What follows belongs to an exercise in optimizing a design on an open flow for small area; a production flow would make more cautious choices. In this exercise RTL edits were held to simulation tests only and were not proved equivalent to the original. Not every run is shown, and edits may drop behaviour that the tests do not exercise. No activity file was given, so power comes from the tool's default toggle rates.

[config.mk]
export PLATFORM = sky130hd
export DESIGN_NAME = router
export DESIGN_NICKNAME = router
export VERILOG_FILES = /design/flow/design.v
export SDC_FILE = /design/flow/constraint.sdc
export NUM_CORES = 4
export LEC_CHECK = 0
export CAP_MARGIN = 20
export CORE_MARGIN = 2
export CORE_UTILIZATION = 40
export SLEW_MARGIN = 20
[constraint.sdc]
create_clock -name core_clock -period 5.0 [get_ports {clk}]
set_input_delay 1.0000 -clock core_clock [delete_from_list [all_inputs] [get_ports {clk}]]
set_output_delay 1.0000 -clock core_clock [all_outputs]
set_load 0.01 [all_outputs]
[design.v]
 module fifo1(input clk,rst,sft_rst,read_enb,write_enb,lfd_state,input [7:0] data_in,output reg[7:0] data_out,output empty,full);
reg [8:0]mem[0:15];
reg [4:0] w_ptr,r_ptr;
reg lfd_t;
integer i;
reg [5:0]temp;
always@(posedge clk)
begin
        if(rst==1'b0)
        begin
                w_ptr<=5'b0;
                for(i=0;i<16;i=i+1)
                begin
                        mem[i]<=9'b0;
                end
        end
        else if(sft_rst)
        begin
                w_ptr<=5'b0;
                for(i=0;i<16;i=i+1)
                begin
                        mem[i]<=9'b0;
                end
        end
        else if(write_enb && !full)
        begin
                mem[w_ptr[3:0]]<={lfd_t,data_in};
                w_ptr<=w_ptr+1'b1;
        end
        else
                        w_ptr<=w_ptr;
end
always@(posedge clk)
begin
        if(rst==1'b0)
        begin
                r_ptr<=5'b0;
                data_out<=8'b0;
        end
        else if(empty==0 && read_enb==1'b1)
        begin
                data_out<=mem[r_ptr[3:0]];
                r_ptr<=r_ptr+1'b1;
        end
        else if(sft_rst==1'b1)
        begin
                data_out<=8'b0;
        end
        else if(temp==0)
                        data_out<=8'b0;
end
always@(posedge clk)
begin
        if(rst==1'b0)
        begin
                lfd_t<=0;
        end
        else if(sft_rst==1'b1)
                lfd_t<=0;
        else
                lfd_t<=lfd_state;
end
always@(posedge clk)
begin
        if(rst==0)
                temp<=0;
        else if(sft_rst)
                temp<=0;
        else if(empty==0 && read_enb)
        begin
                if(mem[r_ptr[3:0]][8]==1)
                temp<=mem[r_ptr[3:0]][7:2]+1'b1;
                else if(temp!=0)
           temp<=temp-1'b1;
                end
end
assign full=(w_ptr==5'd16 && r_ptr==5'd0)?1'b1:1'b0;
assign empty=(r_ptr==w_ptr)?1'b1:1'b0;
endmodule
module Synchronizer(input rst,clk,detect_add,
                          read_enb_0,read_enb_1,read_enb_2,
                          full_0,full_1,full_2,
                          empty_0,empty_1,empty_2,
                          write_enb_reg,
                          input [1:0] data_in,
                    output vld_out_0,vld_out_1,vld_out_2,
                         output reg sft_rst_0,sft_rst_1,sft_rst_2,
                            fifo_full,
                    output reg [2:0] write_enb);
            reg [1:0] address;
            reg [7:0] count_0,count_1,count_2;
                 wire flag_0,flag_1,flag_2;
            always@(posedge clk)
            begin
                    if(rst==1'b0)
                            address<=2'b00;
                    else if(detect_add==1'b1)
                            address<=data_in;
            end
            always@(*)
            begin
                    if(write_enb_reg==1'b1)
                         begin
                            case(address)
                                    2'b00:write_enb=3'b001;
                                    2'b01:write_enb=3'b010;
                                    2'b10:write_enb=3'b100;
                                    default : write_enb=3'b000;
                    endcase
                         end
                    else
                            write_enb=3'b000;
            end
            always@(*)
            begin
                    case(address)
                            2'b00:fifo_full=full_0;
                            2'b01:fifo_full=full_1;
                            2'b10:fifo_full=full_2;
                            default:fifo_full=1'b0;
            endcase
    end
    assign vld_out_0= ~empty_0;
    assign vld_out_1= ~empty_1;
    assign vld_out_2= ~empty_2;
    assign flag_0=(count_0==8'd29);
    assign flag_1=(count_1==8'd29);
    assign flag_2=(count_2==8'd29);
    always@(posedge clk)
    begin
            if(rst==1'b0)
            begin
                    count_0<=0;
                    sft_rst_0<=1'b0;
            end
            else if(vld_out_0==1'b0)
            begin
                    count_0<=0;
                    sft_rst_0<=1'b0;
            end
            else if(read_enb_0==1'b1)
            begin
                    count_0<=8'b0;
                    sft_rst_0<=1'b0;
            end
            else
            begin
                    if(flag_0)
                            begin
                                    count_0<=0;
                                    sft_rst_0<=1'b1;
                            end
                    else
                            count_0<=count_0+1;
            end
    end
         always@(posedge clk)
    begin
            if(rst==1'b0)
            begin
                    count_1<=0;
                    sft_rst_1<=1'b0;
            end
            else if(vld_out_1==1'b0)
            begin
                    count_1<=0;
                    sft_rst_1<=1'b0;
            end
            else if(read_enb_1==1'b1)
            begin
                    count_1<=8'b0;
                    sft_rst_1<=1'b0;
            end
            else
            begin
                    if(flag_1)
                            begin
                                    count_1<=0;
                                    sft_rst_1<=1'b1;
                            end
                    else
                            count_1<=count_1+1;
            end
    end
         always@(posedge clk)
    begin
            if(rst==1'b0)
            begin
                    count_2<=0;
                    sft_rst_2<=1'b0;
            end
            else if(vld_out_2==1'b0)
            begin
                    count_2<=0;
                    sft_rst_2<=1'b0;
            end
            else if(vld_out_2==1'b0)
            begin
                    count_2<=0;
                    sft_rst_2<=1'b0;
            end
            else if(read_enb_2==1'b1)
            begin
                    count_2<=1'b0;
                    sft_rst_2<=1'b0;
            end
            else
            begin
                    if(flag_2)
                            begin
                                    count_2<=0;
                                    sft_rst_2<=1'b1;
                            end
                    else
                            count_2<=count_2+1;
            end
    end
    endmodule
module fsm(input clk,rst,pkt_valid,parity_done,
                 sft_rst_0,sft_rst_1,sft_rst_2,
                 fifo_full,low_pkt_valid,
                 fifo_empty_0,fifo_empty_1,fifo_empty_2,
           input [1:0] data_in,
           output busy,detect_add,ld_state,laf_state,full_state,write_enb_reg,rst_int_reg,lfd_state);
parameter decoder_address=3'b000,
               load_first_data=3'b001,
               wait_till_empty=3'b010,
                         load_data=3'b011,
                    load_parity=3'b100,
               check_parity_error=3'b101,
               fifo_full_state=3'b110,
               load_after_full=3'b111;
  reg [2:0] state,next_state;
  always@(posedge clk)begin
          if(rst==1'b0)
                  state<= decoder_address;
                else if(sft_rst_0 ||sft_rst_1 || sft_rst_2)
                        state<= decoder_address;
          else
                  state<=next_state;
  end
  always@(*)
       begin
               next_state=decoder_address;
               case(state)
                                decoder_address:if((pkt_valid &&(data_in[1:0]==0)&& fifo_empty_0)||
                                               (pkt_valid &&(data_in[1:0]==1)&& fifo_empty_1)||
                                                         (pkt_valid &&(data_in[1:0]==2)&& fifo_empty_2))
                                                                                  begin
                                                                                                next_state=load_first_data;
                                                                                  end
                                        else if((pkt_valid &&(data_in[1:0]==0)&& !fifo_empty_0)||
                                                            (pkt_valid &&(data_in[1:0]==1)&& !fifo_empty_1)||
                                                            (pkt_valid &&(data_in[1:0]==2)&& !fifo_empty_2))
                                                                                  begin
                                                                                                next_state=wait_till_empty;
                                end
                                                                         else
                                                                                                next_state=decoder_address;
                       load_first_data:next_state=load_data;
                                 wait_till_empty:if((fifo_empty_0  && (data_in[1:0]==0)) ||
                                                                                   (fifo_empty_1 && (data_in[1:0]==1)) ||
                                                          (fifo_empty_2 && (data_in[1:0]==2)) )
                                                                                        next_state= load_first_data;
                                                                         else
                                                                                        next_state=wait_till_empty;
                       load_data:if((!fifo_full) && (!pkt_valid))
                                                                        next_state=load_parity;
                                                          else if(fifo_full)
                                                                        next_state=fifo_full_state;
                                                          else
                                                                        next_state=load_data;
                                load_parity:next_state=check_parity_error;
                                check_parity_error:if(!fifo_full)
                                                                                                next_state=decoder_address;
                                                                                 else if(fifo_full)
                                                                                                next_state=fifo_full_state;
                                fifo_full_state:if(!fifo_full)
                                                next_state=load_after_full;
                                        else
                                                next_state=fifo_full_state;
                                load_after_full:if(!parity_done && !low_pkt_valid)
                                           next_state=load_data;
                                        else if(!parity_done && low_pkt_valid)
                                                                        next_state=load_parity;
                                                  else if(parity_done)
                                                                        next_state=decoder_address;
                                                  else
                                                                        next_state=load_after_full;
                endcase
        end
assign busy=((state==load_first_data) ||(state==load_parity)||(state==fifo_full_state) ||(state==load_after_full) ||(state== wait_till_empty) || (state==check_parity_error));
assign detect_add= (state==decoder_address);
assign ld_state= (state==load_data);
assign laf_state= (state==load_after_full);
assign full_state= (state==fifo_full_state);
assign write_enb_reg=(state==load_parity) ||(state==load_data) ||(state==load_after_full) ;
assign rst_int_reg=(state==check_parity_error);
assign lfd_state=(state==load_first_data);
endmodule
module register(input clk,rst,pkt_valid,fifo_full,rst_int_reg,detect_add,ld_state,laf_state,full_state,lfd_state,input [7:0] data_in,output reg parity_done,low_pkt_valid,err,output reg [7:0] dout);
reg [7:0] header;
reg [7:0] full_state_byte;
reg [7:0] internal_parity;
reg [7:0] packet_parity;
always@(posedge clk)
begin
        if(rst==1'b0)
        begin
                dout<=8'b0;
                full_state_byte<=0;
                end
        else if(detect_add && pkt_valid && data_in[1:0]!=2'd3)
                dout<=dout;
        else if(lfd_state)
                dout<=header;
        else if(ld_state && !fifo_full)
                dout<=data_in;
        else if(ld_state && fifo_full)
                full_state_byte<=data_in;
        else if(laf_state)
                dout<=full_state_byte;
        else
                dout<=dout;
end
always@(posedge clk)
begin
        if(rst==1'b0)
                header<=0;
        else if(detect_add && pkt_valid && data_in[1:0]!=3)
                header<=data_in;
        else
                header<=header;
end
always@(posedge clk)
begin
        if(rst==1'b0)
                internal_parity<=8'b0;
        else if(detect_add)
                internal_parity<=8'b0;
        else if(lfd_state)
                internal_parity<=internal_parity^header;
        else if(pkt_valid && ld_state && !full_state)
                internal_parity<=internal_parity^data_in;
        else
                internal_parity<=internal_parity;
end
always@(posedge clk)
begin
        if(rst==1'b0)
                 packet_parity<=8'b0;
        else if(detect_add)
                 packet_parity<=8'b0;
        else if(ld_state && !pkt_valid)
                 packet_parity<=data_in;
        else
                 packet_parity<= packet_parity;
 end
always@(posedge clk)
begin
        if(rst==1'b0)
                parity_done<=1'b0;
        else if((ld_state==1'b1 && (!fifo_full && !pkt_valid)) || (laf_state && low_pkt_valid && (!parity_done)))
                parity_done<=1'b1;
        else if(detect_add)
                parity_done<=1'b0;
end
always@(posedge clk)
begin
        if(!rst)
                low_pkt_valid<=1'b0;
        else if(rst_int_reg==1'b1)
                low_pkt_valid<=1'b0;
        else if(ld_state && (!pkt_valid))
                low_pkt_valid<=1'b1;
        else
        low_pkt_valid<=1'b0;
end
always@(posedge clk)
begin
        if(!rst)
                err<=1'b0;
        else if((packet_parity!=internal_parity) && (parity_done))
                err<=1'b1;
        else if((packet_parity ==internal_parity) && parity_done)
                err<=1'b0;
end
endmodule
module router(input clk,rst,
                                                read_enb_0,read_enb_1,read_enb_2,pkt_valid,
                                                input [7:0] data_in,
                                                output vld_out_0,vld_out_1,vld_out_2,err,busy,
                                                output [7:0] data_out_0,data_out_1,data_out_2);
wire [2:0] write_enb;
wire [7:0] dout;
fifo1 F0(.clk(clk),.rst(rst),.write_enb(write_enb[0]),.sft_rst(sft_rst_0),.read_enb(read_enb_0),.data_in(dout),.lfd_state(lfd_state),.empty(fifo_empty_0),.data_out(data_out_0),.full(full_0));
fifo1 F1(.clk(clk),.rst(rst),.write_enb(write_enb[1]),.sft_rst(sft_rst_1),.read_enb(read_enb_1),.data_in(dout),.lfd_state(lfd_state),.empty(fifo_empty_1),.data_out(data_out_1),.full(full_1));
fifo1 F2(.clk(clk),.rst(rst),.write_enb(write_enb[2]),.sft_rst(sft_rst_2),.read_enb(read_enb_2),.data_in(dout),.lfd_state(lfd_state),.empty(fifo_empty_2),.data_out(data_out_2),.full(full_2));
Synchronizer synch1(.detect_add(detect_add),.data_in(data_in[1:0]),.clk(clk),.rst(rst),.write_enb_reg(write_enb_reg),
                                         .read_enb_0(read_enb_0),.read_enb_1(read_enb_1),.read_enb_2(read_enb_2),
                                         .empty_0(fifo_empty_0),.empty_1(fifo_empty_1),.empty_2(fifo_empty_2),
                                         .full_0(full_0),.full_1(full_1),.full_2(full_2),
                                         .vld_out_0(vld_out_0),.vld_out_1(vld_out_1),.vld_out_2(vld_out_2),
                                         .sft_rst_0(sft_rst_0),.sft_rst_1(sft_rst_1),.sft_rst_2(sft_rst_2),
                                         .fifo_full(fifo_full),.write_enb(write_enb));
fsm fsm1(.clk(clk),.rst(rst),.pkt_valid(pkt_valid),
       .parity_done(parity_done),
            .sft_rst_0(sft_rst_0),.sft_rst_1(sft_rst_1),.sft_rst_2(sft_rst_2),
            .fifo_full(fifo_full),.low_pkt_valid(low_pkt_valid),
                 .fifo_empty_0(fifo_empty_0),.fifo_empty_1(fifo_empty_1),.fifo_empty_2(fifo_empty_2),
            .data_in(data_in[1:0]),
            .busy(busy),.detect_add(detect_add),.ld_state(ld_state),.laf_state(laf_state),.full_state(full_state),
                 .write_enb_reg(write_enb_reg),.rst_int_reg(rst_int_reg),.lfd_state(lfd_state));
register r1(.clk(clk),.rst(rst),.pkt_valid(pkt_valid),.fifo_full(fifo_full),
                                .rst_int_reg(rst_int_reg),.detect_add(detect_add),.ld_state(ld_state),.laf_state(laf_state),
                                .full_state(full_state),.lfd_state(lfd_state),.data_in(data_in),
                                .parity_done(parity_done),.low_pkt_valid(low_pkt_valid),.err(err),.dout(dout));
endmodule
[run.sh]
#!/bin/bash
# synth_recipe.tcl (not shown) runs the flow's synth.tcl, then flattens the netlist and writes it again
# the make line also repeats each setting of config.mk as NAME=value (left out here)
make -C /OpenROAD-flow-scripts/flow DESIGN_CONFIG=/design/flow/config.mk WORK_HOME=/design/flow/orfs CLKGATE_MAP_FILE= SYNTH_SCRIPT=/design/flow/synth_recipe.tcl finish
Fig. 1: run 1, port wiring
Scale bar: 100 um.
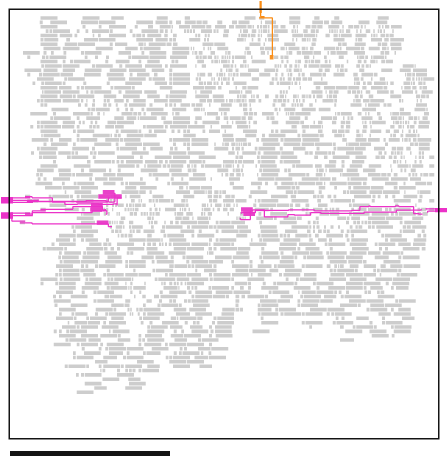
data_out_2: in magenta, bits 8, direction output, edge 6 left, 2 right, end cells 8, buffers 8, wire 707 um. busy: in orange, bits 1, direction output, edge top, end cells 1, buffers 1, wire 38.8 um.
IO Count: 43
Port Buffer Count: 42

Fig. 2: run 1, supply voltage drop heat map
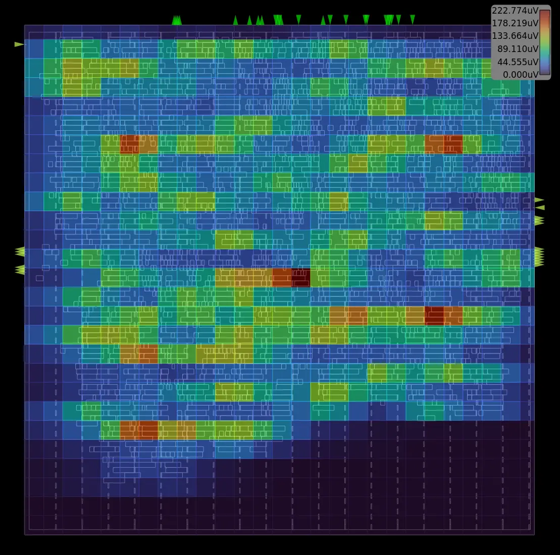
Psw: 2.52 mW
PwrDens: 353 nW/um^2

Fig. 3: run 1, clock network drawn from the DEF
Scale bar: 100 um.
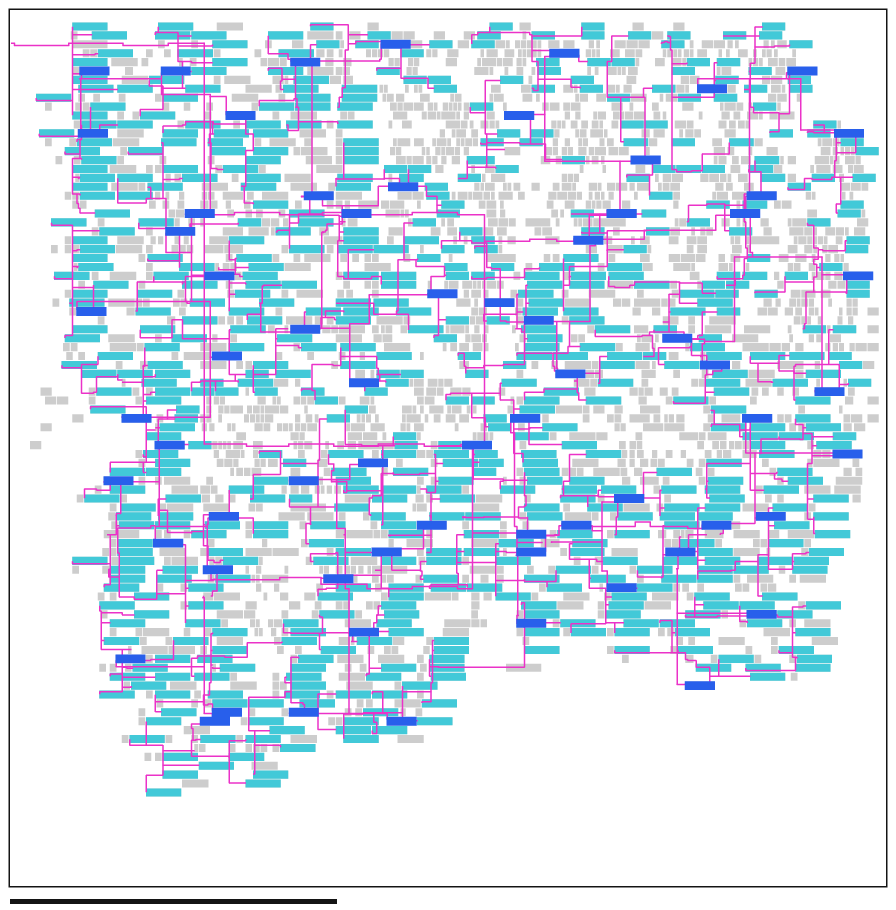
flip-flops: in cyan, count 594. cells driving clock nets: in blue, count 66. clock wires: in magenta, length 7450 um.
There are 67 routed clock nets.
Clock Power: 4.89 mW
clock latency on the worst-skew pair: 0.61 ns
Worst Skew: 0.0379 ns
clock share of power: 44.1%

==> flow_metrics.env, run 1 <==
export IMPL_mostFrequentLayoutCells="441 x and2_1, 432 x edfxtp_1, 150 x dfxtp_1, 143 x nor2_1, 120 x mux4_2"
export IMPL_yosysWarnings=23
export IMPL_drt_total_wl_mm=68.1
export IMPL_cts_tree="yes"
export IMPL_drtIter0Drc=1467
export IMPL_grt_met2_usage_pct=30.1
export IMPL_seq_area_frac_synth_pct=58.4
export IMPL_drtPass1Iterations=5
export IMPL_antenna_found_initial=1
export IMPL_endpoint="vld_out_2"
export IMPL_dr_wl_met2_mm=31.6
export IMPL_rows=96
export IMPL_path_cells="xor2_1 > nor2_1 > nand2_1 > clkdlybuf4s50_1"
export IMPL_wl_per_cell_um=21.5
export IMPL_design_core_area_sq_um=68700
export IMPL_netlist_instances=2143
export IMPL_dieHeight_um=268
export IMPL_gr_total_overflow=0
export IMPL_use_met1_pct=27.5
export IMPL_worstPathArrival_ns=2.70
export IMPL_async_flop_share_pct=0
export IMPL_grt_first_pass_wirelength_mm=105
export IMPL_yosysMostFrequentCell="and2_1"
export IMPL_route_detailed_drc=0
export IMPL_critical_path_class="register to primary output"
export IMPL_clock_buffers=89
export IMPL_grt_use_total_pct=19.3
export IMPL_max_cap_violations=0
export IMPL_synth_edf_count=432
export IMPL_crit_buf_inv=1
export IMPL_path_depth=4
export IMPL_viasPerCell=5.44
export IMPL_vias=17200
export IMPL_r2r_cells=6
export IMPL_sh_seq_area_pct=51.8
export IMPL_end_kind="primary output"
export IMPL_nMultiInputCombCells=1390
export IMPL_design_area_sq_um=31400
export IMPL_place_area_sq_um=29200
export IMPL_crit_family="flip-flops"
export IMPL_worstHoldStart="r1.packet_parity[3]"
export IMPL_status="no timing/DRC/antenna violations"
export IMPL_post_cts_resized=0
export IMPL_fillers=6140
export IMPL_met1_length_mm=31.2
export IMPL_slew_viol_final=0
export IMPL_seq_area_sq_um=16200
export IMPL_die_area_sq_um=71600
export IMPL_multi_input_area_share_pct=34.7
export IMPL_hold_buffers=0
export IMPL_final_common_cell="and2_1"
export IMPL_setup_viol=0
export IMPL_synth_top_area_share_pct=46.7
export IMPL_finalNetCount=2224
export IMPL_cts_buffer_depth=3
export IMPL_nWellTaps=931
export IMPL_fmax_mhz=270
export IMPL_dominant_cells="flip-flops and latches"
export IMPL_grt_max_degree=50
export IMPL_critPathLaunch="F2.w_ptr[2]"
export IMPL_ys_flop_type="edfxtp_1"
export IMPL_diodes=1
export IMPL_intPower_mw=8.56
export IMPL_rsz0062_at_grt="no"
export IMPL_drive_gt1_share_pct=15.2
export IMPL_multi_input_area_sq_um=10900
export IMPL_pwr_share_seq_pct=49.9
export IMPL_dp_hpwl_mm=44.6
export IMPL_met3_usage_pct=3.14
export IMPL_cp_max_fo=11
export IMPL_maxUsedRoutingLayer="met4"
export IMPL_crit_path_start_kind="register"
export IMPL_final_setup_tns_ns=0
export IMPL_slew_headroom_pct=28.8
==> run 1: per-stage QoR <==
step | util, % | power [mW] | hold WS, ns | std cells | setup WS (ns)
final | 45.6 | 11.1 | 0.464 | 3162 | 1.30
after detailed placement | 42.5 | 6.30 | 0.458 | 3040 | 1.05
after CTS | 45.6 | 11.2 | 0.466 | 3161 | 1.28
after global placement | 42.5 | 6.28 | 0.449 | 3040 | 1.10
after floorplan | - | 6.02 | 0.433 | 2143 | 1.58
after global routing | 45.6 | 11.4 | 0.486 | 3161 | 1.20
==> run 1: power groups by stage <==
stage | registers [mW] | logic, mW | clock network [mW]
3_5_place_dp | 5.64 | 0.659 | 0
2_1_floorplan | 5.56 | 0.455 | 0
5_1_grt | 5.55 | 0.711 | 5.15
4_1_cts | 5.53 | 0.662 | 4.96
3_3_place_gp | 5.63 | 0.650 | 0
6_report | 5.53 | 0.661 | 4.89
==> run 1: cell families after synthesis <==
| family | after synthesis | share of synthesized area, % |
|---|---|---|
| compound gates | 255 | 5.95 |
| xor+xnor | 80 | 2.52 |
| fa+ha+maj | 33 | 1.49 |
| buf+inv | 159 | 2.51 |
| flops | 594 | 58.4 |
| mux | 148 | 10.7 |
| simple gates | 874 | 18.4 |
==> run 2: a larger rewrite; changed files in full <==
==> design.v <==
module fifo1(input clk, rst, sft_rst, read_enb, write_enb, lfd_state,
             input [7:0] data_in,
             output reg [7:0] data_out,
             output empty, full);
reg [8:0] mem [0:15];
reg [4:0] w_ptr, r_ptr;
reg wrapped;
reg [5:0] temp;
wire rd = !empty && read_enb;
wire we = write_enb && !full;
wire valid = wrapped || (r_ptr[3:0] < w_ptr[3:0]);
wire [8:0] rdata = valid ? mem[r_ptr[3:0]] : 9'b0;
always @(posedge clk)
        if (we)
                mem[w_ptr[3:0]] <= {lfd_state, data_in};
always @(posedge clk)
        if (!rst || sft_rst) begin
                w_ptr <= 5'b0;
                wrapped <= 1'b0;
        end else if (we) begin
                w_ptr <= w_ptr + 1'b1;
                if (w_ptr[3:0] == 4'hf)
                        wrapped <= 1'b1;
        end
always @(posedge clk)
        if (!rst)
                r_ptr <= 5'b0;
        else if (rd)
                r_ptr <= r_ptr + 1'b1;
always @(posedge clk)
        if (!rst)
                data_out <= 8'b0;
        else if (rd)
                data_out <= rdata[7:0];
        else if (sft_rst || temp == 6'd0)
                data_out <= 8'b0;
always @(posedge clk)
        if (!rst || sft_rst)
                temp <= 6'b0;
        else if (rd) begin
                if (rdata[8])
                        temp <= rdata[7:2] + 1'b1;
                else if (temp != 6'd0)
                        temp <= temp - 1'b1;
        end
assign full = (w_ptr == 5'd16) && (r_ptr == 5'd0);
assign empty = (r_ptr == w_ptr);
endmodule
module Synchronizer(input rst, clk, detect_add,
                    read_enb_0, read_enb_1, read_enb_2,
                    full_0, full_1, full_2,
                    empty_0, empty_1, empty_2,
                    write_enb_reg,
                    input [1:0] data_in,
                    output vld_out_0, vld_out_1, vld_out_2,
                    output sft_rst_0, sft_rst_1, sft_rst_2,
                    output fifo_full,
                    output [2:0] write_enb);
reg [1:0] address;
always @(posedge clk)
        if (!rst)
                address <= 2'b00;
        else if (detect_add)
                address <= data_in;
assign write_enb = write_enb_reg ? {address == 2'd2, address == 2'd1, address == 2'd0} : 3'b000;
assign fifo_full = (address == 2'd0 && full_0) || (address == 2'd1 && full_1) || (address == 2'd2 && full_2);
assign vld_out_0 = ~empty_0;
assign vld_out_1 = ~empty_1;
assign vld_out_2 = ~empty_2;
timeout t0(.clk(clk), .rst(rst), .vld(vld_out_0), .read_enb(read_enb_0), .sft_rst(sft_rst_0));
timeout t1(.clk(clk), .rst(rst), .vld(vld_out_1), .read_enb(read_enb_1), .sft_rst(sft_rst_1));
timeout t2(.clk(clk), .rst(rst), .vld(vld_out_2), .read_enb(read_enb_2), .sft_rst(sft_rst_2));
endmodule
module timeout(input clk, rst, vld, read_enb, output reg sft_rst);
reg [4:0] count;
always @(posedge clk)
        if (!rst || !vld || read_enb) begin
                count <= 5'd0;
                sft_rst <= 1'b0;
        end else if (count == 5'd29) begin
                count <= 5'd0;
                sft_rst <= 1'b1;
        end else
                count <= count + 1'b1;
endmodule
module fsm(input clk, rst, pkt_valid, parity_done,
           sft_rst_0, sft_rst_1, sft_rst_2,
           fifo_full,
           fifo_empty_0, fifo_empty_1, fifo_empty_2,
           input [1:0] data_in,
           output busy, detect_add, ld_state, laf_state, write_enb_reg, lfd_state);
localparam decoder_address    = 3'b000,
           load_data          = 3'b001,
           load_first_data    = 3'b010,
           load_parity        = 3'b011,
           wait_till_empty    = 3'b100,
           load_after_full    = 3'b101,
           check_parity_error = 3'b110,
           fifo_full_state    = 3'b111;
reg [2:0] state, next_state;
wire addr_ok = (data_in != 2'd3);
wire dest_empty = (data_in == 2'd0 && fifo_empty_0) ||
                  (data_in == 2'd1 && fifo_empty_1) ||
                  (data_in == 2'd2 && fifo_empty_2);
always @(posedge clk)
        if (!rst || sft_rst_0 || sft_rst_1 || sft_rst_2)
                state <= decoder_address;
        else
                state <= next_state;
always @(*) begin
        case (state)
        decoder_address:    next_state = (pkt_valid && addr_ok) ? (dest_empty ? load_first_data : wait_till_empty) : decoder_address;
        load_first_data:    next_state = load_data;
        wait_till_empty:    next_state = dest_empty ? load_first_data : wait_till_empty;
        load_data:          next_state = fifo_full ? fifo_full_state : (pkt_valid ? load_data : load_parity);
        load_parity:        next_state = check_parity_error;
        check_parity_error: next_state = fifo_full ? fifo_full_state : decoder_address;
        fifo_full_state:    next_state = fifo_full ? fifo_full_state : load_after_full;
        default:            next_state = parity_done ? decoder_address : load_data;  
        endcase
end
assign busy = state[2] | state[1];
assign detect_add = (state == decoder_address);
assign ld_state = (state == load_data);
assign laf_state = (state == load_after_full);
assign lfd_state = (state == load_first_data);
assign write_enb_reg = (state == load_data) || (state == load_parity) || (state == load_after_full);
endmodule
module register(input clk, rst, pkt_valid, fifo_full, detect_add, ld_state, laf_state,
                input [7:0] data_in,
                output reg parity_done, err,
                output reg [7:0] dout);
reg [7:0] full_state_byte;
reg [7:0] parity;
always @(posedge clk)
        if (!rst)
                dout <= 8'b0;
        else if ((detect_add && pkt_valid && data_in[1:0] != 2'd3) || (ld_state && !fifo_full))
                dout <= data_in;
        else if (laf_state)
                dout <= full_state_byte;
always @(posedge clk)
        if (!rst)
                full_state_byte <= 8'b0;
        else if (ld_state && fifo_full)
                full_state_byte <= data_in;
always @(posedge clk)
        if (detect_add)
                parity <= data_in;
        else if (ld_state && (pkt_valid || !fifo_full))
                parity <= parity ^ data_in;
always @(posedge clk)
        if (!rst)
                parity_done <= 1'b0;
        else if (ld_state && !fifo_full && !pkt_valid)
                parity_done <= 1'b1;
        else if (detect_add)
                parity_done <= 1'b0;
always @(posedge clk)
        if (!rst)
                err <= 1'b0;
        else if (parity_done)
                err <= (parity != 8'b0);
endmodule
module router(input clk, rst,
              read_enb_0, read_enb_1, read_enb_2, pkt_valid,
              input [7:0] data_in,
              output vld_out_0, vld_out_1, vld_out_2, err, busy,
              output [7:0] data_out_0, data_out_1, data_out_2);
wire [2:0] write_enb;
wire [7:0] dout;
wire sft_rst_0, sft_rst_1, sft_rst_2;
wire fifo_empty_0, fifo_empty_1, fifo_empty_2;
wire full_0, full_1, full_2, fifo_full;
wire detect_add, ld_state, laf_state, write_enb_reg, lfd_state, parity_done;
reg lfd_t;
always @(posedge clk)
        lfd_t <= lfd_state;
fifo1 F0(.clk(clk), .rst(rst), .write_enb(write_enb[0]), .sft_rst(sft_rst_0), .read_enb(read_enb_0),
         .data_in(dout), .lfd_state(lfd_t), .empty(fifo_empty_0), .data_out(data_out_0), .full(full_0));
fifo1 F1(.clk(clk), .rst(rst), .write_enb(write_enb[1]), .sft_rst(sft_rst_1), .read_enb(read_enb_1),
         .data_in(dout), .lfd_state(lfd_t), .empty(fifo_empty_1), .data_out(data_out_1), .full(full_1));
fifo1 F2(.clk(clk), .rst(rst), .write_enb(write_enb[2]), .sft_rst(sft_rst_2), .read_enb(read_enb_2),
         .data_in(dout), .lfd_state(lfd_t), .empty(fifo_empty_2), .data_out(data_out_2), .full(full_2));
Synchronizer synch1(.detect_add(detect_add), .data_in(data_in[1:0]), .clk(clk), .rst(rst),
                    .write_enb_reg(write_enb_reg),
                    .read_enb_0(read_enb_0), .read_enb_1(read_enb_1), .read_enb_2(read_enb_2),
                    .empty_0(fifo_empty_0), .empty_1(fifo_empty_1), .empty_2(fifo_empty_2),
                    .full_0(full_0), .full_1(full_1), .full_2(full_2),
                    .vld_out_0(vld_out_0), .vld_out_1(vld_out_1), .vld_out_2(vld_out_2),
                    .sft_rst_0(sft_rst_0), .sft_rst_1(sft_rst_1), .sft_rst_2(sft_rst_2),
                    .fifo_full(fifo_full), .write_enb(write_enb));
fsm fsm1(.clk(clk), .rst(rst), .pkt_valid(pkt_valid), .parity_done(parity_done),
         .sft_rst_0(sft_rst_0), .sft_rst_1(sft_rst_1), .sft_rst_2(sft_rst_2),
         .fifo_full(fifo_full),
         .fifo_empty_0(fifo_empty_0), .fifo_empty_1(fifo_empty_1), .fifo_empty_2(fifo_empty_2),
         .data_in(data_in[1:0]),
         .busy(busy), .detect_add(detect_add), .ld_state(ld_state), .laf_state(laf_state),
         .write_enb_reg(write_enb_reg), .lfd_state(lfd_state));
register r1(.clk(clk), .rst(rst), .pkt_valid(pkt_valid), .fifo_full(fifo_full),
            .detect_add(detect_add), .ld_state(ld_state), .laf_state(laf_state),
            .data_in(data_in), .parity_done(parity_done), .err(err), .dout(dout));
endmodule
==> config.mk <==
export PLATFORM = sky130hd
export DESIGN_NAME = router
export DESIGN_NICKNAME = router
export VERILOG_FILES = /design/flow/design.v
export SDC_FILE = /design/flow/constraint.sdc
export NUM_CORES = 4
export LEC_CHECK = 0
export CAP_MARGIN = 20
export CORE_MARGIN = 2
export CORE_UTILIZATION = 70
export CTS_CLUSTER_DIAMETER = 100
export CTS_CLUSTER_SIZE = 20
export SLEW_MARGIN = 20
Fig. 4: run 2, port wiring
Scale bar: 50 um.
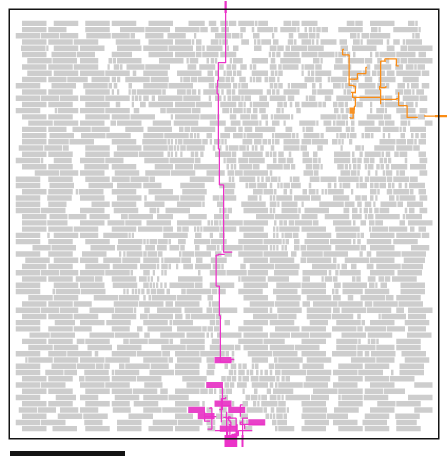
busy: in orange, bits 1, direction output, edge right, end cells 1, buffers 1, wire 134 um. data_out_2: in magenta, bits 8, direction output, edge 7 bottom, 1 top, end cells 8, buffers 8, wire 329 um.

Fig. 5: run 2, supply voltage drop heat map
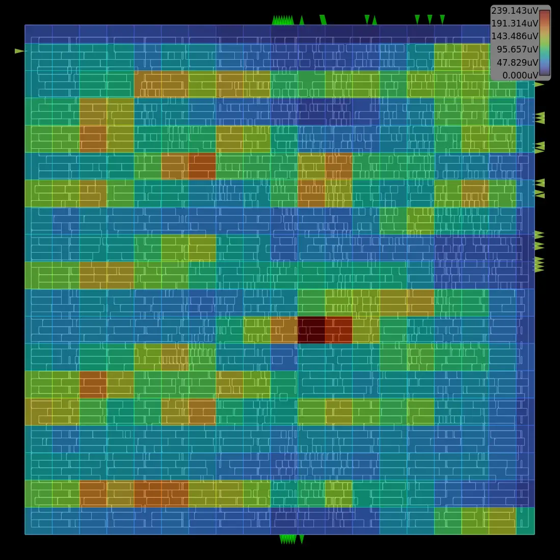
PwrDens: 356 nW/um^2
Total Power: 8.99 mW
Psw: 2.10 mW
P_int: 6.89 mW

==> run 2 against run 1 <==
- still clean on timing, DRC and antenna
- fmax increased by 5.6%
- first-iteration DRC count decreased by 9.2%
- global-route usage increased by 9.9 points
- clock skew decreased by 0.017 ns
- area after synthesis decreased by 16%
- count of clock-buffer cells in the layout decreased by 31
- largest cell class unchanged
==> flow_metrics.env, run 2 <==
export IMPL_status="no timing/DRC/antenna violations"
export IMPL_fillers=1881
export IMPL_first_global_vias=13100
export IMPL_wl_per_cell_um=25.0
export IMPL_slew_viol_final=0
export IMPL_dieHeight_um=187
export IMPL_sh_seq_area_pct=62.7
export IMPL_finalNetCount=1596
export IMPL_vias=13200
export IMPL_grt_met2_usage_pct=47.3
export IMPL_ios=43
export IMPL_viasPerCell=6.59
export IMPL_final_common_cell="edfxtp_1"
export IMPL_dp_cells=1943
export IMPL_gr_total_overflow=0
export IMPL_synth_edf_count=440
export IMPL_design_area_sq_um=25200
export IMPL_final_cells=2003
export IMPL_cp_max_fo=16
export IMPL_crit_buf_inv=1
export IMPL_seq_area_sq_um=15800
export IMPL_clk_latency_ns=0.54
export IMPL_synth_top_family_by_area="multiplexers"
export IMPL_yosys_area_share_simple_pct=8.10
export IMPL_seq_area_frac_synth_pct=67.6
export IMPL_use_met1_pct=41.6
export IMPL_fmax_mhz=285
export IMPL_cellLeakagePower_nw=8.00
export IMPL_worstPathArrival_ns=3.93
export IMPL_finalClockSkew_ns=0.0208
export IMPL_synth_top_area_share_pct=56.5
export IMPL_synth_xor_area_share_pct=1.95
export IMPL_grt_max_degree=50
export IMPL_design_core_area_sq_um=32700
export IMPL_cts_tree="yes"
export IMPL_slew_headroom_pct=20.1
export IMPL_nMultiInputCombCells=817
export IMPL_rsz0062_at_grt="no"
export IMPL_clock_buffers=58
export IMPL_cts_buffer_depth=3
export IMPL_initial_utilization_pct=71.5
export IMPL_max_cap_violations=0
export IMPL_hold_path_class="register to register"
export IMPL_fin_crit_ns=3.51
export IMPL_critical_path_class="register to register"
export IMPL_route_detailed_drc=0
export IMPL_synth_adder_area_share_pct=2.41
export IMPL_multi_input_area_sq_um=7050
export IMPL_async_flop_share_pct=0
export IMPL_final_setup_tns_ns=0
export IMPL_path_cells="inv_1 > ha_1 > nor4bb_1 > nand4_1 > a31oi_1 > nor2_1 > a21oi_1 > o21ai_0 > o311a_1"
export IMPL_place_area_sq_um=24200
export IMPL_maxPowerGroup="sequential cells"
export IMPL_p_seq_mw=5.65
export IMPL_wl_met3_mm=3.88
export IMPL_p_comb_mw=0.536
export IMPL_grt_use_total_pct=29.2
export IMPL_ys_flop_type="edfxtp_1"
export IMPL_io_buffers=42
export IMPL_netlist_instances=1497
export IMPL_dp_hpwl_mm=31.0
export IMPL_grt_first_pass_wirelength_mm=77.0
export IMPL_mostFrequentLayoutCells="440 x edfxtp_1, 147 x nor2_1, 118 x dfxtp_1, 90 x mux4_2, 81 x nand2_1"
export IMPL_antenna_found_initial=0
export IMPL_yosysMostFrequentCell="edfxtp_1"
export IMPL_synth_compound_area_share_pct=4.75
export IMPL_yosysWarnings=6
export IMPL_drtIter0Drc=1332
export IMPL_drt_total_wl_mm=50.1
export IMPL_hold_buffers=0
export IMPL_muxShareOfSynthArea_pct=12.9
export IMPL_rows=66
export IMPL_dominant_cells="flip-flops and latches"
export IMPL_maxUsedRoutingLayer="met4"
export IMPL_drive_gt1_share_pct=11.9
export IMPL_crit_family="compound AO/OA/AOI/OAI gates"
export IMPL_htree_levels=2
export IMPL_hold_slack_ns=0.473
export IMPL_die_area_sq_um=34900
export IMPL_post_cts_resized=0
export IMPL_synth_seq_cells=569
export IMPL_crit_path_start_kind="register"
export IMPL_pwr_share_seq_pct=62.8
export IMPL_nWellTaps=442
export IMPL_drtPass1Iterations=5
export IMPL_setup_viol=0
Fig. 6: run 2, clock network drawn from the DEF
Scale bar: 50 um.
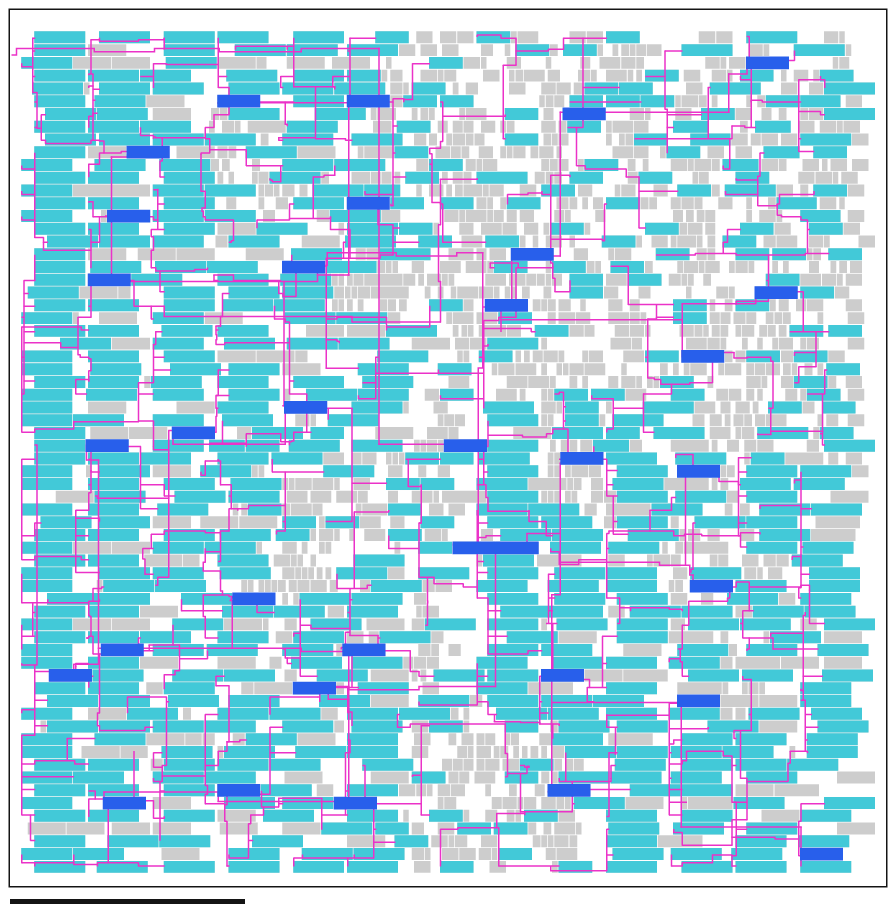
Clock Power: 2.81 mW
clock share of power: 31.2%

## run 2: changes by cell type after synthesis, moves of 21 or more
cell	previous run	this run
dfxtp_1	162	129
nor2_2	24	1
clkbuf_1	94	33
xor2_1	51	18
a21oi_1	54	21
o21ai_1	24	0
mux4_2	120	90
and2_1	441	15
nor3_1	9	30
mux2i_1	26	53
## run 2: cells by family (layout without fill, tap and decap cells)
logic type | Yosys count | count (layout)
DFF | 569 | 569
and+or+nand+nor | 399 | 399
muxes | 163 | 163
AOI/OAI and AO/OA | 158 | 158
buffers and inverters | 111 | 175
xor gates and xnor gates | 52 | 52
adders and majority gates | 45 | 45
## run 2: worst paths after layout
path                                      endpoint  slack (ns)  cells past startpoint               start
worst max-delay path                    r1.dout[0]        1.49                      9         F2.w_ptr[0]
worst min-delay path            synch1.t0.count[0]        0.47                      1  synch1.t0.count[0]
worst min register to register  synch1.t0.count[0]        0.47                      1  synch1.t0.count[0]
worst max register to register          r1.dout[0]        1.49                      9         F2.w_ptr[0]
## run 2: stage by stage
stage               setup WS, ns  utilization [%]
floorplan                   2.32                -
detailed placement          1.57             74.1
global placement            1.71             74.1
global route                1.30             77.1
finish                      1.49             77.1
CTS                         1.52             77.0
==> run 3: changes to the inputs <==
--- a/config.mk
+++ b/config.mk
@@ -9,5 +9,5 @@
 export CORE_MARGIN = 2
 export CORE_UTILIZATION = 70
-export CTS_CLUSTER_DIAMETER = 100
-export CTS_CLUSTER_SIZE = 20
+export CTS_BUF_LIST = sky130_fd_sc_hd__clkbuf_8
+export CTS_CLUSTER_SIZE = 30
 export SLEW_MARGIN = 20
Fig. 7: run 3, port wiring
Scale bar: 50 um.
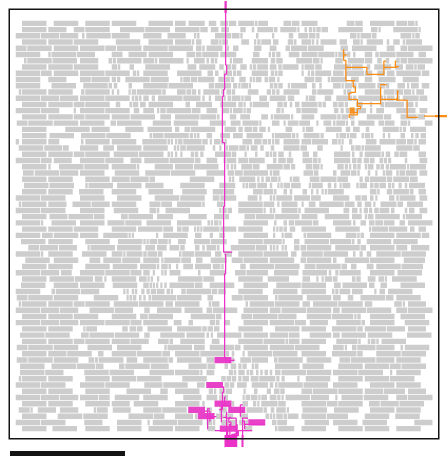
busy: in orange, bits 1, direction output, edge right, end cells 1, buffers 1, wire 144 um. data_out_2: in magenta, bits 8, direction output, edge 7 bottom, 1 top, end cells 8, buffers 8, wire 315 um.

Fig. 8: run 3, signal metal coverage by tile
The die is cut into 37 by 37 equal tiles; dark purple is low, yellow is high, scaled to the fullest tile. Values are wire area over tile area, all layers added.
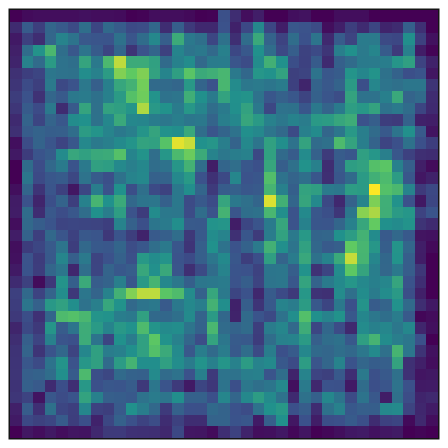
The mean over all tiles is 0.23. 2.2% of the tiles are nearly empty. 18% of the tiles are over half the peak. The fullest tile reaches 0.69.
wire length per cell: 23.6 um
final wirelength: 49.7 mm
Vias: 13500

==> run 3 against run 2 <==
- sequential cell count unchanged
- synthesized cell count stayed put
- sequential power hardly changed
- die area unchanged
- combinational power about the same
- utilization rose by 1.9 points
- clock power increased by 25%
- fmax is 1.5% lower
- first-iteration DRC count decreased by 0.30%
- count of clock-buffer cells in the layout rose by 36
- design area rose by 2.4%
- via count grew 2.2%
==> flow_metrics.env, run 3 <==
export IMPL_status="no timing/DRC/antenna violations"
export IMPL_ant_nets=0
export IMPL_rrSetupSlack_ns=1.52
export IMPL_grt_met2_usage_pct=46.3
export IMPL_htree_levels=3
export IMPL_max_cap_violations=0
export IMPL_yosysWarnings=6
export IMPL_endpoint="vld_out_1"
export IMPL_finalCoreUtilization_pct=79.0
export IMPL_async_flop_share_pct=0
export IMPL_seq_area_frac_synth_pct=67.6
export IMPL_ys_flop_type="edfxtp_1"
export IMPL_cts_tree="yes"
export IMPL_synth_top_area_share_pct=56.5
export IMPL_final_setup_worst_slack_ns=1.44
export IMPL_use_met1_pct=41.1
export IMPL_mostFrequentLayoutCells="440 x edfxtp_1, 147 x nor2_1, 118 x dfxtp_1, 94 x clkbuf_8, 90 x mux4_2"
export IMPL_rows=66
export IMPL_place_area_sq_um=24200
export IMPL_wl_met3_mm=3.72
export IMPL_place_ws_ns=1.57
export IMPL_dr_wl_met2_mm=24.0
export IMPL_crit_family="buffers and inverters"
export IMPL_grt_busiest_layer="met2"
export IMPL_dieHeight_um=187
export IMPL_sh_seq_area_pct=61.2
export IMPL_cts_buffer_depth=3
export IMPL_crit_path_start_kind="register"
export IMPL_setup_viol=0
export IMPL_io_buffers=42
export IMPL_nWellTaps=442
export IMPL_maxUsedRoutingLayer="met4"
export IMPL_final_setup_tns_ns=0
export IMPL_power_mw=9.69
export IMPL_slew_headroom_pct=24.9
export IMPL_drive_gt1_share_pct=15.4
export IMPL_first_global_vias=13500
export IMPL_critPathLaunch="F1.w_ptr[3]"
export IMPL_seq_area_sq_um=15800
export IMPL_worstPathArrival_ns=2.56
export IMPL_antenna_found_initial=1
export IMPL_synth_seq_cells=569
export IMPL_netlist_instances=1497
export IMPL_dp_cells=1943
export IMPL_dp_hpwl_mm=31.0
export IMPL_die_area_sq_um=34900
export IMPL_fmax_mhz=281
export IMPL_reg2reg_from="F2.w_ptr[0]"
export IMPL_initial_utilization_pct=71.5
export IMPL_crit_buf_inv=2
export IMPL_design_core_area_sq_um=32700
export IMPL_drtPass1Iterations=5
export IMPL_multi_input_area_sq_um=7050
export IMPL_final_cells=2104
export IMPL_worstHoldStart="synch1.t0.count[0]"
export IMPL_slew_viol_final=0
export IMPL_hold_path_class="register to register"
export IMPL_grt_use_total_pct=29.2
export IMPL_route_detailed_drc=0
export IMPL_viasPerCell=6.41
export IMPL_final_common_cell="edfxtp_1"
export IMPL_gr_total_overflow=0
export IMPL_hold_slack_ns=0.465
export IMPL_synth_area_leaders="edfxtp_1 57%, dfxtp_1 11%, mux4_2 8.7%, ha_1 2.4%, nor2_1 2.4%"
export IMPL_nMultiInputCombCells=817
export IMPL_fillers=1815
export IMPL_finalNetCount=1649
export IMPL_post_cts_resized=0
export IMPL_r2r_cells=9
export IMPL_path_depth=5
export IMPL_ios=43
export IMPL_hold_buffers=0
export IMPL_worstHoldEndpoint="synch1.t0.count[0]"
export IMPL_rsz0062_at_grt="no"
export IMPL_design_area_sq_um=25800
export IMPL_dominant_cells="flip-flops and latches"
export IMPL_clock_buffers=94
export IMPL_cellLeakagePower_nw=8.48
export IMPL_cp_max_fo=8
export IMPL_grt_max_degree=50
export IMPL_fin_crit_ns=3.56
export IMPL_critical_path_class="register to primary output"
export IMPL_reg2reg_to="r1.dout[7]"
export IMPL_multi_input_area_share_pct=27.3
export IMPL_power_density_nw_per_um2=375
Fig. 9: run 3, clock network drawn from the DEF
Scale bar: 50 um.
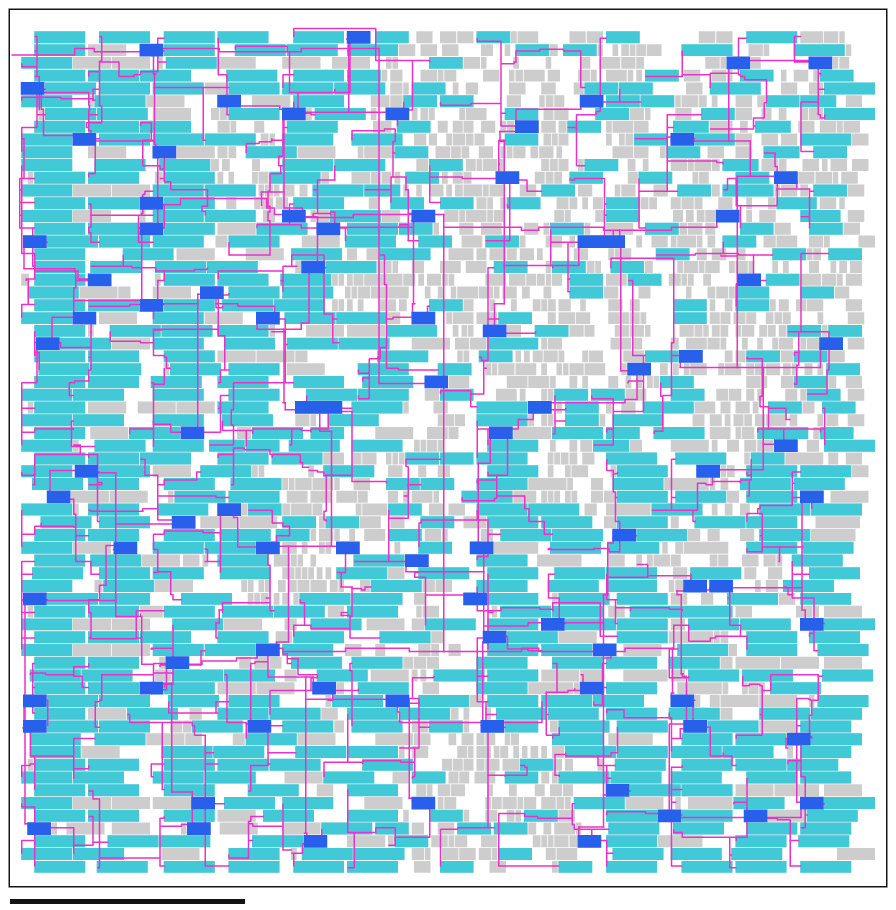
clock wires: in magenta, length 6470 um. flip-flops: in cyan, count 569. cells driving clock nets: in blue, count 87.
There are 88 routed clock nets.
clock latency on the worst-skew pair: 0.65 ns
Worst Skew: 0.0270 ns
Clock Power: 3.50 mW

run 3: cell types whose count changed in the layout (fill, tap and decap cells not counted), moves of 7 or more:
| cell | delta |
|---|---|
| clkbuf_1 | -24 |
| clkbuf_16 | -34 |
| clkbuf_8 | +94 |
| clkinv_1 | +20 |
| clkinv_2 | +7 |
| inv_1 | +35 |
run 3: worst register-to-register path, stage by stage, from the launching register on:
cell and delay [ns]:
dfxtp_1 0.38, inv_1 0.12, ha_1 0.20, nor4bb_1 0.48
nand4_1 0.25, a31oi_1 0.67, nor2_1 0.09, a21oi_1 0.83
o21ai_0 0.19, o311a_1 0.17
run 3: cell families (layout without fill, tap and decap cells):
family / after synthesis / after routing / share of synthesized area (%)
adders and majority gates: 45 / 45 / 2.41
and+or+nand+nor: 399 / 399 / 8.10
DFF: 569 / 569 / 67.6
xor gates and xnor gates: 52 / 52 / 1.95
AOI/OAI and AO/OA: 158 / 158 / 4.75
buffers and inverters: 111 / 276 / 2.27
muxes: 163 / 163 / 12.9
run 3: where the power goes:
group          internal (mW)  switching (mW)  total (mW)
registers               5.35           0.301        5.65
logic                  0.245           0.290       0.535
clock network           1.74            1.76        3.50
total                   7.34            2.35        9.69
==> run 4: changes to the inputs <==
--- a/config.mk
+++ b/config.mk
@@ -8,6 +8,4 @@
 export CAP_MARGIN = 20
 export CORE_MARGIN = 2
-export CORE_UTILIZATION = 70
-export CTS_BUF_LIST = sky130_fd_sc_hd__clkbuf_8
-export CTS_CLUSTER_SIZE = 30
+export CORE_UTILIZATION = 40
 export SLEW_MARGIN = 20
Fig. 10: run 4, port wiring
Scale bar: 50 um.
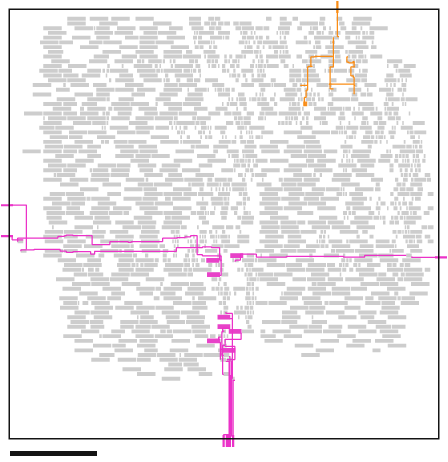

Fig. 11: run 4, supply voltage drop heat map
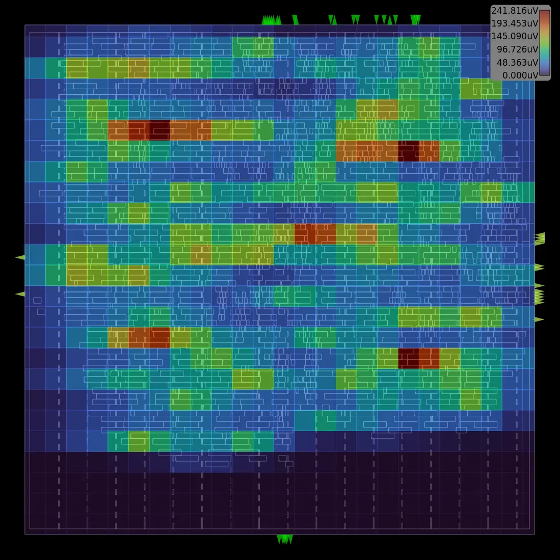
Psw: 2.39 mW
PwrDens: 390 nW/um^2

==> run 4 against run 3 <==
- critical path depth stayed put
- clock skew decreased by 0.010 ns
- sequential cell count unchanged
- first-iteration DRC count shrank 23%
- sequential share of layout area down 1.5 points
- setup slack worse by 0.048 ns
- cell count up 13%
- global-route usage shrank 12 points
- sequential power is essentially flat
- utilization is 33 points lower
- count of clock-buffer cells in the layout decreased by 24
- still clean
==> flow_metrics.env, run 4 <==
export IMPL_cts_buffer_depth=3
export IMPL_die_area_sq_um=60400
export IMPL_hold_path_class="register to register"
export IMPL_antenna_found_initial=0
export IMPL_drtPass1Iterations=5
export IMPL_grt_busiest_layer="met2"
export IMPL_io_buffers=42
export IMPL_final_setup_tns_ns=0
export IMPL_ant_nets=0
export IMPL_first_global_vias=13000
export IMPL_critical_path_class="register to primary output"
export IMPL_dr_wl_met2_mm=25.4
export IMPL_p_sw_share_pct=23.1
export IMPL_p_seq_mw=5.63
export IMPL_p_comb_mw=0.554
export IMPL_rrSetupSlack_ns=1.67
export IMPL_clk_latency_ns=0.62
export IMPL_worstHoldStart="F1.data_out[6]"
export IMPL_mostFrequentLayoutCells="440 x edfxtp_1, 142 x nor2_1, 117 x dfxtp_1, 90 x mux4_2, 81 x nand2_1"
export IMPL_ios=43
export IMPL_syn_nets=1556
export IMPL_max_cap_violations=0
export IMPL_wl_per_cell_um=21.7
export IMPL_post_cts_resized=0
export IMPL_cellLeakagePower_nw=8.44
export IMPL_reg2reg_from="F2.w_ptr[1]"
export IMPL_htree_levels=2
export IMPL_path_cells="inv_1 > ha_1 > and4_1 > nand2_1 > clkdlybuf4s50_1"
export IMPL_grt_met2_usage_pct=29.0
export IMPL_crit_buf_inv=2
export IMPL_tightestPinTransition_ns=1.16
export IMPL_dieHeight_um=246
export IMPL_ys_flop_type="edfxtp_1"
export IMPL_die_width_um=246
export IMPL_synth_edf_count=440
export IMPL_finalCoreUtilization_pct=45.9
export IMPL_yosysWarnings=6
export IMPL_netlist_top_cells_count="440 x edfxtp_1, 149 x nor2_1, 129 x dfxtp_1"
export IMPL_finalNetCount=1617
export IMPL_critPathLaunch="F1.w_ptr[3]"
export IMPL_gp_congestion=0.821
export IMPL_gr_total_overflow=0
export IMPL_status="no timing/DRC/antenna violations"
export IMPL_fmax_mhz=277
export IMPL_intPower_mw=7.95
export IMPL_slowest_delay_ns=0.57
export IMPL_grt_use_total_pct=17.3
export IMPL_fin_crit_sh_pct=72.1
export IMPL_viasPerCell=5.45
export IMPL_cts_tree="yes"
export IMPL_hold_buffers=0
export IMPL_slew_headroom_pct=22.3
export IMPL_yosysTopAreaCell="edfxtp_1"
export IMPL_cts_root_buf="clkbuf_16"
export IMPL_synth_top_area_share_pct=56.5
export IMPL_drt_total_wl_mm=51.5
export IMPL_synth_area_leaders="edfxtp_1 57%, dfxtp_1 11%, mux4_2 8.7%, ha_1 2.4%, nor2_1 2.4%"
export IMPL_fin_crit_ns=3.61
export IMPL_maxPowerGroup="sequential cells"
export IMPL_pwr_share_seq_pct=54.4
export IMPL_rows=88
export IMPL_design_core_area_sq_um=57700
export IMPL_hold_slack_ns=0.465
export IMPL_cts_clk_slew_worst_paths_ns=0.06
export IMPL_netlist_instances=1497
export IMPL_crit_family="buffers and inverters"
export IMPL_final_common_cell="edfxtp_1"
export IMPL_synth_seq_cells=569
export IMPL_vias=12900
export IMPL_dp_hpwl_mm=32.5
export IMPL_async_flop_share_pct=0
export IMPL_drive_gt1_share_pct=15.3
export IMPL_route_detailed_drc=0
export IMPL_seq_area_frac_synth_pct=67.6
export IMPL_worstPathArrival_ns=2.61
export IMPL_finalClockSkew_ns=0.0170
export IMPL_cp_max_fo=8
export IMPL_yosysMostFrequentCell="edfxtp_1"
export IMPL_power_mw=10.3
export IMPL_initial_utilization_pct=40.5
export IMPL_clk_power_mw=4.16
export IMPL_rsz0062_at_grt="no"
export IMPL_grt_max_degree=50
export IMPL_p_comb_share_pct=5.4
export IMPL_grt_first_pass_wirelength_mm=79.1
export IMPL_cts_buffers=56
export IMPL_wl_met3_mm=2.37
export IMPL_maxUsedRoutingLayer="met4"
export IMPL_use_met1_pct=23.5
export IMPL_crit_path_start_kind="register"
export IMPL_setup_viol=0
export IMPL_slew_viol_final=0
export IMPL_end_kind="primary output"
export IMPL_yosysUniqueCellTypes=70
export IMPL_power_frac_clock_pct=40.2
Fig. 12: run 4, selected gate families
Scale bar: 50 um.
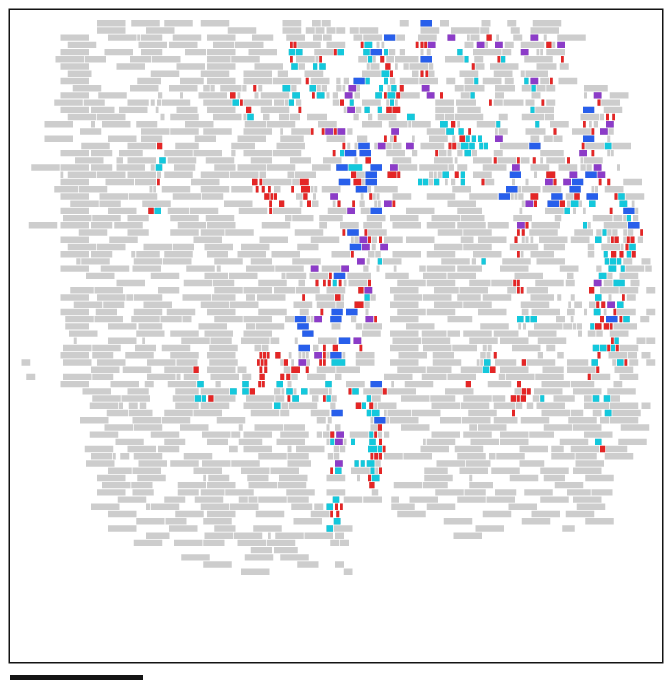
inverting AOI/OAI gates: in cyan, cells 141, most used a22oi_1. NOR gates: in red, cells 213, most used nor2_1. XOR/XNOR gates: in purple, cells 52, most used xnor2_1. adder and majority cells: in blue, cells 45, most used ha_1.

[run 4: kinds of logic after synthesis]
| kind of cell | after synthesis | share of synthesized area [%] |
|---|---|---|
| DFF | 569 | 67.6 |
| and+or+nand+nor | 399 | 8.10 |
| muxes | 163 | 12.9 |
| AOI/OAI and AO/OA | 158 | 4.75 |
| buffers and inverters | 111 | 2.27 |
| xor gates and xnor gates | 52 | 1.95 |
| adders and majority gates | 45 | 2.41 |
[run 4: path summary, 6_finish.rpt]
check                        end  cells past startpoint
setup / recovery       vld_out_1                      5
hold / removal    F1.data_out[6]                      2
setup reg to reg      r1.dout[5]                      9
hold reg to reg   F1.data_out[6]                      2
[run 4: per-stage QoR]
step	area, sq um	setup WS [ns]	instances
after global placement	24600	1.57	2261
final	26500	1.39	2372
after floorplan	23400	2.32	1497
after CTS	26400	1.37	2367
after detailed placement	24600	1.68	2262
after global routing	26500	1.24	2370
[run 4: cell type report]
type / count / area, sq um
antenna: 2 / 5.00
multi-input combinational: 817 / 7080
timing repair buffer: 74 / 661
inverter: 40 / 150
tap: 765 / 957
clock inverter: 35 / 308
fill: 5006 / 31200
sequential: 569 / 15800
clock buffer: 70 / 1510
==> run 5: changes to the inputs <==
--- a/design.v
+++ b/design.v
@@ -6,9 +6,18 @@
 reg [4:0] w_ptr, r_ptr;
 reg wrapped;
-reg [5:0] temp;
+reg [5:0] temp;   
+wire temp_zero = &temp;
 wire rd = !empty && read_enb;
 wire we = write_enb && !full;
-wire valid = wrapped || (r_ptr[3:0] < w_ptr[3:0]);
-wire [8:0] rdata = valid ? mem[r_ptr[3:0]] : 9'b0;
+reg [15:0] sel;
+reg [8:0] rdata;
+integer i;
+always @(*) begin
+        rdata = 9'b0;
+        for (i = 0; i < 16; i = i + 1) begin
+                sel[i] = (r_ptr[3:0] == i) && (wrapped || w_ptr[3:0] > i);
+                rdata = rdata | ({9{sel[i]}} & mem[i]);
+        end
+end
 always @(posedge clk)
         if (we)
@@ -33,13 +42,13 @@
         else if (rd)
                 data_out <= rdata[7:0];
-        else if (sft_rst || temp == 6'd0)
+        else if (sft_rst || temp_zero)
                 data_out <= 8'b0;
 always @(posedge clk)
         if (!rst || sft_rst)
-                temp <= 6'b0;
+                temp <= 6'h3f;
         else if (rd) begin
                 if (rdata[8])
-                        temp <= rdata[7:2] + 1'b1;
-                else if (temp != 6'd0)
+                        temp <= rdata[7:2];
+                else if (!temp_zero)
                         temp <= temp - 1'b1;
         end
@@ -78,9 +87,9 @@
                 count <= 5'd0;
                 sft_rst <= 1'b0;
-        end else if (count == 5'd29) begin
+        end else if (count == 5'b11000) begin
                 count <= 5'd0;
                 sft_rst <= 1'b1;
         end else
-                count <= count + 1'b1;
+                count <= {count[3:0], ~(count[4] ^ count[2])};
 endmodule
 module fsm(input clk, rst, pkt_valid, parity_done,
--- a/config.mk
+++ b/config.mk
@@ -8,4 +8,6 @@
 export CAP_MARGIN = 20
 export CORE_MARGIN = 2
-export CORE_UTILIZATION = 40
+export CORE_UTILIZATION = 70
+export CTS_CLUSTER_DIAMETER = 100
+export CTS_CLUSTER_SIZE = 20
 export SLEW_MARGIN = 20
Fig. 13: run 5, signal metal coverage by tile
The die is cut into 37 by 37 equal tiles; dark purple is low, yellow is high, scaled to the fullest tile. Values are wire area over tile area, all layers added.
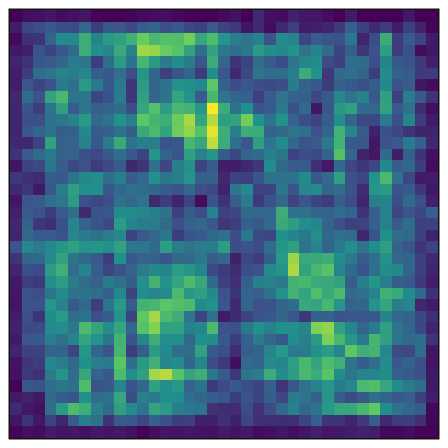
The mean over all tiles is 0.27. The densest ninth of the die: top centre. The fullest tile reaches 0.79. 1.7% of the tiles are nearly empty. The emptiest ninth of the die: upper right.

Fig. 14: run 5, selected gate families
Scale bar: 50 um.
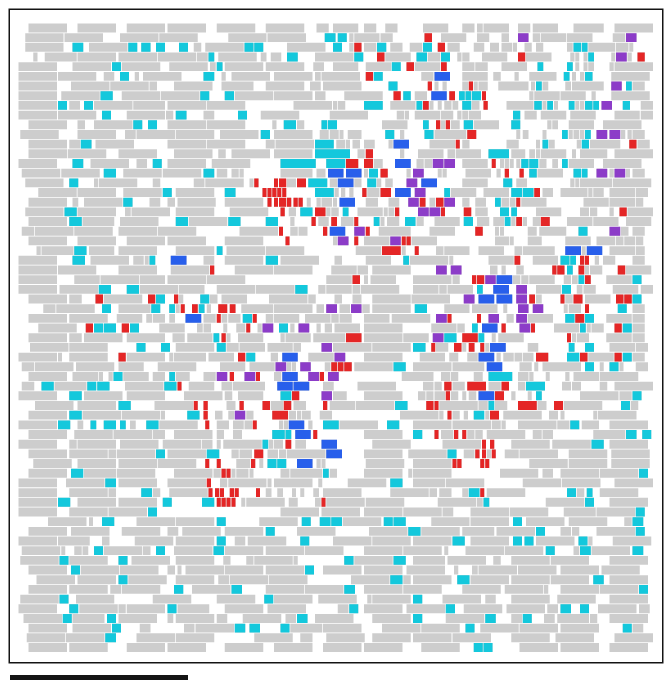
multi-input combinational area share: 26.8%
Final Instance Count excl. Fillers: 2039

==> run 5 against run 4 <==
- area after synthesis is 3.8% lower
- via count grew 9.7%
- power down 19%
- sequential cell count is 12 lower
- utilization rose by 31 points
- still clean on timing, DRC and antenna
- cell count fell by 14%
- global-route usage increased by 15 points
==> flow_metrics.env, run 5 <==
export IMPL_nFlopsAndLatches=557
export IMPL_sh_seq_area_pct=64.5
export IMPL_die_area_sq_um=33600
export IMPL_hold_path_class="register to register"
export IMPL_hold_buffers=0
export IMPL_grt_max_degree=54
export IMPL_dominant_cells="flip-flops and latches"
export IMPL_r2r_cells=9
export IMPL_status="no timing/DRC/antenna violations"
export IMPL_cts_tree="yes"
export IMPL_final_setup_worst_slack_ns=1.39
export IMPL_finalNetCount=1658
export IMPL_reg2reg_from="F0.w_ptr[1]"
export IMPL_gr_total_overflow=0
export IMPL_worstHoldPathCells=2
export IMPL_place_ws_ns=1.47
export IMPL_p_sw_share_pct=22.3
export IMPL_nWellTaps=402
export IMPL_slowest_delay_ns=0.87
export IMPL_multi_input_area_sq_um=6470
export IMPL_post_cts_resized=0
export IMPL_drive_gt1_share_pct=6.05
export IMPL_final_common_cell="edfxtp_1"
export IMPL_synth_seq_cells=557
export IMPL_design_area_sq_um=24100
export IMPL_antenna_found_initial=0
export IMPL_cellLeakagePower_nw=7.99
export IMPL_viasPerCell=6.95
export IMPL_cts_root_buf="clkbuf_16"
export IMPL_mostFrequentLayoutCells="440 x edfxtp_1, 108 x dfxtp_1, 106 x a22oi_1, 102 x nand2_1, 102 x nor2_1"
export IMPL_vias=14200
export IMPL_finalCoreUtilization_pct=76.5
export IMPL_synth_edf_count=440
export IMPL_die_width_um=183
export IMPL_io_buffers=42
export IMPL_initial_utilization_pct=71.2
export IMPL_wl_per_cell_um=26.3
export IMPL_p_comb_share_pct=3.9
export IMPL_fillers=1961
export IMPL_nMultiInputCombCells=925
export IMPL_netlist_top_cells_count="440 x edfxtp_1, 117 x dfxtp_1, 106 x a22oi_1"
export IMPL_synth_area_leaders="edfxtp_1 59%, dfxtp_1 10%, a22oi_1 3.5%, a222oi_1 2.0%, ha_1 1.8%"
export IMPL_dr_wl_met2_mm=24.6
export IMPL_cts_clk_slew_worst_paths_ns=0.09
export IMPL_clk_latency_ns=0.62
export IMPL_dp_cells=1978
export IMPL_buffers_excl_clock=61
export IMPL_fin_crit_ns=3.61
export IMPL_finalClockSkew_ns=0.0308
export IMPL_yosysUniqueCellTypes=80
export IMPL_diodes=1
export IMPL_final_setup_tns_ns=0
export IMPL_buf_share_pct=2.35
export IMPL_rrSetupSlack_ns=1.39
export IMPL_ios=43
export IMPL_max_cap_violations=0
export IMPL_async_flop_share_pct=0
export IMPL_cts_buffers=31
export IMPL_worstHoldEndpoint="F1.data_out[0]"
export IMPL_hold_slack_ns=0.465
export IMPL_route_detailed_drc=0
export IMPL_ys_flop_type="edfxtp_1"
export IMPL_drtPass1Iterations=7
export IMPL_slew_headroom_pct=23.4
export IMPL_yosysMostFrequentCell="edfxtp_1"
export IMPL_dieHeight_um=183
export IMPL_reg2reg_to="F0.w_ptr[4]"
export IMPL_fmax_mhz=277
export IMPL_final_clk_cell_share_pct=3.71
export IMPL_yosysTopAreaCell="edfxtp_1"
export IMPL_cts_buffer_depth=3
export IMPL_worstPathArrival_ns=4.08
export IMPL_dp_hpwl_mm=34.1
export IMPL_htree_levels=1
export IMPL_clk_power_mw=2.60
export IMPL_critical_path_class="register to register"
export IMPL_maxUsedRoutingLayer="met4"
export IMPL_crit_buf_inv=1
export IMPL_n_all_inverters=35
Fig. 15: run 5, supply voltage drop heat map
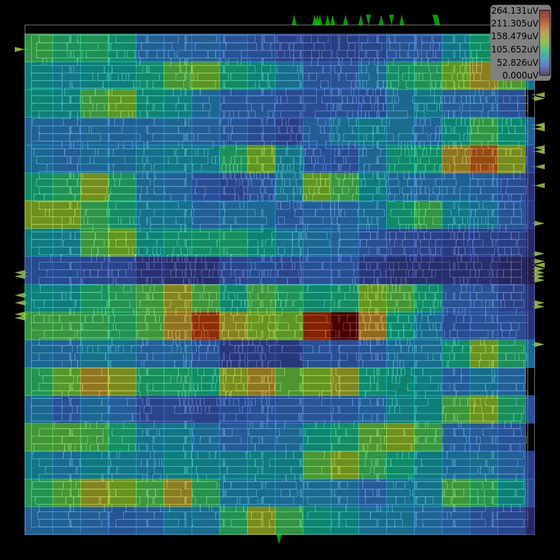
PwrDens: 347 nW/um^2
Total Power: 8.38 mW
Psw: 1.87 mW
P_int: 6.51 mW

## run 5: cell families (layout without fill, tap and decap cells)
logic type	Yosys count	after routing	synth area share, %
mux	25	25	1.16
buf+inv	114	154	2.13
xor+xnor	49	49	1.91
flops	557	557	69.2
fa+ha+maj	33	33	1.84
simple gates	469	469	11.2
compound gates	349	349	12.6
other cells	0	1	0
## run 5: worst max path at each step
stage,start,endpoint,cells past startpoint
after global routing,F0.w_ptr[1],F0.w_ptr[4],9
after floorplan,F1.w_ptr[1],F1.temp[1],12
after detailed placement,F0.w_ptr[1],F0.w_ptr[4],9
after global placement,F0.w_ptr[0],F0.mem[15][5],7
final,F0.w_ptr[1],F0.w_ptr[4],9
after CTS,F0.w_ptr[2],vld_out_0,4
## run 5: layer usage
| metal | global-route usage, % | vias up |
|---|---|---|
| met5 | 0 | - |
| met4 | 12.0 | 0 |
| met3 | 5.68 | 125 |
| met2 | 50.0 | 757 |
| met1 | 46.6 | 7030 |
| li1 | - | 6263 |
==> run 6: changes to the inputs <==
==> flow/run.sh (new file) <==
#!/bin/bash
# Standard layout, with a leaner clock tree (small buffers, no dummy loads)
# and the smallest buffer on the ports.
export CTS_ARGS="-sink_clustering_enable -repair_clock_nets -dont_use_dummy_load -buf_list sky130_fd_sc_hd__clkbuf_8 -sink_clustering_size 20 -sink_clustering_max_diameter 50"
export BUFFER_PORTS_ARGS="-buffer_cell sky130_fd_sc_hd__buf_1"
bash standard.sh > standard_run.log 2>&1
==> standard.sh (new file) <==
#!/bin/bash
# synth_recipe.tcl (not shown) runs the flow's synth.tcl, then flattens the netlist and writes it again
# the make line also repeats each setting of config.mk as NAME=value (left out here)
make -C /OpenROAD-flow-scripts/flow DESIGN_CONFIG=/design/flow/config.mk WORK_HOME=/design/flow/orfs CLKGATE_MAP_FILE= SYNTH_SCRIPT=/design/flow/synth_recipe.tcl "${@:-finish}"
--- a/config.mk
+++ b/config.mk
@@ -9,5 +9,3 @@
 export CORE_MARGIN = 2
 export CORE_UTILIZATION = 70
-export CTS_CLUSTER_DIAMETER = 100
-export CTS_CLUSTER_SIZE = 20
 export SLEW_MARGIN = 20
removed: run.sh
Fig. 16: run 6, clock network drawn from the DEF
Scale bar: 50 um.
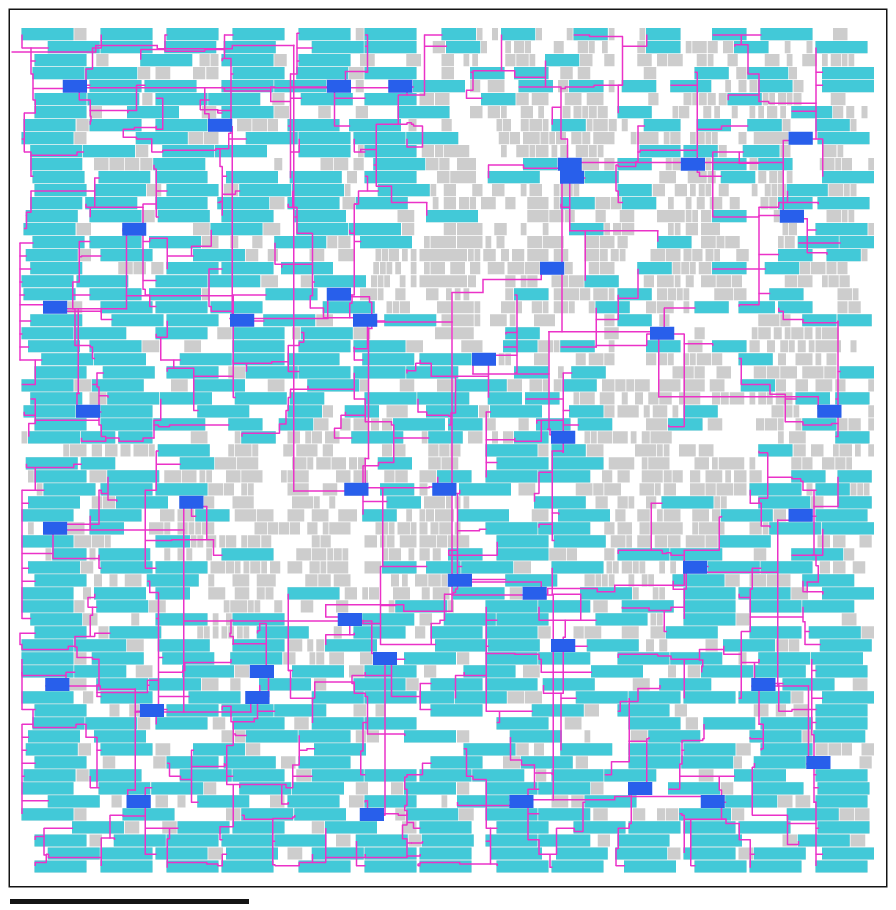
cells driving clock nets: in blue, count 42. flip-flops: in cyan, count 557. clock wires: in magenta, length 5210 um.
Position of the flops: widely spread.
Worst Skew: 0.0732 ns
Clock Power: 2.06 mW
clock share of power: 26.3%
clock latency on the worst-skew pair: 0.60 ns

Fig. 17: run 6, signal metal coverage by tile
The die is cut into 37 by 37 equal tiles; dark purple is low, yellow is high, scaled to the fullest tile. Values are wire area over tile area, all layers added.
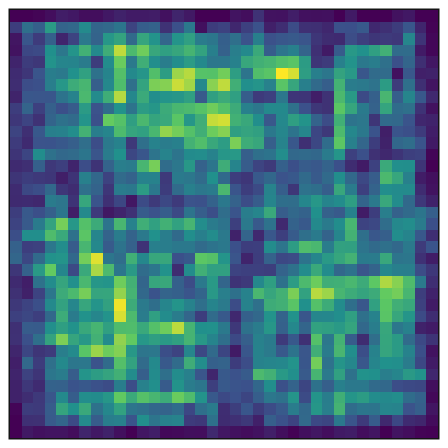
The emptiest ninth of the die: upper right. 1.8% of the tiles are nearly empty. The fullest tile reaches 0.71. The densest ninth of the die: top centre.

==> run 6 against run 5 <==
- cell count fell by 0.78%
- first-iteration DRC count increased by 12%
- clock skew increased by 0.042 ns
- fmax increased by 4.6%
- non-clock buffer count grew 1
- power shrank 6.6%
- register-to-register slack better by 0.16 ns
- design area decreased by 2.3%
- combinational power down 5%
- wire length is 0.99% lower
- highest routed layer is now met5
==> flow_metrics.env, run 6 <==
export IMPL_hold_buffers=0
export IMPL_yosysUniqueCellTypes=80
export IMPL_reg2reg_to="F0.w_ptr[4]"
export IMPL_drive_gt1_share_pct=6.66
export IMPL_diodes=0
export IMPL_ios=43
export IMPL_max_cap_violations=0
export IMPL_path_depth=9
export IMPL_synth_edf_count=440
export IMPL_finalNetCount=1670
export IMPL_status="no timing/DRC/antenna violations"
export IMPL_drtPass1Iterations=7
export IMPL_grt_met2_usage_pct=50.4
export IMPL_slew_headroom_pct=20.6
export IMPL_dp_hpwl_mm=33.8
export IMPL_power_density_nw_per_um2=332
export IMPL_die_width_um=183
export IMPL_initial_utilization_pct=71.2
export IMPL_gr_total_overflow=0
export IMPL_worstHoldPathCells=1
export IMPL_netlist_top_cells_count="440 x edfxtp_1, 117 x dfxtp_1, 106 x a22oi_1"
export IMPL_rrSetupSlack_ns=1.55
export IMPL_synth_area_leaders="edfxtp_1 59%, dfxtp_1 10%, a22oi_1 3.5%, a222oi_1 2.0%, ha_1 1.8%"
export IMPL_dp_cells=1980
export IMPL_io_buffers=42
export IMPL_cts_buffer_depth=3
export IMPL_critPathLaunch="F0.w_ptr[0]"
export IMPL_final_common_cell="edfxtp_1"
export IMPL_wl_per_cell_um=26.2
export IMPL_slowest_delay_ns=0.84
export IMPL_cts_clk_slew_worst_paths_ns=0.10
export IMPL_worstHoldEndpoint="synch1.t0.count[2]"
export IMPL_hold_slack_ns=0.461
export IMPL_synth_adder_area_share_pct=1.84
export IMPL_cts_root_buf="clkbuf_8"
export IMPL_ys_flop_type="edfxtp_1"
export IMPL_synth_seq_cells=557
export IMPL_muxShareOfSynthArea_pct=1.16
export IMPL_worstPathArrival_ns=3.86
export IMPL_maxUsedRoutingLayer="met5"
export IMPL_final_cells=2023
export IMPL_synth_xor_area_share_pct=1.91
export IMPL_use_met1_pct=45.1
export IMPL_dieHeight_um=183
export IMPL_fillers=1991
export IMPL_fmax_mhz=290
export IMPL_async_flop_share_pct=0
export IMPL_hold_path_class="register to register"
export IMPL_endpoint="F0.w_ptr[4]"
export IMPL_crit_buf_inv=1
export IMPL_yosysMostFrequentCell="edfxtp_1"
export IMPL_grt_max_degree=50
export IMPL_final_setup_tns_ns=0
export IMPL_synth_top_family_by_area="compound AO/OA/AOI/OAI gates"
export IMPL_met3_usage_pct=7.68
export IMPL_vias=14000
export IMPL_cts_tree="yes"
Fig. 18: run 6, port wiring
Scale bar: 50 um.
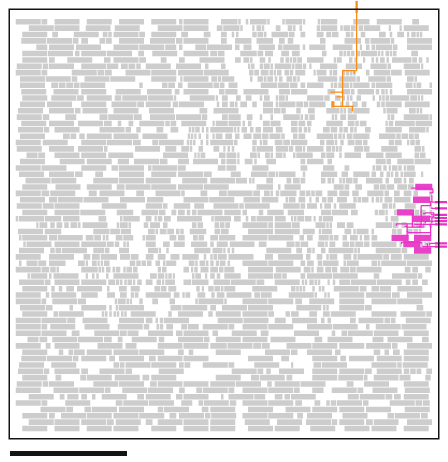
busy: in orange, bits 1, direction output, edge top, end cells 1, buffers 1, wire 66.7 um. data_out_2: in magenta, bits 8, direction output, edge right, end cells 8, buffers 8, wire 134 um.

==> run 6: changes by cell type in the layout (fill, tap and decap cells not counted), sizes merged <==
cell           previous run  this run
clkbuf                   56        43
inv                      36        35
clkdlybuf4s50            41         0
buf                      20        61
clkinv                    1         0
diode                     1         0
==> run 6: final cells by class <==
class	count	area [sq um]	area share, %
well taps	402	503	2.13
clock buffers	42	578	2.45
repair buffers	62	322	1.36
flip-flops and latches	557	15600	66.1
multi-input cells	925	6470	27.4
inverters	35	131	0.557
==> run 6: report_power, final <==
part | switching [mW] | leakage [nW] | total [mW] | internal [mW]
Clock | 1.30 | 0.302 | 2.06 | 0.755
Sequential | 0.248 | 4.99 | 5.46 | 5.21
Combinational | 0.208 | 2.48 | 0.316 | 0.107
Total | 1.76 | 7.78 | 7.83 | 6.07
==> run 6: per-stage QoR <==
stage / setup WS, ns / power, mW / cell area [sq um]
after floorplan: 1.91 / 5.65 / 22500
after global placement: 1.59 / 5.86 / 22900
after detailed placement: 1.63 / 5.87 / 23000
after CTS: 1.56 / 7.84 / 23500
after global routing: 1.27 / 8.04 / 23600
final: 1.55 / 7.83 / 23600
==> run 7: changes to the inputs <==
==> flow/run.sh (replaced) <==
#!/bin/bash
# Standard layout, with a leaner clock tree (small buffers, no dummy loads)
# and the smallest buffer on the ports.
export CTS_ARGS="-sink_clustering_enable -repair_clock_nets -dont_use_dummy_load -buf_list sky130_fd_sc_hd__clkbuf_16 -sink_clustering_size 35 -sink_clustering_max_diameter 60"
export BUFFER_PORTS_ARGS="-buffer_cell sky130_fd_sc_hd__buf_1"
bash standard.sh > standard_run.log 2>&1
Fig. 19: run 7, supply voltage drop heat map
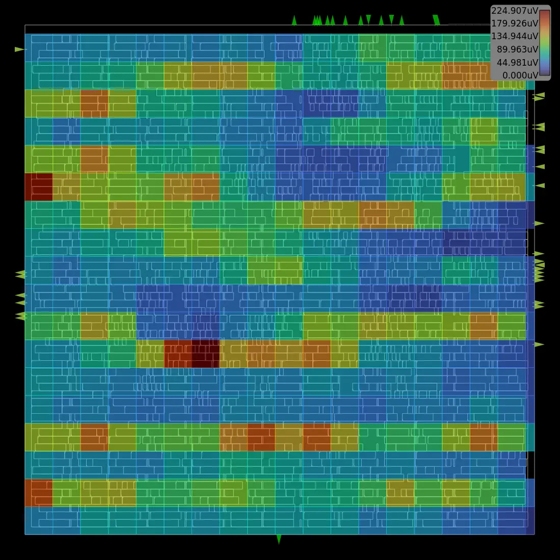
Total Power: 8.48 mW
Psw: 1.85 mW
PwrDens: 354 nW/um^2
P_int: 6.63 mW

Fig. 20: run 7, selected gate families
Scale bar: 50 um.
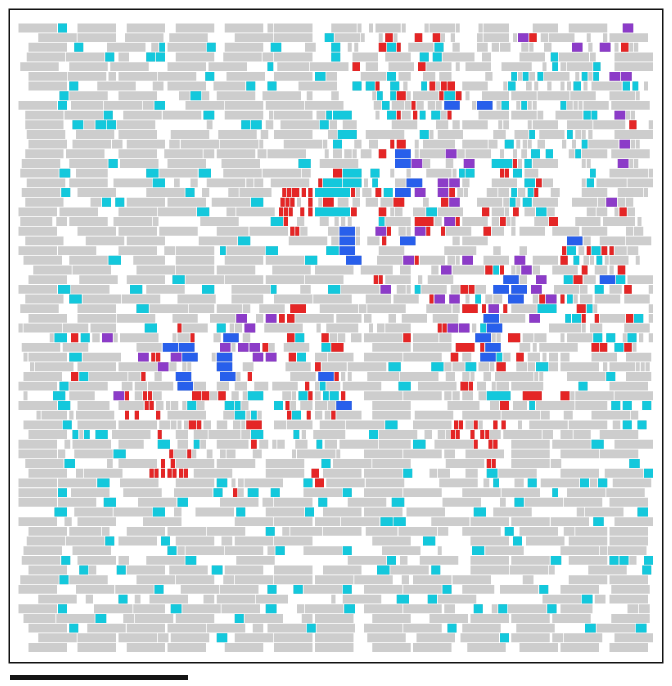
multi-input combinational area share: 27.0%
Final Instance Count excl. Fillers: 2020
commonest non-fill, non-tap cell in the layout: edfxtp_1

==> run 7 against run 6 <==
- die area unchanged
- highest routed layer unchanged
- critical path type unchanged
- via count grew 1.8%
- critical endpoint is now F0.mem[2][2]
- design area grew 1.5%
- fmax decreased by 0.26%
- synthesized cell count unchanged
- wire length rose by 1.4%
- critical path depth shrank 2
- area after synthesis is the same
- combinational power hardly changed
- sequential cell count unchanged
==> flow_metrics.env, run 7 <==
export IMPL_async_flop_share_pct=0
export IMPL_slowest_delay_ns=0.88
export IMPL_yosysUniqueCellTypes=80
export IMPL_slew_headroom_pct=22.3
export IMPL_fin_crit_sh_pct=69.2
export IMPL_p_comb_share_pct=3.7
export IMPL_cts_clk_slew_worst_paths_ns=0.08
export IMPL_status="no timing/DRC/antenna violations"
export IMPL_seq_area_frac_synth_pct=69.2
export IMPL_die_area_sq_um=33600
export IMPL_synth_compound_area_share_pct=12.6
export IMPL_synth_seq_cells=557
export IMPL_worstPathArrival_ns=3.61
export IMPL_dp_hpwl_mm=33.8
export IMPL_place_ws_ns=1.63
export IMPL_cts_buffer_depth=3
export IMPL_grt_busiest_layer="met2"
export IMPL_die_width_um=183
export IMPL_diodes=0
export IMPL_crit_required_ns=5.15
export IMPL_yosysWarnings=6
export IMPL_use_met1_pct=46.5
export IMPL_setup_viol=0
export IMPL_hold_path_class="register to register"
export IMPL_maxUsedRoutingLayer="met5"
export IMPL_cts_root_buf="clkbuf_16"
export IMPL_max_cap_violations=0
export IMPL_critPathLaunch="F0.w_ptr[1]"
export IMPL_place_area_sq_um=23000
export IMPL_ys_flop_type="edfxtp_1"
export IMPL_reg2reg_from="F0.w_ptr[1]"
export IMPL_cts_buffers=37
export IMPL_grt_met2_usage_pct=51.9
export IMPL_fillers=1942
export IMPL_synth_xor_area_share_pct=1.91
export IMPL_p_comb_mw=0.317
export IMPL_worstHoldPathCells=2
export IMPL_design_area_sq_um=23900
export IMPL_maxPowerGroup="sequential cells"
export IMPL_ios=43
export IMPL_area_growth_pct=6.51
export IMPL_vias=14200
export IMPL_viasPerCell=7.04
export IMPL_worstHoldEndpoint="r1.full_state_byte[2]"
export IMPL_synth_top_family_by_area="compound AO/OA/AOI/OAI gates"
export IMPL_clk_latency_ns=0.56
export IMPL_path_cells="inv_1 > ha_1 > nand4bb_1 > nor3_1 > nor4_2 > nand2_1 > nor2_1"
export IMPL_muxShareOfSynthArea_pct=1.16
export IMPL_drtPass1Iterations=8
export IMPL_fmax_mhz=289
export IMPL_slew_viol_final=0
export IMPL_synth_area_leaders="edfxtp_1 59%, dfxtp_1 10%, a22oi_1 3.5%, a222oi_1 2.0%, ha_1 1.8%"
export IMPL_synth_adder_area_share_pct=1.84
export IMPL_reg2reg_to="F0.mem[2][2]"
export IMPL_drtIter0Drc=1976
export IMPL_wl_per_cell_um=26.6
export IMPL_cts_tree="yes"
export IMPL_crit_path_start_kind="register"
export IMPL_netlist_top_cells_count="440 x edfxtp_1, 117 x dfxtp_1, 106 x a22oi_1"
export IMPL_met1_length_mm=21.3
export IMPL_p_seq_mw=5.46
export IMPL_initial_utilization_pct=71.2
export IMPL_ant_nets=0
export IMPL_cp_slowest_cell="nor2_1"
export IMPL_rows=65
export IMPL_grt_max_degree=50
export IMPL_io_buffers=42
export IMPL_crit_buf_inv=1
export IMPL_gr_total_overflow=0
export IMPL_p_sw_share_pct=21.8
export IMPL_met3_usage_pct=6.16
export IMPL_pwr_share_seq_pct=64.4
export IMPL_hold_buffers=0
export IMPL_first_global_vias=13700
export IMPL_final_setup_tns_ns=0
export IMPL_synth_edf_count=440
export IMPL_finalClockSkew_ns=0.0627
export IMPL_r2r_cells=7
export IMPL_clk_power_mw=2.70
export IMPL_grt_first_pass_wirelength_mm=81.8
export IMPL_power_frac_clock_pct=31.9
export IMPL_fin_crit_ns=3.46
export IMPL_yosysMostFrequentCell="edfxtp_1"
export IMPL_design_core_area_sq_um=31600
export IMPL_cts_sinks=557
export IMPL_finalNetCount=1667
export IMPL_final_setup_worst_slack_ns=1.54
export IMPL_rrSetupSlack_ns=1.54
export IMPL_drive_gt1_share_pct=6.49
export IMPL_avgSynthCellArea_sq_um=14.1
export IMPL_dieHeight_um=183
Fig. 21: run 7, port wiring
Scale bar: 50 um.
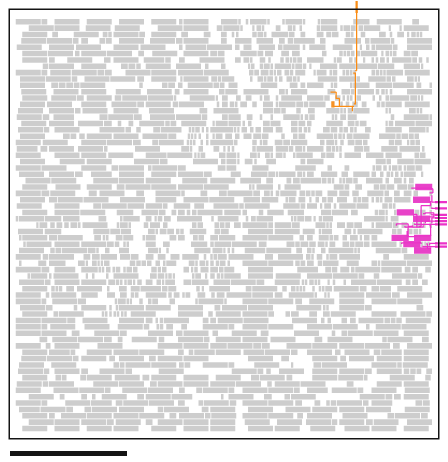
data_out_2: in magenta, bits 8, direction output, edge right, end cells 8, buffers 8, wire 136 um. busy: in orange, bits 1, direction output, edge top, end cells 1, buffers 1, wire 61.6 um.

## run 7: changes by cell type in the layout (fill, tap and decap cells not counted), sizes merged
cell    before  now
buf         61   63
clkbuf      43   38
## run 7: layout make-up
cell class              instances  area [sq um]  area share (%)
flip-flops and latches        557         15600            65.1
multi-input cells             925          6470            27.0
clock buffers                  37           926            3.87
well taps                     402           503            2.10
repair buffers                 64           334            1.40
inverters                      35           131           0.549
## run 7: how the worst max path moves through the flow
stage                     slack [ns]  depth (start not counted)           end
after floorplan                 1.91                         12    F1.temp[1]
after global placement          1.59                          9    F1.temp[1]
after detailed placement        1.63                          7  F0.mem[9][1]
after CTS                       1.61                          7  F0.mem[9][1]
after global routing            1.34                          7  F0.mem[8][1]
final                           1.54                          7  F0.mem[2][2]
## run 7: through the flow
step | utilization, % | instances | hold WS, ns
6_report | 75.9 | 2020 | 0.460
5_1_grt | 75.9 | 2020 | 0.479
4_1_cts | 75.7 | 2017 | 0.458
3_5_place_dp | 72.8 | 1980 | 0.442
3_3_place_gp | 72.7 | 1979 | 0.437
2_1_floorplan | - | 1596 | 0.430
==> run 8: changes to the inputs <==
==> flow/run.sh (replaced) <==
#!/bin/bash
# Layout flow: the standard synthesis, its combinational logic re-mapped for
# area, then the standard layout steps with a leaner clock tree (clkbuf_8
# only, no dummy loads) and buf_1 cells as the port buffers.
set -euo pipefail
here=$(pwd)
flowdir=$here/flow
res=$here/orfs/results/$FLOW_PLATFORM/router/base
lib=$FLOW_HOME/platforms/$FLOW_PLATFORM/lib/sky130_fd_sc_hd__tt_025C_1v80.lib
YOSYS=$(command -v yosys || echo /OpenROAD-flow-scripts/tools/install/yosys/bin/yosys)

export CTS_ARGS="-sink_clustering_enable -repair_clock_nets -dont_use_dummy_load -buf_list sky130_fd_sc_hd__clkbuf_8 -sink_clustering_size 20 -sink_clustering_max_diameter 50"
export BUFFER_PORTS_ARGS="-buffer_cell sky130_fd_sc_hd__buf_1"

# 1. standard synthesis
bash standard.sh synth > synth_standard.log 2>&1

# 2. re-map the combinational logic
dont_use=""
for c in $(cat "$flowdir/dont_use.txt"); do dont_use="$dont_use -dont_use $c"; done
python3 "$flowdir/genmodels.py" "$lib" "$here/comb_models.v" > genmodels.log 2>&1
cp "$res/1_2_yosys.v" "$here/1_2_yosys.standard.v"
sed -e "s#@LIB@#$lib#g" -e "s#@MODELS@#$here/comb_models.v#" \
    -e "s#@NETLIST_IN@#$here/1_2_yosys.standard.v#" -e "s#@NETLIST_OUT@#$here/1_2_yosys.resynth.v#" \
    -e "s#@TOP@#$FLOW_TOP#" -e "s#@ABC_SCRIPT@#$flowdir/area.abc#" -e "s#@DONT_USE@#$dont_use#" \
    "$flowdir/resynth.ys.in" > resynth.ys
"$YOSYS" -s resynth.ys > resynth.log 2>&1
cp "$here/1_2_yosys.resynth.v" "$res/1_2_yosys.v"
rm -f "$res/1_synth.odb" "$res/1_synth.sdc"

# 3. the rest of the standard layout
bash standard.sh > layout_standard.log 2>&1
==> flow/area.abc (new file) <==
&get -n
&st
&deepsyn -T 60
&dch -f
&nf -R 1000 -p
&put
==> flow/dont_use.txt (new file) <==
sky130_fd_sc_hd__probe_p_8
sky130_fd_sc_hd__probec_p_8
sky130_fd_sc_hd__lpflow_bleeder_1
sky130_fd_sc_hd__lpflow_clkbufkapwr_1
sky130_fd_sc_hd__lpflow_clkbufkapwr_16
sky130_fd_sc_hd__lpflow_clkbufkapwr_2
sky130_fd_sc_hd__lpflow_clkbufkapwr_4
sky130_fd_sc_hd__lpflow_clkbufkapwr_8
sky130_fd_sc_hd__lpflow_clkinvkapwr_1
sky130_fd_sc_hd__lpflow_clkinvkapwr_16
sky130_fd_sc_hd__lpflow_clkinvkapwr_2
sky130_fd_sc_hd__lpflow_clkinvkapwr_4
sky130_fd_sc_hd__lpflow_clkinvkapwr_8
sky130_fd_sc_hd__lpflow_decapkapwr_12
sky130_fd_sc_hd__lpflow_decapkapwr_3
sky130_fd_sc_hd__lpflow_decapkapwr_4
sky130_fd_sc_hd__lpflow_decapkapwr_6
sky130_fd_sc_hd__lpflow_decapkapwr_8
sky130_fd_sc_hd__lpflow_inputiso0n_1
sky130_fd_sc_hd__lpflow_inputiso0p_1
sky130_fd_sc_hd__lpflow_inputiso1n_1
sky130_fd_sc_hd__lpflow_inputiso1p_1
sky130_fd_sc_hd__lpflow_inputisolatch_1
sky130_fd_sc_hd__lpflow_isobufsrc_1
sky130_fd_sc_hd__lpflow_isobufsrc_16
sky130_fd_sc_hd__lpflow_isobufsrc_2
sky130_fd_sc_hd__lpflow_isobufsrc_4
sky130_fd_sc_hd__lpflow_isobufsrc_8
sky130_fd_sc_hd__lpflow_isobufsrckapwr_16
sky130_fd_sc_hd__lpflow_lsbuf_lh_hl_isowell_tap_1
sky130_fd_sc_hd__lpflow_lsbuf_lh_hl_isowell_tap_2
sky130_fd_sc_hd__lpflow_lsbuf_lh_hl_isowell_tap_4
sky130_fd_sc_hd__lpflow_lsbuf_lh_isowell_4
sky130_fd_sc_hd__lpflow_lsbuf_lh_isowell_tap_1
sky130_fd_sc_hd__lpflow_lsbuf_lh_isowell_tap_2
sky130_fd_sc_hd__lpflow_lsbuf_lh_isowell_tap_4
==> flow/genmodels.py (new file) <==
# Write Verilog models of the liberty's combinational cells (from their
# function attributes) so Yosys can re-optimise an already mapped netlist.
import re, sys
lib = open(sys.argv[1]).read()
out = []
cells = re.split(r'\n\s*cell\s*\(', lib)[1:]
for c in cells:
    name = re.match(r'\s*"?(\w+)"?', c).group(1)
    if re.search(r'\b(ff|latch|statetable)\s*\(', c):
        continue
    pins = []
    for m in re.finditer(r'\n\s*pin\s*\(\s*"?(\w+)"?\s*\)\s*\{(.*?)\n\s*\}', c, re.S):
        pn, body = m.group(1), m.group(2)
        d = re.search(r'direction\s*:\s*"?(\w+)"?', body)
        f = re.search(r'function\s*:\s*"([^"]*)"', body)
        pins.append((pn, d.group(1) if d else None, f.group(1) if f else None))
    outs = [p for p in pins if p[1] == 'output']
    ins = [p for p in pins if p[1] == 'input']
    if not outs or any(p[2] is None for p in outs) or not ins:
        continue
    if any(p[1] not in ('input', 'output') for p in pins):
        continue
    def conv(f):
        f = f.replace("'", "")  # not used in sky130
        f = re.sub(r'\s*\+\s*', ' | ', f)
        f = re.sub(r'\s*\*\s*', ' & ', f)
        f = f.replace('!', '~')
        return f
    ports = ', '.join([p[0] for p in ins] + [p[0] for p in outs])
    s = 'module %s(%s);\n' % (name, ports)
    for p in ins: s += '  input %s;\n' % p[0]
    for p in outs: s += '  output %s;\n  assign %s = %s;\n' % (p[0], p[0], conv(p[2]))
    s += 'endmodule\n'
    out.append(s)
open(sys.argv[2], 'w').write('\n'.join(out))
print(len(out), 'cells')
==> flow/resynth.ys.in (new file) <==
# Re-map the combinational logic of the standard synthesis's netlist.
# The flip-flops stay as they are (same instances, names and cell types);
# every combinational cell is read as its liberty function, flattened and
# mapped again by ABC with an area-oriented script.
read_liberty -lib @LIB@
read_verilog -overwrite @MODELS@
read_verilog @NETLIST_IN@
hierarchy -top @TOP@
flatten
opt -purge
techmap
opt -fast
abc -script @ABC_SCRIPT@ -liberty @LIB@ @DONT_USE@
setundef -zero
splitnets
opt_clean -purge
hilomap -singleton -hicell sky130_fd_sc_hd__conb_1 HI -locell sky130_fd_sc_hd__conb_1 LO
insbuf -buf sky130_fd_sc_hd__buf_4 A X
opt_clean -purge
rename -enumerate -pattern rs_%_ w:$* c:$*
stat -liberty @LIB@
write_verilog -noattr -nohex -nodec @NETLIST_OUT@
--- a/config.mk
+++ b/config.mk
@@ -6,6 +6,6 @@
 export NUM_CORES = 4
 export LEC_CHECK = 0
-export CAP_MARGIN = 20
+export CAP_MARGIN = 0
 export CORE_MARGIN = 2
 export CORE_UTILIZATION = 70
-export SLEW_MARGIN = 20
+export SLEW_MARGIN = 0
Fig. 22: run 8, signal metal coverage by tile
The die is cut into 35 by 35 equal tiles; dark purple is low, yellow is high, scaled to the fullest tile. Values are wire area over tile area, all layers added.
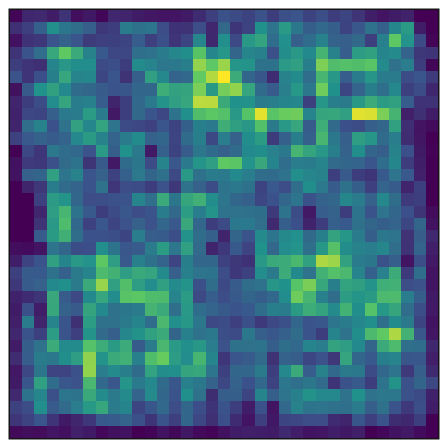
2.4% of the tiles are nearly empty. 20% of the tiles are over half the peak. The mean over all tiles is 0.27. The fullest tile reaches 0.76. The densest ninth of the die: top centre.

Fig. 23: run 8, port wiring
Scale bar: 50 um.
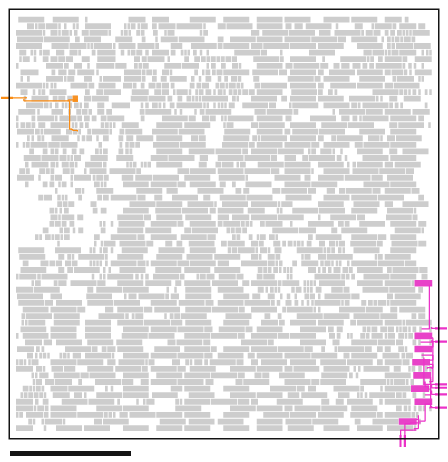
data_out_2: in magenta, bits 8, direction output, edge 6 right, 2 bottom, end cells 8, buffers 8, wire 158 um. busy: in orange, bits 1, direction output, edge left, end cells 1, buffers 1, wire 45.6 um.

==> run 8 against run 7 <==
- largest power group unchanged
- critical path type unchanged
- clock power down 27%
- first-iteration DRC count shrank 4.2%
- via count shrank 5.3%
- sequential power increased by 0.7%
- power down 7.9%
- synthesized cell count decreased by 9.3%
==> flow_metrics.env, run 8 <==
export IMPL_use_met1_pct=47.6
export IMPL_cellLeakagePower_nw=7.05
export IMPL_dp_cells=1896
export IMPL_crit_family="simple AND/OR/NAND/NOR gates"
export IMPL_fillers=1837
export IMPL_hold_path_class="register to register"
export IMPL_htree_levels=2
export IMPL_tightestPinTransition_ns=1.25
export IMPL_place_ws_ns=1.15
export IMPL_cts_buffers=39
export IMPL_cts_buffer_depth=3
export IMPL_post_cts_resized=0
export IMPL_finalClockSkew_ns=0.0486
export IMPL_critical_path_class="register to register"
export IMPL_cp_slowest_cell="nor3_1"
export IMPL_hold_buffers=0
export IMPL_grt_first_pass_wirelength_mm=75.2
export IMPL_gr_total_overflow=0
export IMPL_ant_nets=0
export IMPL_rows=63
export IMPL_first_global_vias=12800
export IMPL_final_setup_worst_slack_ns=1.18
export IMPL_mostFrequentLayoutCells="440 x edfxtp_1, 146 x nor2_1, 136 x nand2_1, 108 x dfxtp_1, 85 x a222oi_1"
export IMPL_dieHeight_um=177
export IMPL_final_cells=1936
export IMPL_cts_tree="yes"
export IMPL_drtPass1Iterations=9
export IMPL_worstPathArrival_ns=4.00
export IMPL_slew_viol_final=0
export IMPL_cts_clk_slew_worst_paths_ns=0.11
export IMPL_hold_viol=0
export IMPL_fin_crit_sh_pct=76.3
export IMPL_cp_max_fo=16
export IMPL_crit_required_ns=5.18
export IMPL_viasPerCell=6.95
export IMPL_wl_per_cell_um=25.4
export IMPL_rsz0062_at_grt="no"
export IMPL_fin_crit_ns=3.82
export IMPL_fmax_mhz=262
export IMPL_clk_latency_ns=0.58
export IMPL_gp_congestion=0.895
export IMPL_cts_sinks=557
export IMPL_vdd_drop_max_mv=0.279
export IMPL_setup_viol=0
export IMPL_initial_utilization_pct=70.8
export IMPL_ios=43
export IMPL_final_setup_tns_ns=0
export IMPL_netlist_instances=1447
export IMPL_syn_nets=1461
export IMPL_area_growth_pct=6.38
export IMPL_io_buffers=42
export IMPL_drt_total_wl_mm=49.2
export IMPL_end_kind="register"
export IMPL_finalCoreUtilization_pct=75.3
export IMPL_vias=13500
export IMPL_design_core_area_sq_um=29500
export IMPL_cts_root_buf="clkbuf_8"
export IMPL_cts_setup_buffers=0
export IMPL_crit_buf_inv=0
export IMPL_path_cells="xnor2_1 > nand4_1 > nor4b_1 > nor2b_1 > nand2_1 > nand3_1 > nor3_1"
export IMPL_met3_usage_pct=4.15
export IMPL_finalNetCount=1561
export IMPL_max_cap_violations=0
export IMPL_die_width_um=177
export IMPL_grt_max_degree=50
export IMPL_avgSynthCellArea_sq_um=14.4
export IMPL_worstHoldPathCells=2
export IMPL_grt_met2_usage_pct=50.3
export IMPL_slowest_delay_ns=0.98
export IMPL_yosysWarnings=6
export IMPL_path_depth=7
export IMPL_drive_gt1_share_pct=5.83
export IMPL_place_area_sq_um=21700
export IMPL_die_area_sq_um=31200
export IMPL_grt_busiest_layer="met2"
export IMPL_route_detailed_drc=0
export IMPL_hold_slack_ns=0.436
export IMPL_synth_area_sq_um=20900
export IMPL_dp_hpwl_mm=31.5
export IMPL_status="no timing/DRC/antenna violations"
export IMPL_drtIter0Drc=1893
export IMPL_crit_path_start_kind="register"
export IMPL_design_area_sq_um=22200
export IMPL_r2r_cells=7
export IMPL_final_common_cell="edfxtp_1"
export IMPL_antenna_found_initial=1
export IMPL_slew_headroom_pct=16.3
export IMPL_grt_use_total_pct=32.1
Fig. 24: run 8, supply voltage drop heat map
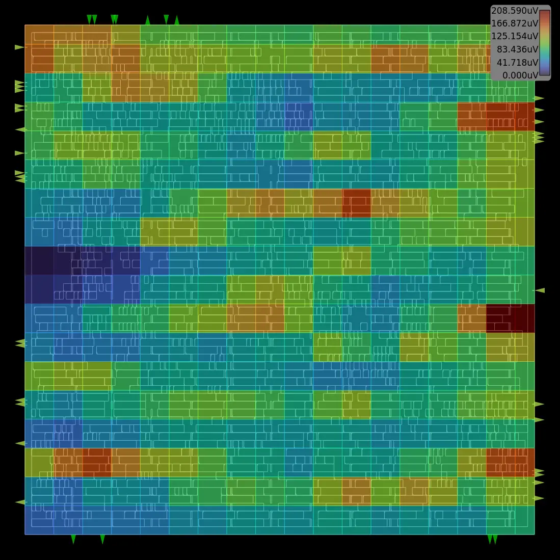
PwrDens: 352 nW/um^2
Psw: 1.76 mW
P_int: 6.06 mW
Total Power: 7.81 mW

run 8: cell type report:
class / count / area, sq um / area share [%]
tap: 390 / 488 / 2.20
sequential: 557 / 15600 / 70.1
multi-input combinational: 847 / 5080 / 22.9
timing repair buffer: 83 / 465 / 2.10
antenna: 1 / 2.50 / 0.0113
clock buffer: 39 / 537 / 2.42
inverter: 19 / 71.3 / 0.321
run 8: path summary, 6_finish.rpt:
kind | startpoint | end | slack (ns)
setup / recovery | F2.w_ptr[3] | F2.mem[2][3] | 1.18
hold / removal | synch1.t1.count[2] | synch1.t1.count[0] | 0.44
setup reg to reg | F2.w_ptr[3] | F2.mem[2][3] | 1.18
hold reg to reg | synch1.t1.count[2] | synch1.t1.count[0] | 0.44
run 8: power by group:
group | internal [mW] | switching, mW | total, mW
clock network | 0.705 | 1.28 | 1.98
logic | 0.116 | 0.213 | 0.330
registers | 5.24 | 0.267 | 5.50
total | 6.06 | 1.76 | 7.81
run 8: metal layers:
metal,vias to the layer above,routed length [um]
li1,5939,-
met1,6585,19500
met2,824,23200
met3,108,5040
met4,2,1490
met5,-,18
==> run 9: changes to the inputs <==
--- a/config.mk
+++ b/config.mk
@@ -6,6 +6,6 @@
 export NUM_CORES = 4
 export LEC_CHECK = 0
-export CAP_MARGIN = 0
+export CAP_MARGIN = 20
 export CORE_MARGIN = 2
 export CORE_UTILIZATION = 70
-export SLEW_MARGIN = 0
+export SLEW_MARGIN = 20
Fig. 25: run 9, clock network drawn from the DEF
Scale bar: 50 um.
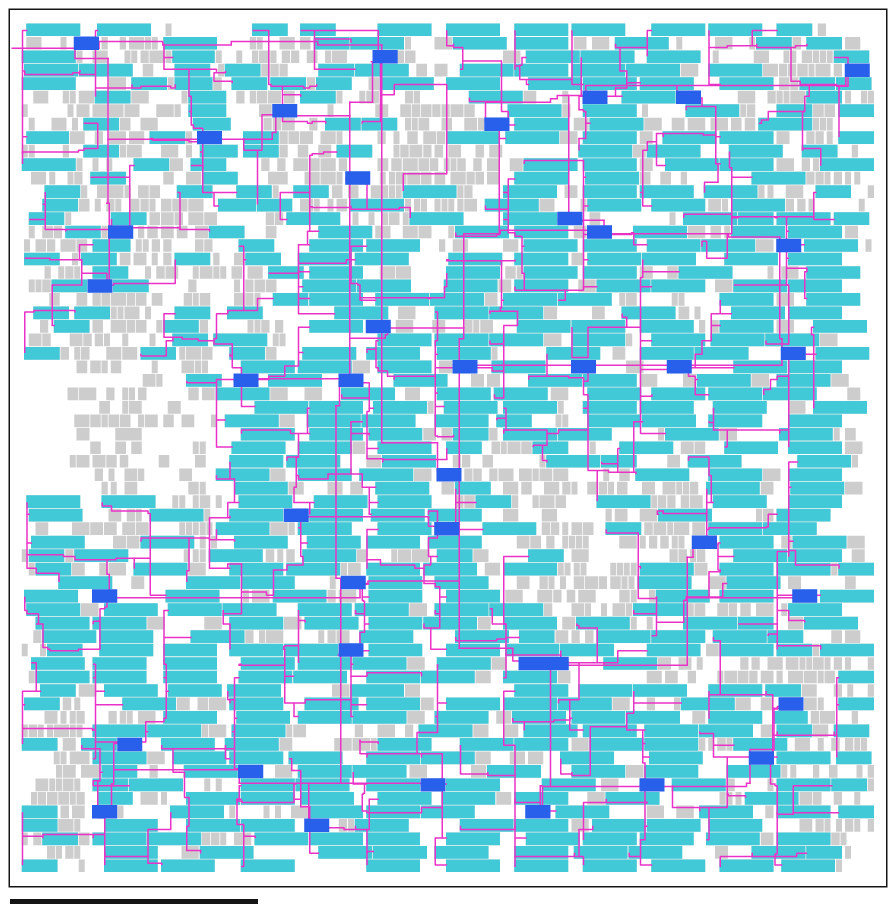
clock wires: in magenta, length 5050 um. flip-flops: in cyan, count 557. cells driving clock nets: in blue, count 40.
There are 41 routed clock nets.
clock share of power: 25.6%
Clock Power: 2.01 mW

Fig. 26: run 9, selected gate families
Scale bar: 50 um.
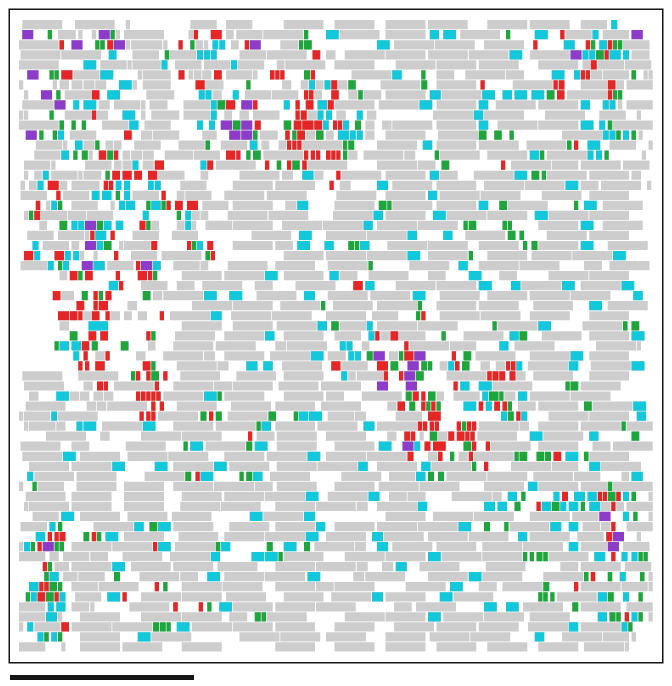
Final Instance Count excl. Fillers: 1937
multi-input combinational area share: 22.9%

==> run 9 against run 8 <==
- first-iteration DRC count shrank 0.11%
- global-route usage is essentially flat
- still clean
- design area grew 0.16%
- die area is the same
- sequential power is essentially flat
- hold slack gained 0.0018 ns
- cell count is essentially flat
- clock skew grew 0.026 ns
- via count is essentially flat
==> flow_metrics.env, run 9 <==
export IMPL_vias=13500
export IMPL_hold_buffers=0
export IMPL_setup_viol=0
export IMPL_synth_area_sq_um=20900
export IMPL_area_growth_pct=6.56
export IMPL_crit_path_start_kind="register"
export IMPL_critical_path_class="register to register"
export IMPL_final_setup_worst_slack_ns=1.30
export IMPL_crit_family="simple AND/OR/NAND/NOR gates"
export IMPL_crit_buf_inv=0
export IMPL_grt_use_total_pct=32.0
export IMPL_fmax_mhz=270
export IMPL_dieHeight_um=177
export IMPL_maxPowerGroup="sequential cells"
export IMPL_p_comb_mw=0.331
export IMPL_finalCoreUtilization_pct=75.5
export IMPL_hold_path_class="register to register"
export IMPL_hold_slack_ns=0.438
export IMPL_yosysWarnings=6
export IMPL_io_buffers=42
export IMPL_slowest_delay_ns=0.88
export IMPL_viasPerCell=6.95
export IMPL_place_area_sq_um=21700
export IMPL_drtPass1Iterations=6
export IMPL_post_cts_resized=0
export IMPL_rows=63
export IMPL_p_comb_share_pct=4.2
export IMPL_end_kind="register"
export IMPL_finalClockSkew_ns=0.0750
export IMPL_max_cap_violations=0
export IMPL_cts_tree="yes"
export IMPL_final_setup_tns_ns=0
export IMPL_final_common_cell="edfxtp_1"
export IMPL_netlist_instances=1447
export IMPL_rsz0062_at_grt="no"
export IMPL_fillers=1840
export IMPL_ant_nets=0
export IMPL_drtIter0Drc=1891
export IMPL_design_core_area_sq_um=29500
export IMPL_p_sw_share_pct=22.5
export IMPL_wl_per_cell_um=25.4
export IMPL_status="no timing/DRC/antenna violations"
export IMPL_clk_latency_ns=0.59
export IMPL_power_mw=7.84
export IMPL_crit_required_ns=5.16
export IMPL_power_density_nw_per_um2=352
export IMPL_syn_nets=1461
export IMPL_drive_gt1_share_pct=6.21
export IMPL_initial_utilization_pct=70.8
export IMPL_cts_buffer_depth=3
export IMPL_dp_cells=1896
export IMPL_die_width_um=177
export IMPL_gp_congestion=0.895
export IMPL_gr_total_overflow=0
Fig. 27: run 9, port wiring
Scale bar: 50 um.
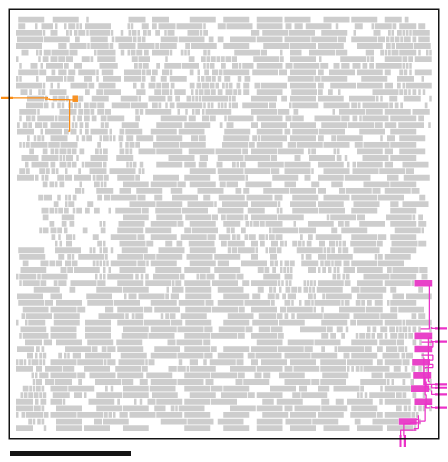

[run 9: cell type report]
type | instances | area share [%]
timing repair buffer | 83 | 2.09
antenna | 1 | 0.0112
clock buffer | 40 | 2.47
sequential | 557 | 70.0
inverter | 19 | 0.321
tap | 390 | 2.19
multi-input combinational | 847 | 22.9
[run 9: per-layer routing]
metal / up-vias / wire length (um) / global-route usage, %
met5: - / 0 / 0
met3: 100 / 4950 / 4.57
met1: 6656 / 19600 / 46.8
met4: 0 / 1510 / 10.6
met2: 776 / 23200 / 50.5
li1: 5931 / - / -
[run 9: final timing paths]
check,startpoint,end,slack (ns)
worst min-delay path,synch1.t2.count[3],synch1.t2.count[4],0.44
worst max-delay path,F2.w_ptr[3],F2.mem[14][0],1.30
worst min register to register,synch1.t2.count[3],synch1.t2.count[4],0.44
worst max register to register,F2.w_ptr[3],F2.mem[14][0],1.30
[run 9: worst min-delay path: stages (launching register included)]
cell	delay, ns
dfxtp_1	0.33
nand2_1	0.05
nor2_1	0.03
==> run 10: changes to the inputs <==
--- a/flow/resynth.ys.in
+++ b/flow/resynth.ys.in
@@ -1,11 +1,10 @@
 # Re-map the combinational logic of the standard synthesis's netlist.
 # The flip-flops stay as they are (same instances, names and cell types);
-# every combinational cell is read as its liberty function, flattened and
-# mapped again by ABC with an area-oriented script.
+# every combinational cell is replaced by its liberty function and the
+# logic mapped again by ABC with an area-oriented script.
 read_liberty -lib @LIB@
-read_verilog -overwrite @MODELS@
 read_verilog @NETLIST_IN@
 hierarchy -top @TOP@
-flatten
+techmap -map @MODELS@
 opt -purge
 techmap
--- a/config.mk
+++ b/config.mk
@@ -6,6 +6,7 @@
 export NUM_CORES = 4
 export LEC_CHECK = 0
-export CAP_MARGIN = 20
+export CAP_MARGIN = 0
 export CORE_MARGIN = 2
 export CORE_UTILIZATION = 70
-export SLEW_MARGIN = 20
+export GPL_TIMING_DRIVEN = 0
+export SLEW_MARGIN = 0
Fig. 28: run 10, supply voltage drop heat map
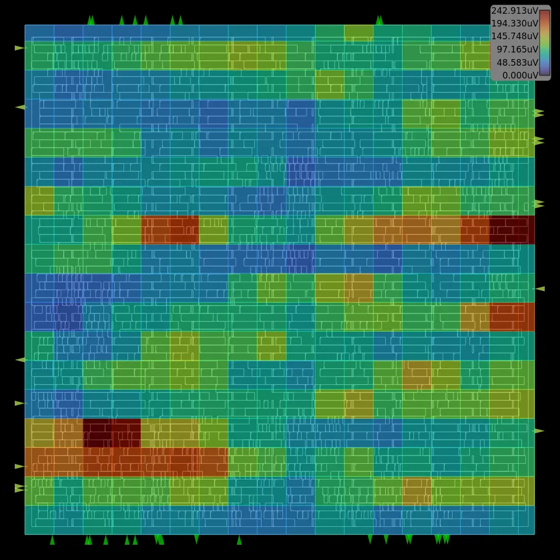
P_int: 6.38 mW
PwrDens: 383 nW/um^2

Fig. 29: run 10, port wiring
Scale bar: 50 um.
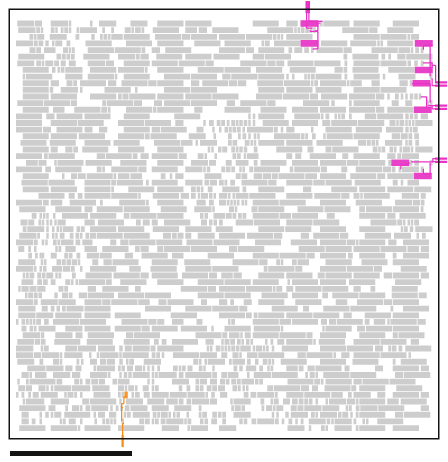
data_out_2: in magenta, bits 8, direction output, edge 6 right, 2 top, end cells 8, buffers 8, wire 136 um. busy: in orange, bits 1, direction output, edge bottom, end cells 1, buffers 1, wire 18.2 um.

==> run 10 against run 9 <==
- now fails the layout checks on max-capacitance violations, max-slew violations
- non-clock buffer count is 22 lower
- cell count is 2.2% lower
- utilization is 1.2 points higher
- combinational power is 130% higher
- design area is 0.59% lower
- sequential share of layout area is 0.39 points higher
- power is 8.1% higher
- clock power hardly changed
- register-to-register slack worse by 0.29 ns
- critical path type unchanged
- largest cell class unchanged
- largest power group unchanged
- highest routed layer unchanged
==> flow_metrics.env, run 10 <==
export IMPL_status="finished with violations"
export IMPL_layout_failed_checks="max-capacitance violations, max-slew violations"
export IMPL_syn_nets=1423
export IMPL_ant_nets=0
export IMPL_final_cells=1894
export IMPL_gp_congestion=0.898
export IMPL_diodes=0
export IMPL_first_global_vias=12700
export IMPL_end_kind="register"
export IMPL_htree_levels=2
export IMPL_hold_buffers=0
export IMPL_fin_crit_ns=3.99
export IMPL_p_seq_mw=5.69
export IMPL_path_cells="clkinv_1 > a222oi_1 > nand2_1 > o41a_1 > o32ai_1 > nand2_1 > nor2_1 > nor2b_1 > a22oi_1 > a222oi_1"
export IMPL_finalNetCount=1526
export IMPL_mostFrequentLayoutCells="440 x edfxtp_1, 147 x nand2_1, 124 x nor2_1, 112 x a222oi_1, 108 x dfxtp_1"
export IMPL_crit_required_ns=5.42
export IMPL_critical_path_class="register to register"
export IMPL_finalCoreUtilization_pct=76.6
export IMPL_slowest_delay_ns=0.74
export IMPL_power_mw=8.48
export IMPL_cts_sinks=557
export IMPL_tightestPinTransition_ns=1.51
export IMPL_drtPass1Iterations=8
export IMPL_cts_clk_slew_worst_paths_ns=0.11
export IMPL_p_sw_share_pct=24.8
export IMPL_die_width_um=176
export IMPL_max_cap_violations=1
export IMPL_cts_buffers=40
export IMPL_wl_per_cell_um=25.5
export IMPL_maxPowerGroup="sequential cells"
export IMPL_gr_total_overflow=0
export IMPL_hold_path_class="register to register"
export IMPL_fin_crit_sh_pct=79.8
export IMPL_design_area_sq_um=22100
export IMPL_final_setup_worst_slack_ns=1.01
export IMPL_cts_tree="yes"
export IMPL_crit_buf_inv=1
export IMPL_area_growth_pct=7.35
export IMPL_ios=43
export IMPL_viasPerCell=6.98
export IMPL_cp_slowest_cell="o32ai_1"
export IMPL_hold_viol=0
export IMPL_setup_viol=0
export IMPL_drtIter0Drc=1990
export IMPL_final_setup_tns_ns=0
export IMPL_crit_family="compound AO/OA/AOI/OAI gates"
export IMPL_grt_max_degree=50
export IMPL_p_comb_share_pct=9.1
export IMPL_p_switching_mw=2.10
export IMPL_rows=62
export IMPL_drive_gt1_share_pct=5.96
export IMPL_io_buffers=42
export IMPL_synth_area_sq_um=20600
export IMPL_crit_path_start_kind="register"
export IMPL_cp_max_fo=10
export IMPL_drt_total_wl_mm=48.3
export IMPL_cts_root_buf="clkbuf_8"
export IMPL_worstPathArrival_ns=4.41
export IMPL_p_comb_mw=0.773
export IMPL_route_detailed_drc=0
export IMPL_cellLeakagePower_nw=6.98
export IMPL_initial_utilization_pct=71.4
export IMPL_clk_latency_ns=0.60
export IMPL_yosysWarnings=6
export IMPL_place_area_sq_um=21500
export IMPL_grt_use_total_pct=31.9
export IMPL_design_core_area_sq_um=28900
export IMPL_avgSynthCellArea_sq_um=14.6
export IMPL_dieHeight_um=176
export IMPL_fmax_mhz=250
export IMPL_hold_slack_ns=0.432
export IMPL_pwr_share_seq_pct=67.1
export IMPL_slew_viol_final=10
export IMPL_rsz0062_at_grt="no"
export IMPL_post_cts_resized=0
export IMPL_final_common_cell="edfxtp_1"
export IMPL_vdd_drop_max_mv=0.433
export IMPL_vias=13200
export IMPL_netlist_instances=1409
export IMPL_cts_setup_buffers=0
export IMPL_grt_first_pass_wirelength_mm=73.7
export IMPL_dp_cells=1852
export IMPL_dp_hpwl_mm=31.0
export IMPL_place_ws_ns=1.08
export IMPL_slew_headroom_pct=-1.32
export IMPL_cts_buffer_depth=3
export IMPL_die_area_sq_um=30800
export IMPL_antenna_found_initial=0
Fig. 30: run 10, clock network drawn from the DEF
Scale bar: 50 um.
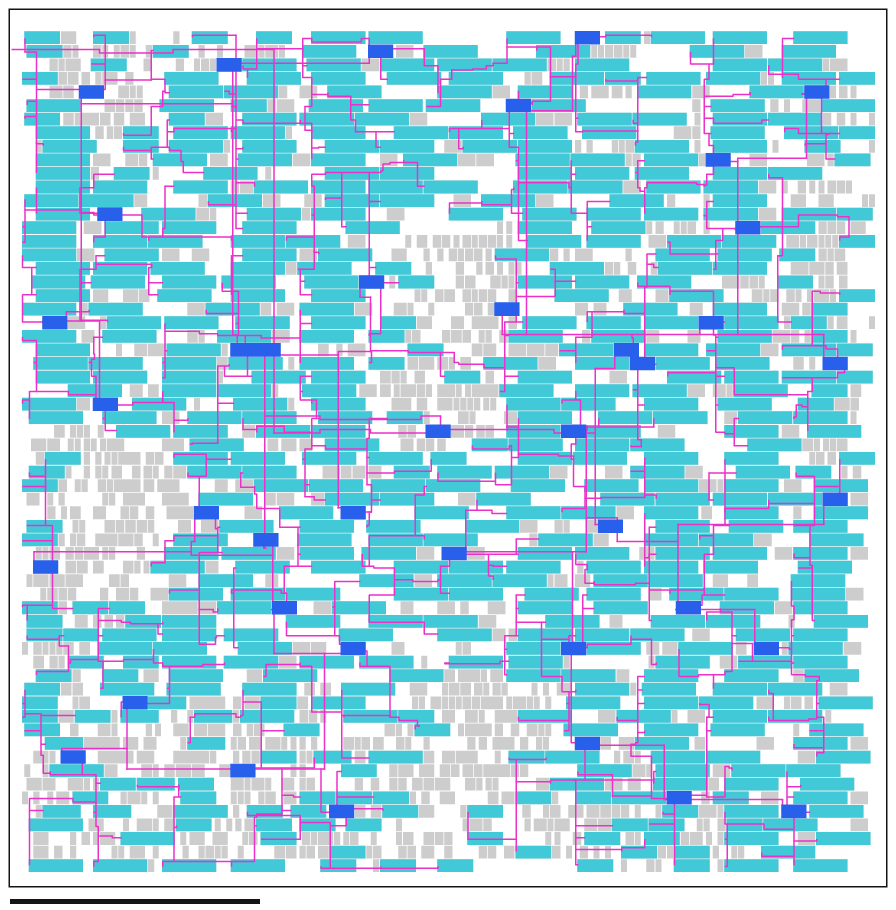
cells driving clock nets: in blue, count 40. clock wires: in magenta, length 5070 um. flip-flops: in cyan, count 557.
Position of the flops: widely spread. There are 41 routed clock nets.
Clock Power: 2.02 mW
Worst Skew: 0.0814 ns
clock share of power: 23.8%

## run 10: changes by cell type in the layout (fill, tap and decap cells not counted), sizes merged, moves of 5 or more
| cell | delta |
|---|---|
| a221oi | -13 |
| nand4 | -8 |
| xnor2 | -7 |
| buf | -22 |
| a22o | -11 |
| a222oi | +27 |
| a21oi | +12 |
| o31ai | -5 |
| nand2 | +11 |
| nor2 | -22 |
| nor4 | -6 |
| o21ai | +8 |
| and2 | +5 |
| a22oi | -9 |
## run 10: final timing paths
path                                    startpoint                  to  slack (ns)  cells past startpoint
worst max-delay path                   F2.r_ptr[3]          r1.dout[7]        1.01                     10
worst min-delay path            synch1.t0.count[3]  synch1.t0.count[4]        0.43                      2
worst max register to register         F2.r_ptr[3]          r1.dout[7]        1.01                     10
worst min register to register  synch1.t0.count[3]  synch1.t0.count[4]        0.43                      2
## run 10: layout make-up
class                   count  area, sq um
clock buffers              40          551
fillers                  1736         6740
inverters                  23         86.3
multi-input cells         829         5080
flip-flops and latches    557        15600
well taps                 384          480
repair buffers             61          354
## run 10: layer usage
metal	global-route usage, %	routed length [um]	vias up
li1	-	-	5854
met1	45.3	18600	6483
met2	52.1	23400	765
met3	4.87	4920	120
met4	10.0	1430	0
met5	0	0	-
==> run 11: changes to the inputs <==
--- a/config.mk
+++ b/config.mk
@@ -9,4 +9,3 @@
 export CORE_MARGIN = 2
 export CORE_UTILIZATION = 70
-export GPL_TIMING_DRIVEN = 0
 export SLEW_MARGIN = 0
Fig. 31: run 11, supply voltage drop heat map
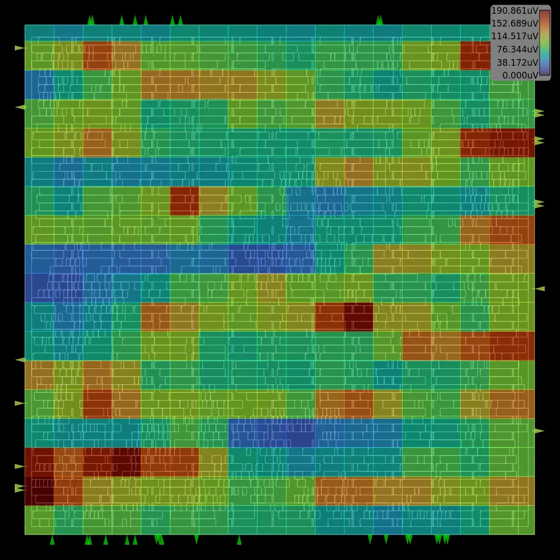
Psw: 2.08 mW
P_int: 6.36 mW
PwrDens: 381 nW/um^2
Total Power: 8.44 mW

Fig. 32: run 11, clock network drawn from the DEF
Scale bar: 50 um.
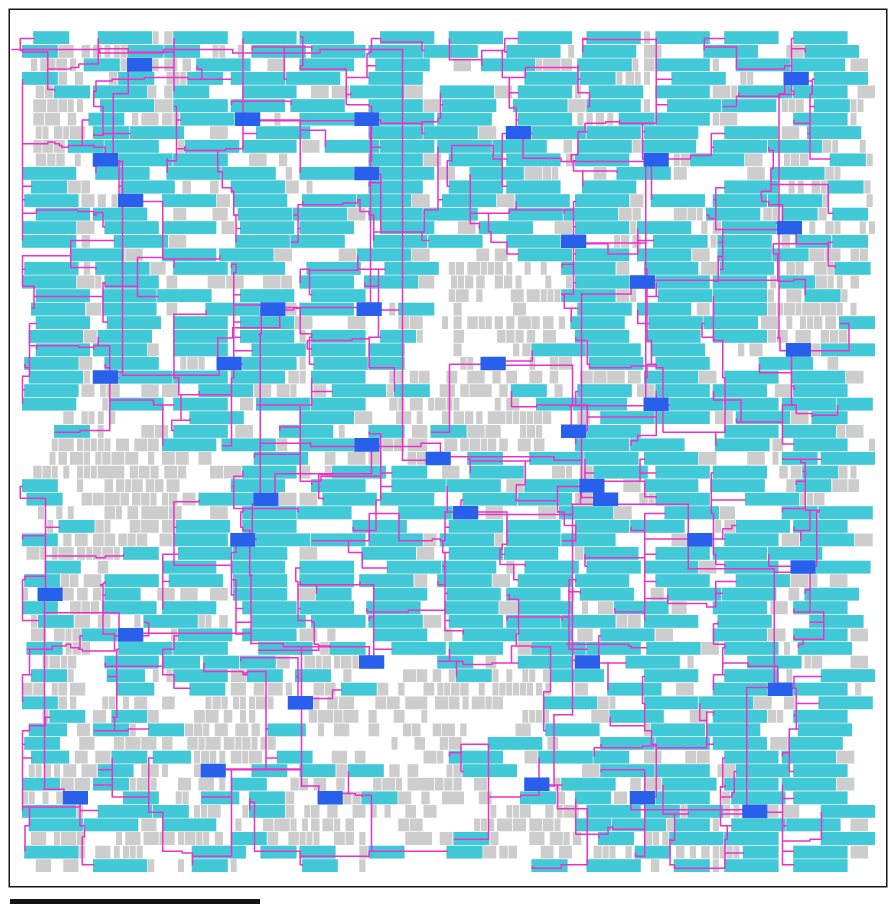
flip-flops: in cyan, count 557. clock wires: in magenta, length 4970 um. cells driving clock nets: in blue, count 41.
There are 42 routed clock nets. Position of the flops: widely spread.

==> run 11 against run 10 <==
- now clean on timing, DRC and antenna
- via count increased by 1.6%
- area after synthesis stayed put
- count of clock-buffer cells in the layout up 1
- sequential cell count unchanged
- global-route usage rose by 0.64 points
- wire length is 2.0% higher
- die area is the same
- hold slack better by 0.0042 ns
- clock skew is 0.017 ns lower
- first-iteration DRC count is 13% higher
- fmax up 6.1%
- power fell by 0.41%
- critical path type unchanged
==> flow_metrics.env, run 11 <==
export IMPL_dieHeight_um=176
export IMPL_rows=62
export IMPL_path_cells="clkinv_1 > a222oi_1 > nand2_1 > nor3_1 > o221ai_1 > and2_0 > nand2_1 > nor4_1 > nor2b_1 > nor2_1 > nor2_1 > a221oi_1"
export IMPL_grt_max_degree=50
export IMPL_end_kind="register"
export IMPL_rsz0062_at_grt="no"
export IMPL_finalCoreUtilization_pct=76.8
export IMPL_design_core_area_sq_um=28900
export IMPL_antenna_found_initial=0
export IMPL_final_common_cell="edfxtp_1"
export IMPL_slew_viol_final=0
export IMPL_post_cts_resized=0
export IMPL_drtPass1Iterations=7
export IMPL_cts_buffer_depth=3
export IMPL_final_setup_tns_ns=0
export IMPL_syn_nets=1423
export IMPL_slowest_delay_ns=0.54
export IMPL_wl_met3_mm=4.96
export IMPL_finalNetCount=1549
export IMPL_vdd_drop_max_mv=0.369
export IMPL_route_detailed_drc=0
export IMPL_place_area_sq_um=21600
export IMPL_status="no timing/DRC/antenna violations"
export IMPL_first_global_vias=12800
export IMPL_final_cells=1917
export IMPL_yosysWarnings=6
export IMPL_fin_crit_ns=3.76
export IMPL_hold_viol=0
export IMPL_dp_hpwl_mm=31.6
export IMPL_cts_tree="yes"
export IMPL_fin_crit_sh_pct=75.3
export IMPL_place_ws_ns=1.30
export IMPL_netlist_instances=1409
export IMPL_synth_area_sq_um=20600
export IMPL_final_setup_worst_slack_ns=1.24
export IMPL_gr_total_overflow=0
export IMPL_drive_gt1_share_pct=6.39
export IMPL_tightestPinTransition_ns=1.35
export IMPL_cts_setup_buffers=0
export IMPL_cts_clk_slew_worst_paths_ns=0.11
export IMPL_gp_congestion=0.910
export IMPL_worstPathArrival_ns=4.26
export IMPL_cts_root_buf="clkbuf_8"
export IMPL_design_area_sq_um=22200
export IMPL_mostFrequentLayoutCells="440 x edfxtp_1, 147 x nand2_1, 124 x nor2_1, 112 x a222oi_1, 108 x dfxtp_1"
export IMPL_area_growth_pct=7.60
export IMPL_viasPerCell=7.01
export IMPL_max_cap_violations=0
export IMPL_htree_levels=2
export IMPL_slew_headroom_pct=9.94
export IMPL_crit_path_start_kind="register"
export IMPL_grt_first_pass_wirelength_mm=74.8
export IMPL_diodes=0
export IMPL_met1_length_mm=19.3
export IMPL_die_area_sq_um=30800
export IMPL_grt_busiest_layer="met2"
export IMPL_critical_path_class="register to register"
export IMPL_cts_sinks=557
export IMPL_cp_max_fo=10
export IMPL_hold_path_class="register to register"
export IMPL_cts_buffers=41
export IMPL_io_buffers=42
export IMPL_setup_viol=0
export IMPL_use_met1_pct=47.6
export IMPL_fmax_mhz=266
export IMPL_dr_wl_met2_mm=23.6
export IMPL_hold_buffers=0
export IMPL_cellLeakagePower_nw=7.07
export IMPL_die_width_um=176
export IMPL_met3_usage_pct=4.26
export IMPL_drtIter0Drc=2253
export IMPL_maxUsedRoutingLayer="met4"
export IMPL_hold_slack_ns=0.436
export IMPL_initial_utilization_pct=71.4
export IMPL_dp_cells=1876
export IMPL_ios=43
export IMPL_ant_nets=0
export IMPL_avgSynthCellArea_sq_um=14.6
export IMPL_crit_buf_inv=1
export IMPL_finalClockSkew_ns=0.0649
export IMPL_crit_required_ns=5.50
export IMPL_cp_slowest_cell="and2_0"
export IMPL_crit_family="simple AND/OR/NAND/NOR gates"
export IMPL_clk_latency_ns=0.59
export IMPL_grt_met2_usage_pct=52.4
Fig. 33: run 11, signal metal coverage by tile
The die is cut into 35 by 35 equal tiles; dark purple is low, yellow is high, scaled to the fullest tile. Values are wire area over tile area, all layers added.
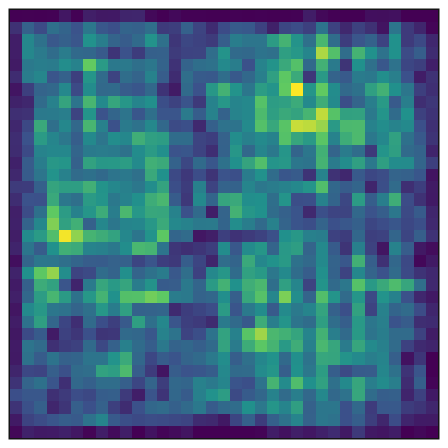
global router's overall resource usage: 32.6%
wire length per cell: 25.7 um
final wirelength: 49.2 mm
Vias: 13400

[run 11: cell count changes in the layout (fill, tap and decap cells not counted), moves of 4 or more]
cell      before  now
buf_12         5    0
a211oi_1       3    7
a211oi_2       5    1
buf_4         10   41
nor3_2         4    0
buf_2          5    0
nor3_1        29   33
[run 11: area by class of cell]
class | count | area (sq um)
Multi-Input combinational cell | 829 | 5000
Tap cell | 384 | 480
Fill cell | 1741 | 6690
Sequential cell | 557 | 15600
Inverter | 23 | 86.3
Clock buffer | 41 | 564
Timing Repair Buffer | 83 | 465
[run 11: report_power, final]
part	total (mW)	switching, mW	internal (mW)	leakage (nW)
Sequential	5.84	0.410	5.43	5.00
Combinational	0.575	0.378	0.197	1.78
Clock	2.03	1.29	0.738	0.295
Total	8.44	2.08	6.36	7.07
[run 11: worst paths after layout]
kind / cells after the start / slack [ns] / start / endpoint
setup / recovery: 12 / 1.24 / F2.r_ptr[3] / F2.temp[3]
hold / removal: 2 / 0.44 / synch1.t2.count[3] / synch1.t2.count[4]
setup reg to reg: 12 / 1.24 / F2.r_ptr[3] / F2.temp[3]
hold reg to reg: 2 / 0.44 / synch1.t2.count[3] / synch1.t2.count[4]

re-timing with driven ports:
How much do the figures lean on ideal ports? The routed layouts below were timed once more, with nothing changed but the port constraints.
Step 1: set_driving_cell puts a clkbuf_16 on clk and a buf_2 on each other input, an assumption about the parent block.
Step 2 adds t to the input delays and takes it off the output delays; t is the mean of the earliest and latest rising clock arrival at the registers after step 1. Input paths then give back, and output paths get back, about the clock's delay inside the block.
Three values: ideal, step 1, step 2; two values: the first two.
| run | t, ns | setup WS [ns] | worst register clock-pin slew, ns |
|---|---|---|---|
| run 1 | 0.659 | 1.298 / 1.235 / 1.042 | 0.07 / 0.07 |
| run 2 | 0.589 | 1.494 / 1.459 / 1.494 | 0.09 / 0.09 |
| run 3 | 0.682 | 1.441 / 1.393 / 1.522 | 0.07 / 0.07 |
| run 4 | 0.671 | 1.393 / 1.335 / 1.670 | 0.07 / 0.07 |
| run 5 | 0.650 | 1.393 / 1.374 / 1.393 | 0.09 / 0.09 |
| run 6 | 0.612 | 1.550 / 1.550 / 1.550 | 0.12 / 0.12 |
| run 7 | 0.583 | 1.541 / 1.541 / 1.541 | 0.10 / 0.10 |
| run 8 | 0.603 | 1.184 / 1.184 / 1.184 | 0.11 / 0.11 |
| run 9 | 0.611 | 1.301 / 1.301 / 1.301 | 0.12 / 0.12 |
| run 10 | 0.605 | 1.008 / 1.008 / 1.008 | 0.11 / 0.11 |
| run 11 | 0.607 | 1.236 / 1.236 / 1.236 | 0.12 / 0.12 |
The setup slack of run 1, which loses most, moves by -0.063 ns with the drivers and by -0.256 ns with both steps.
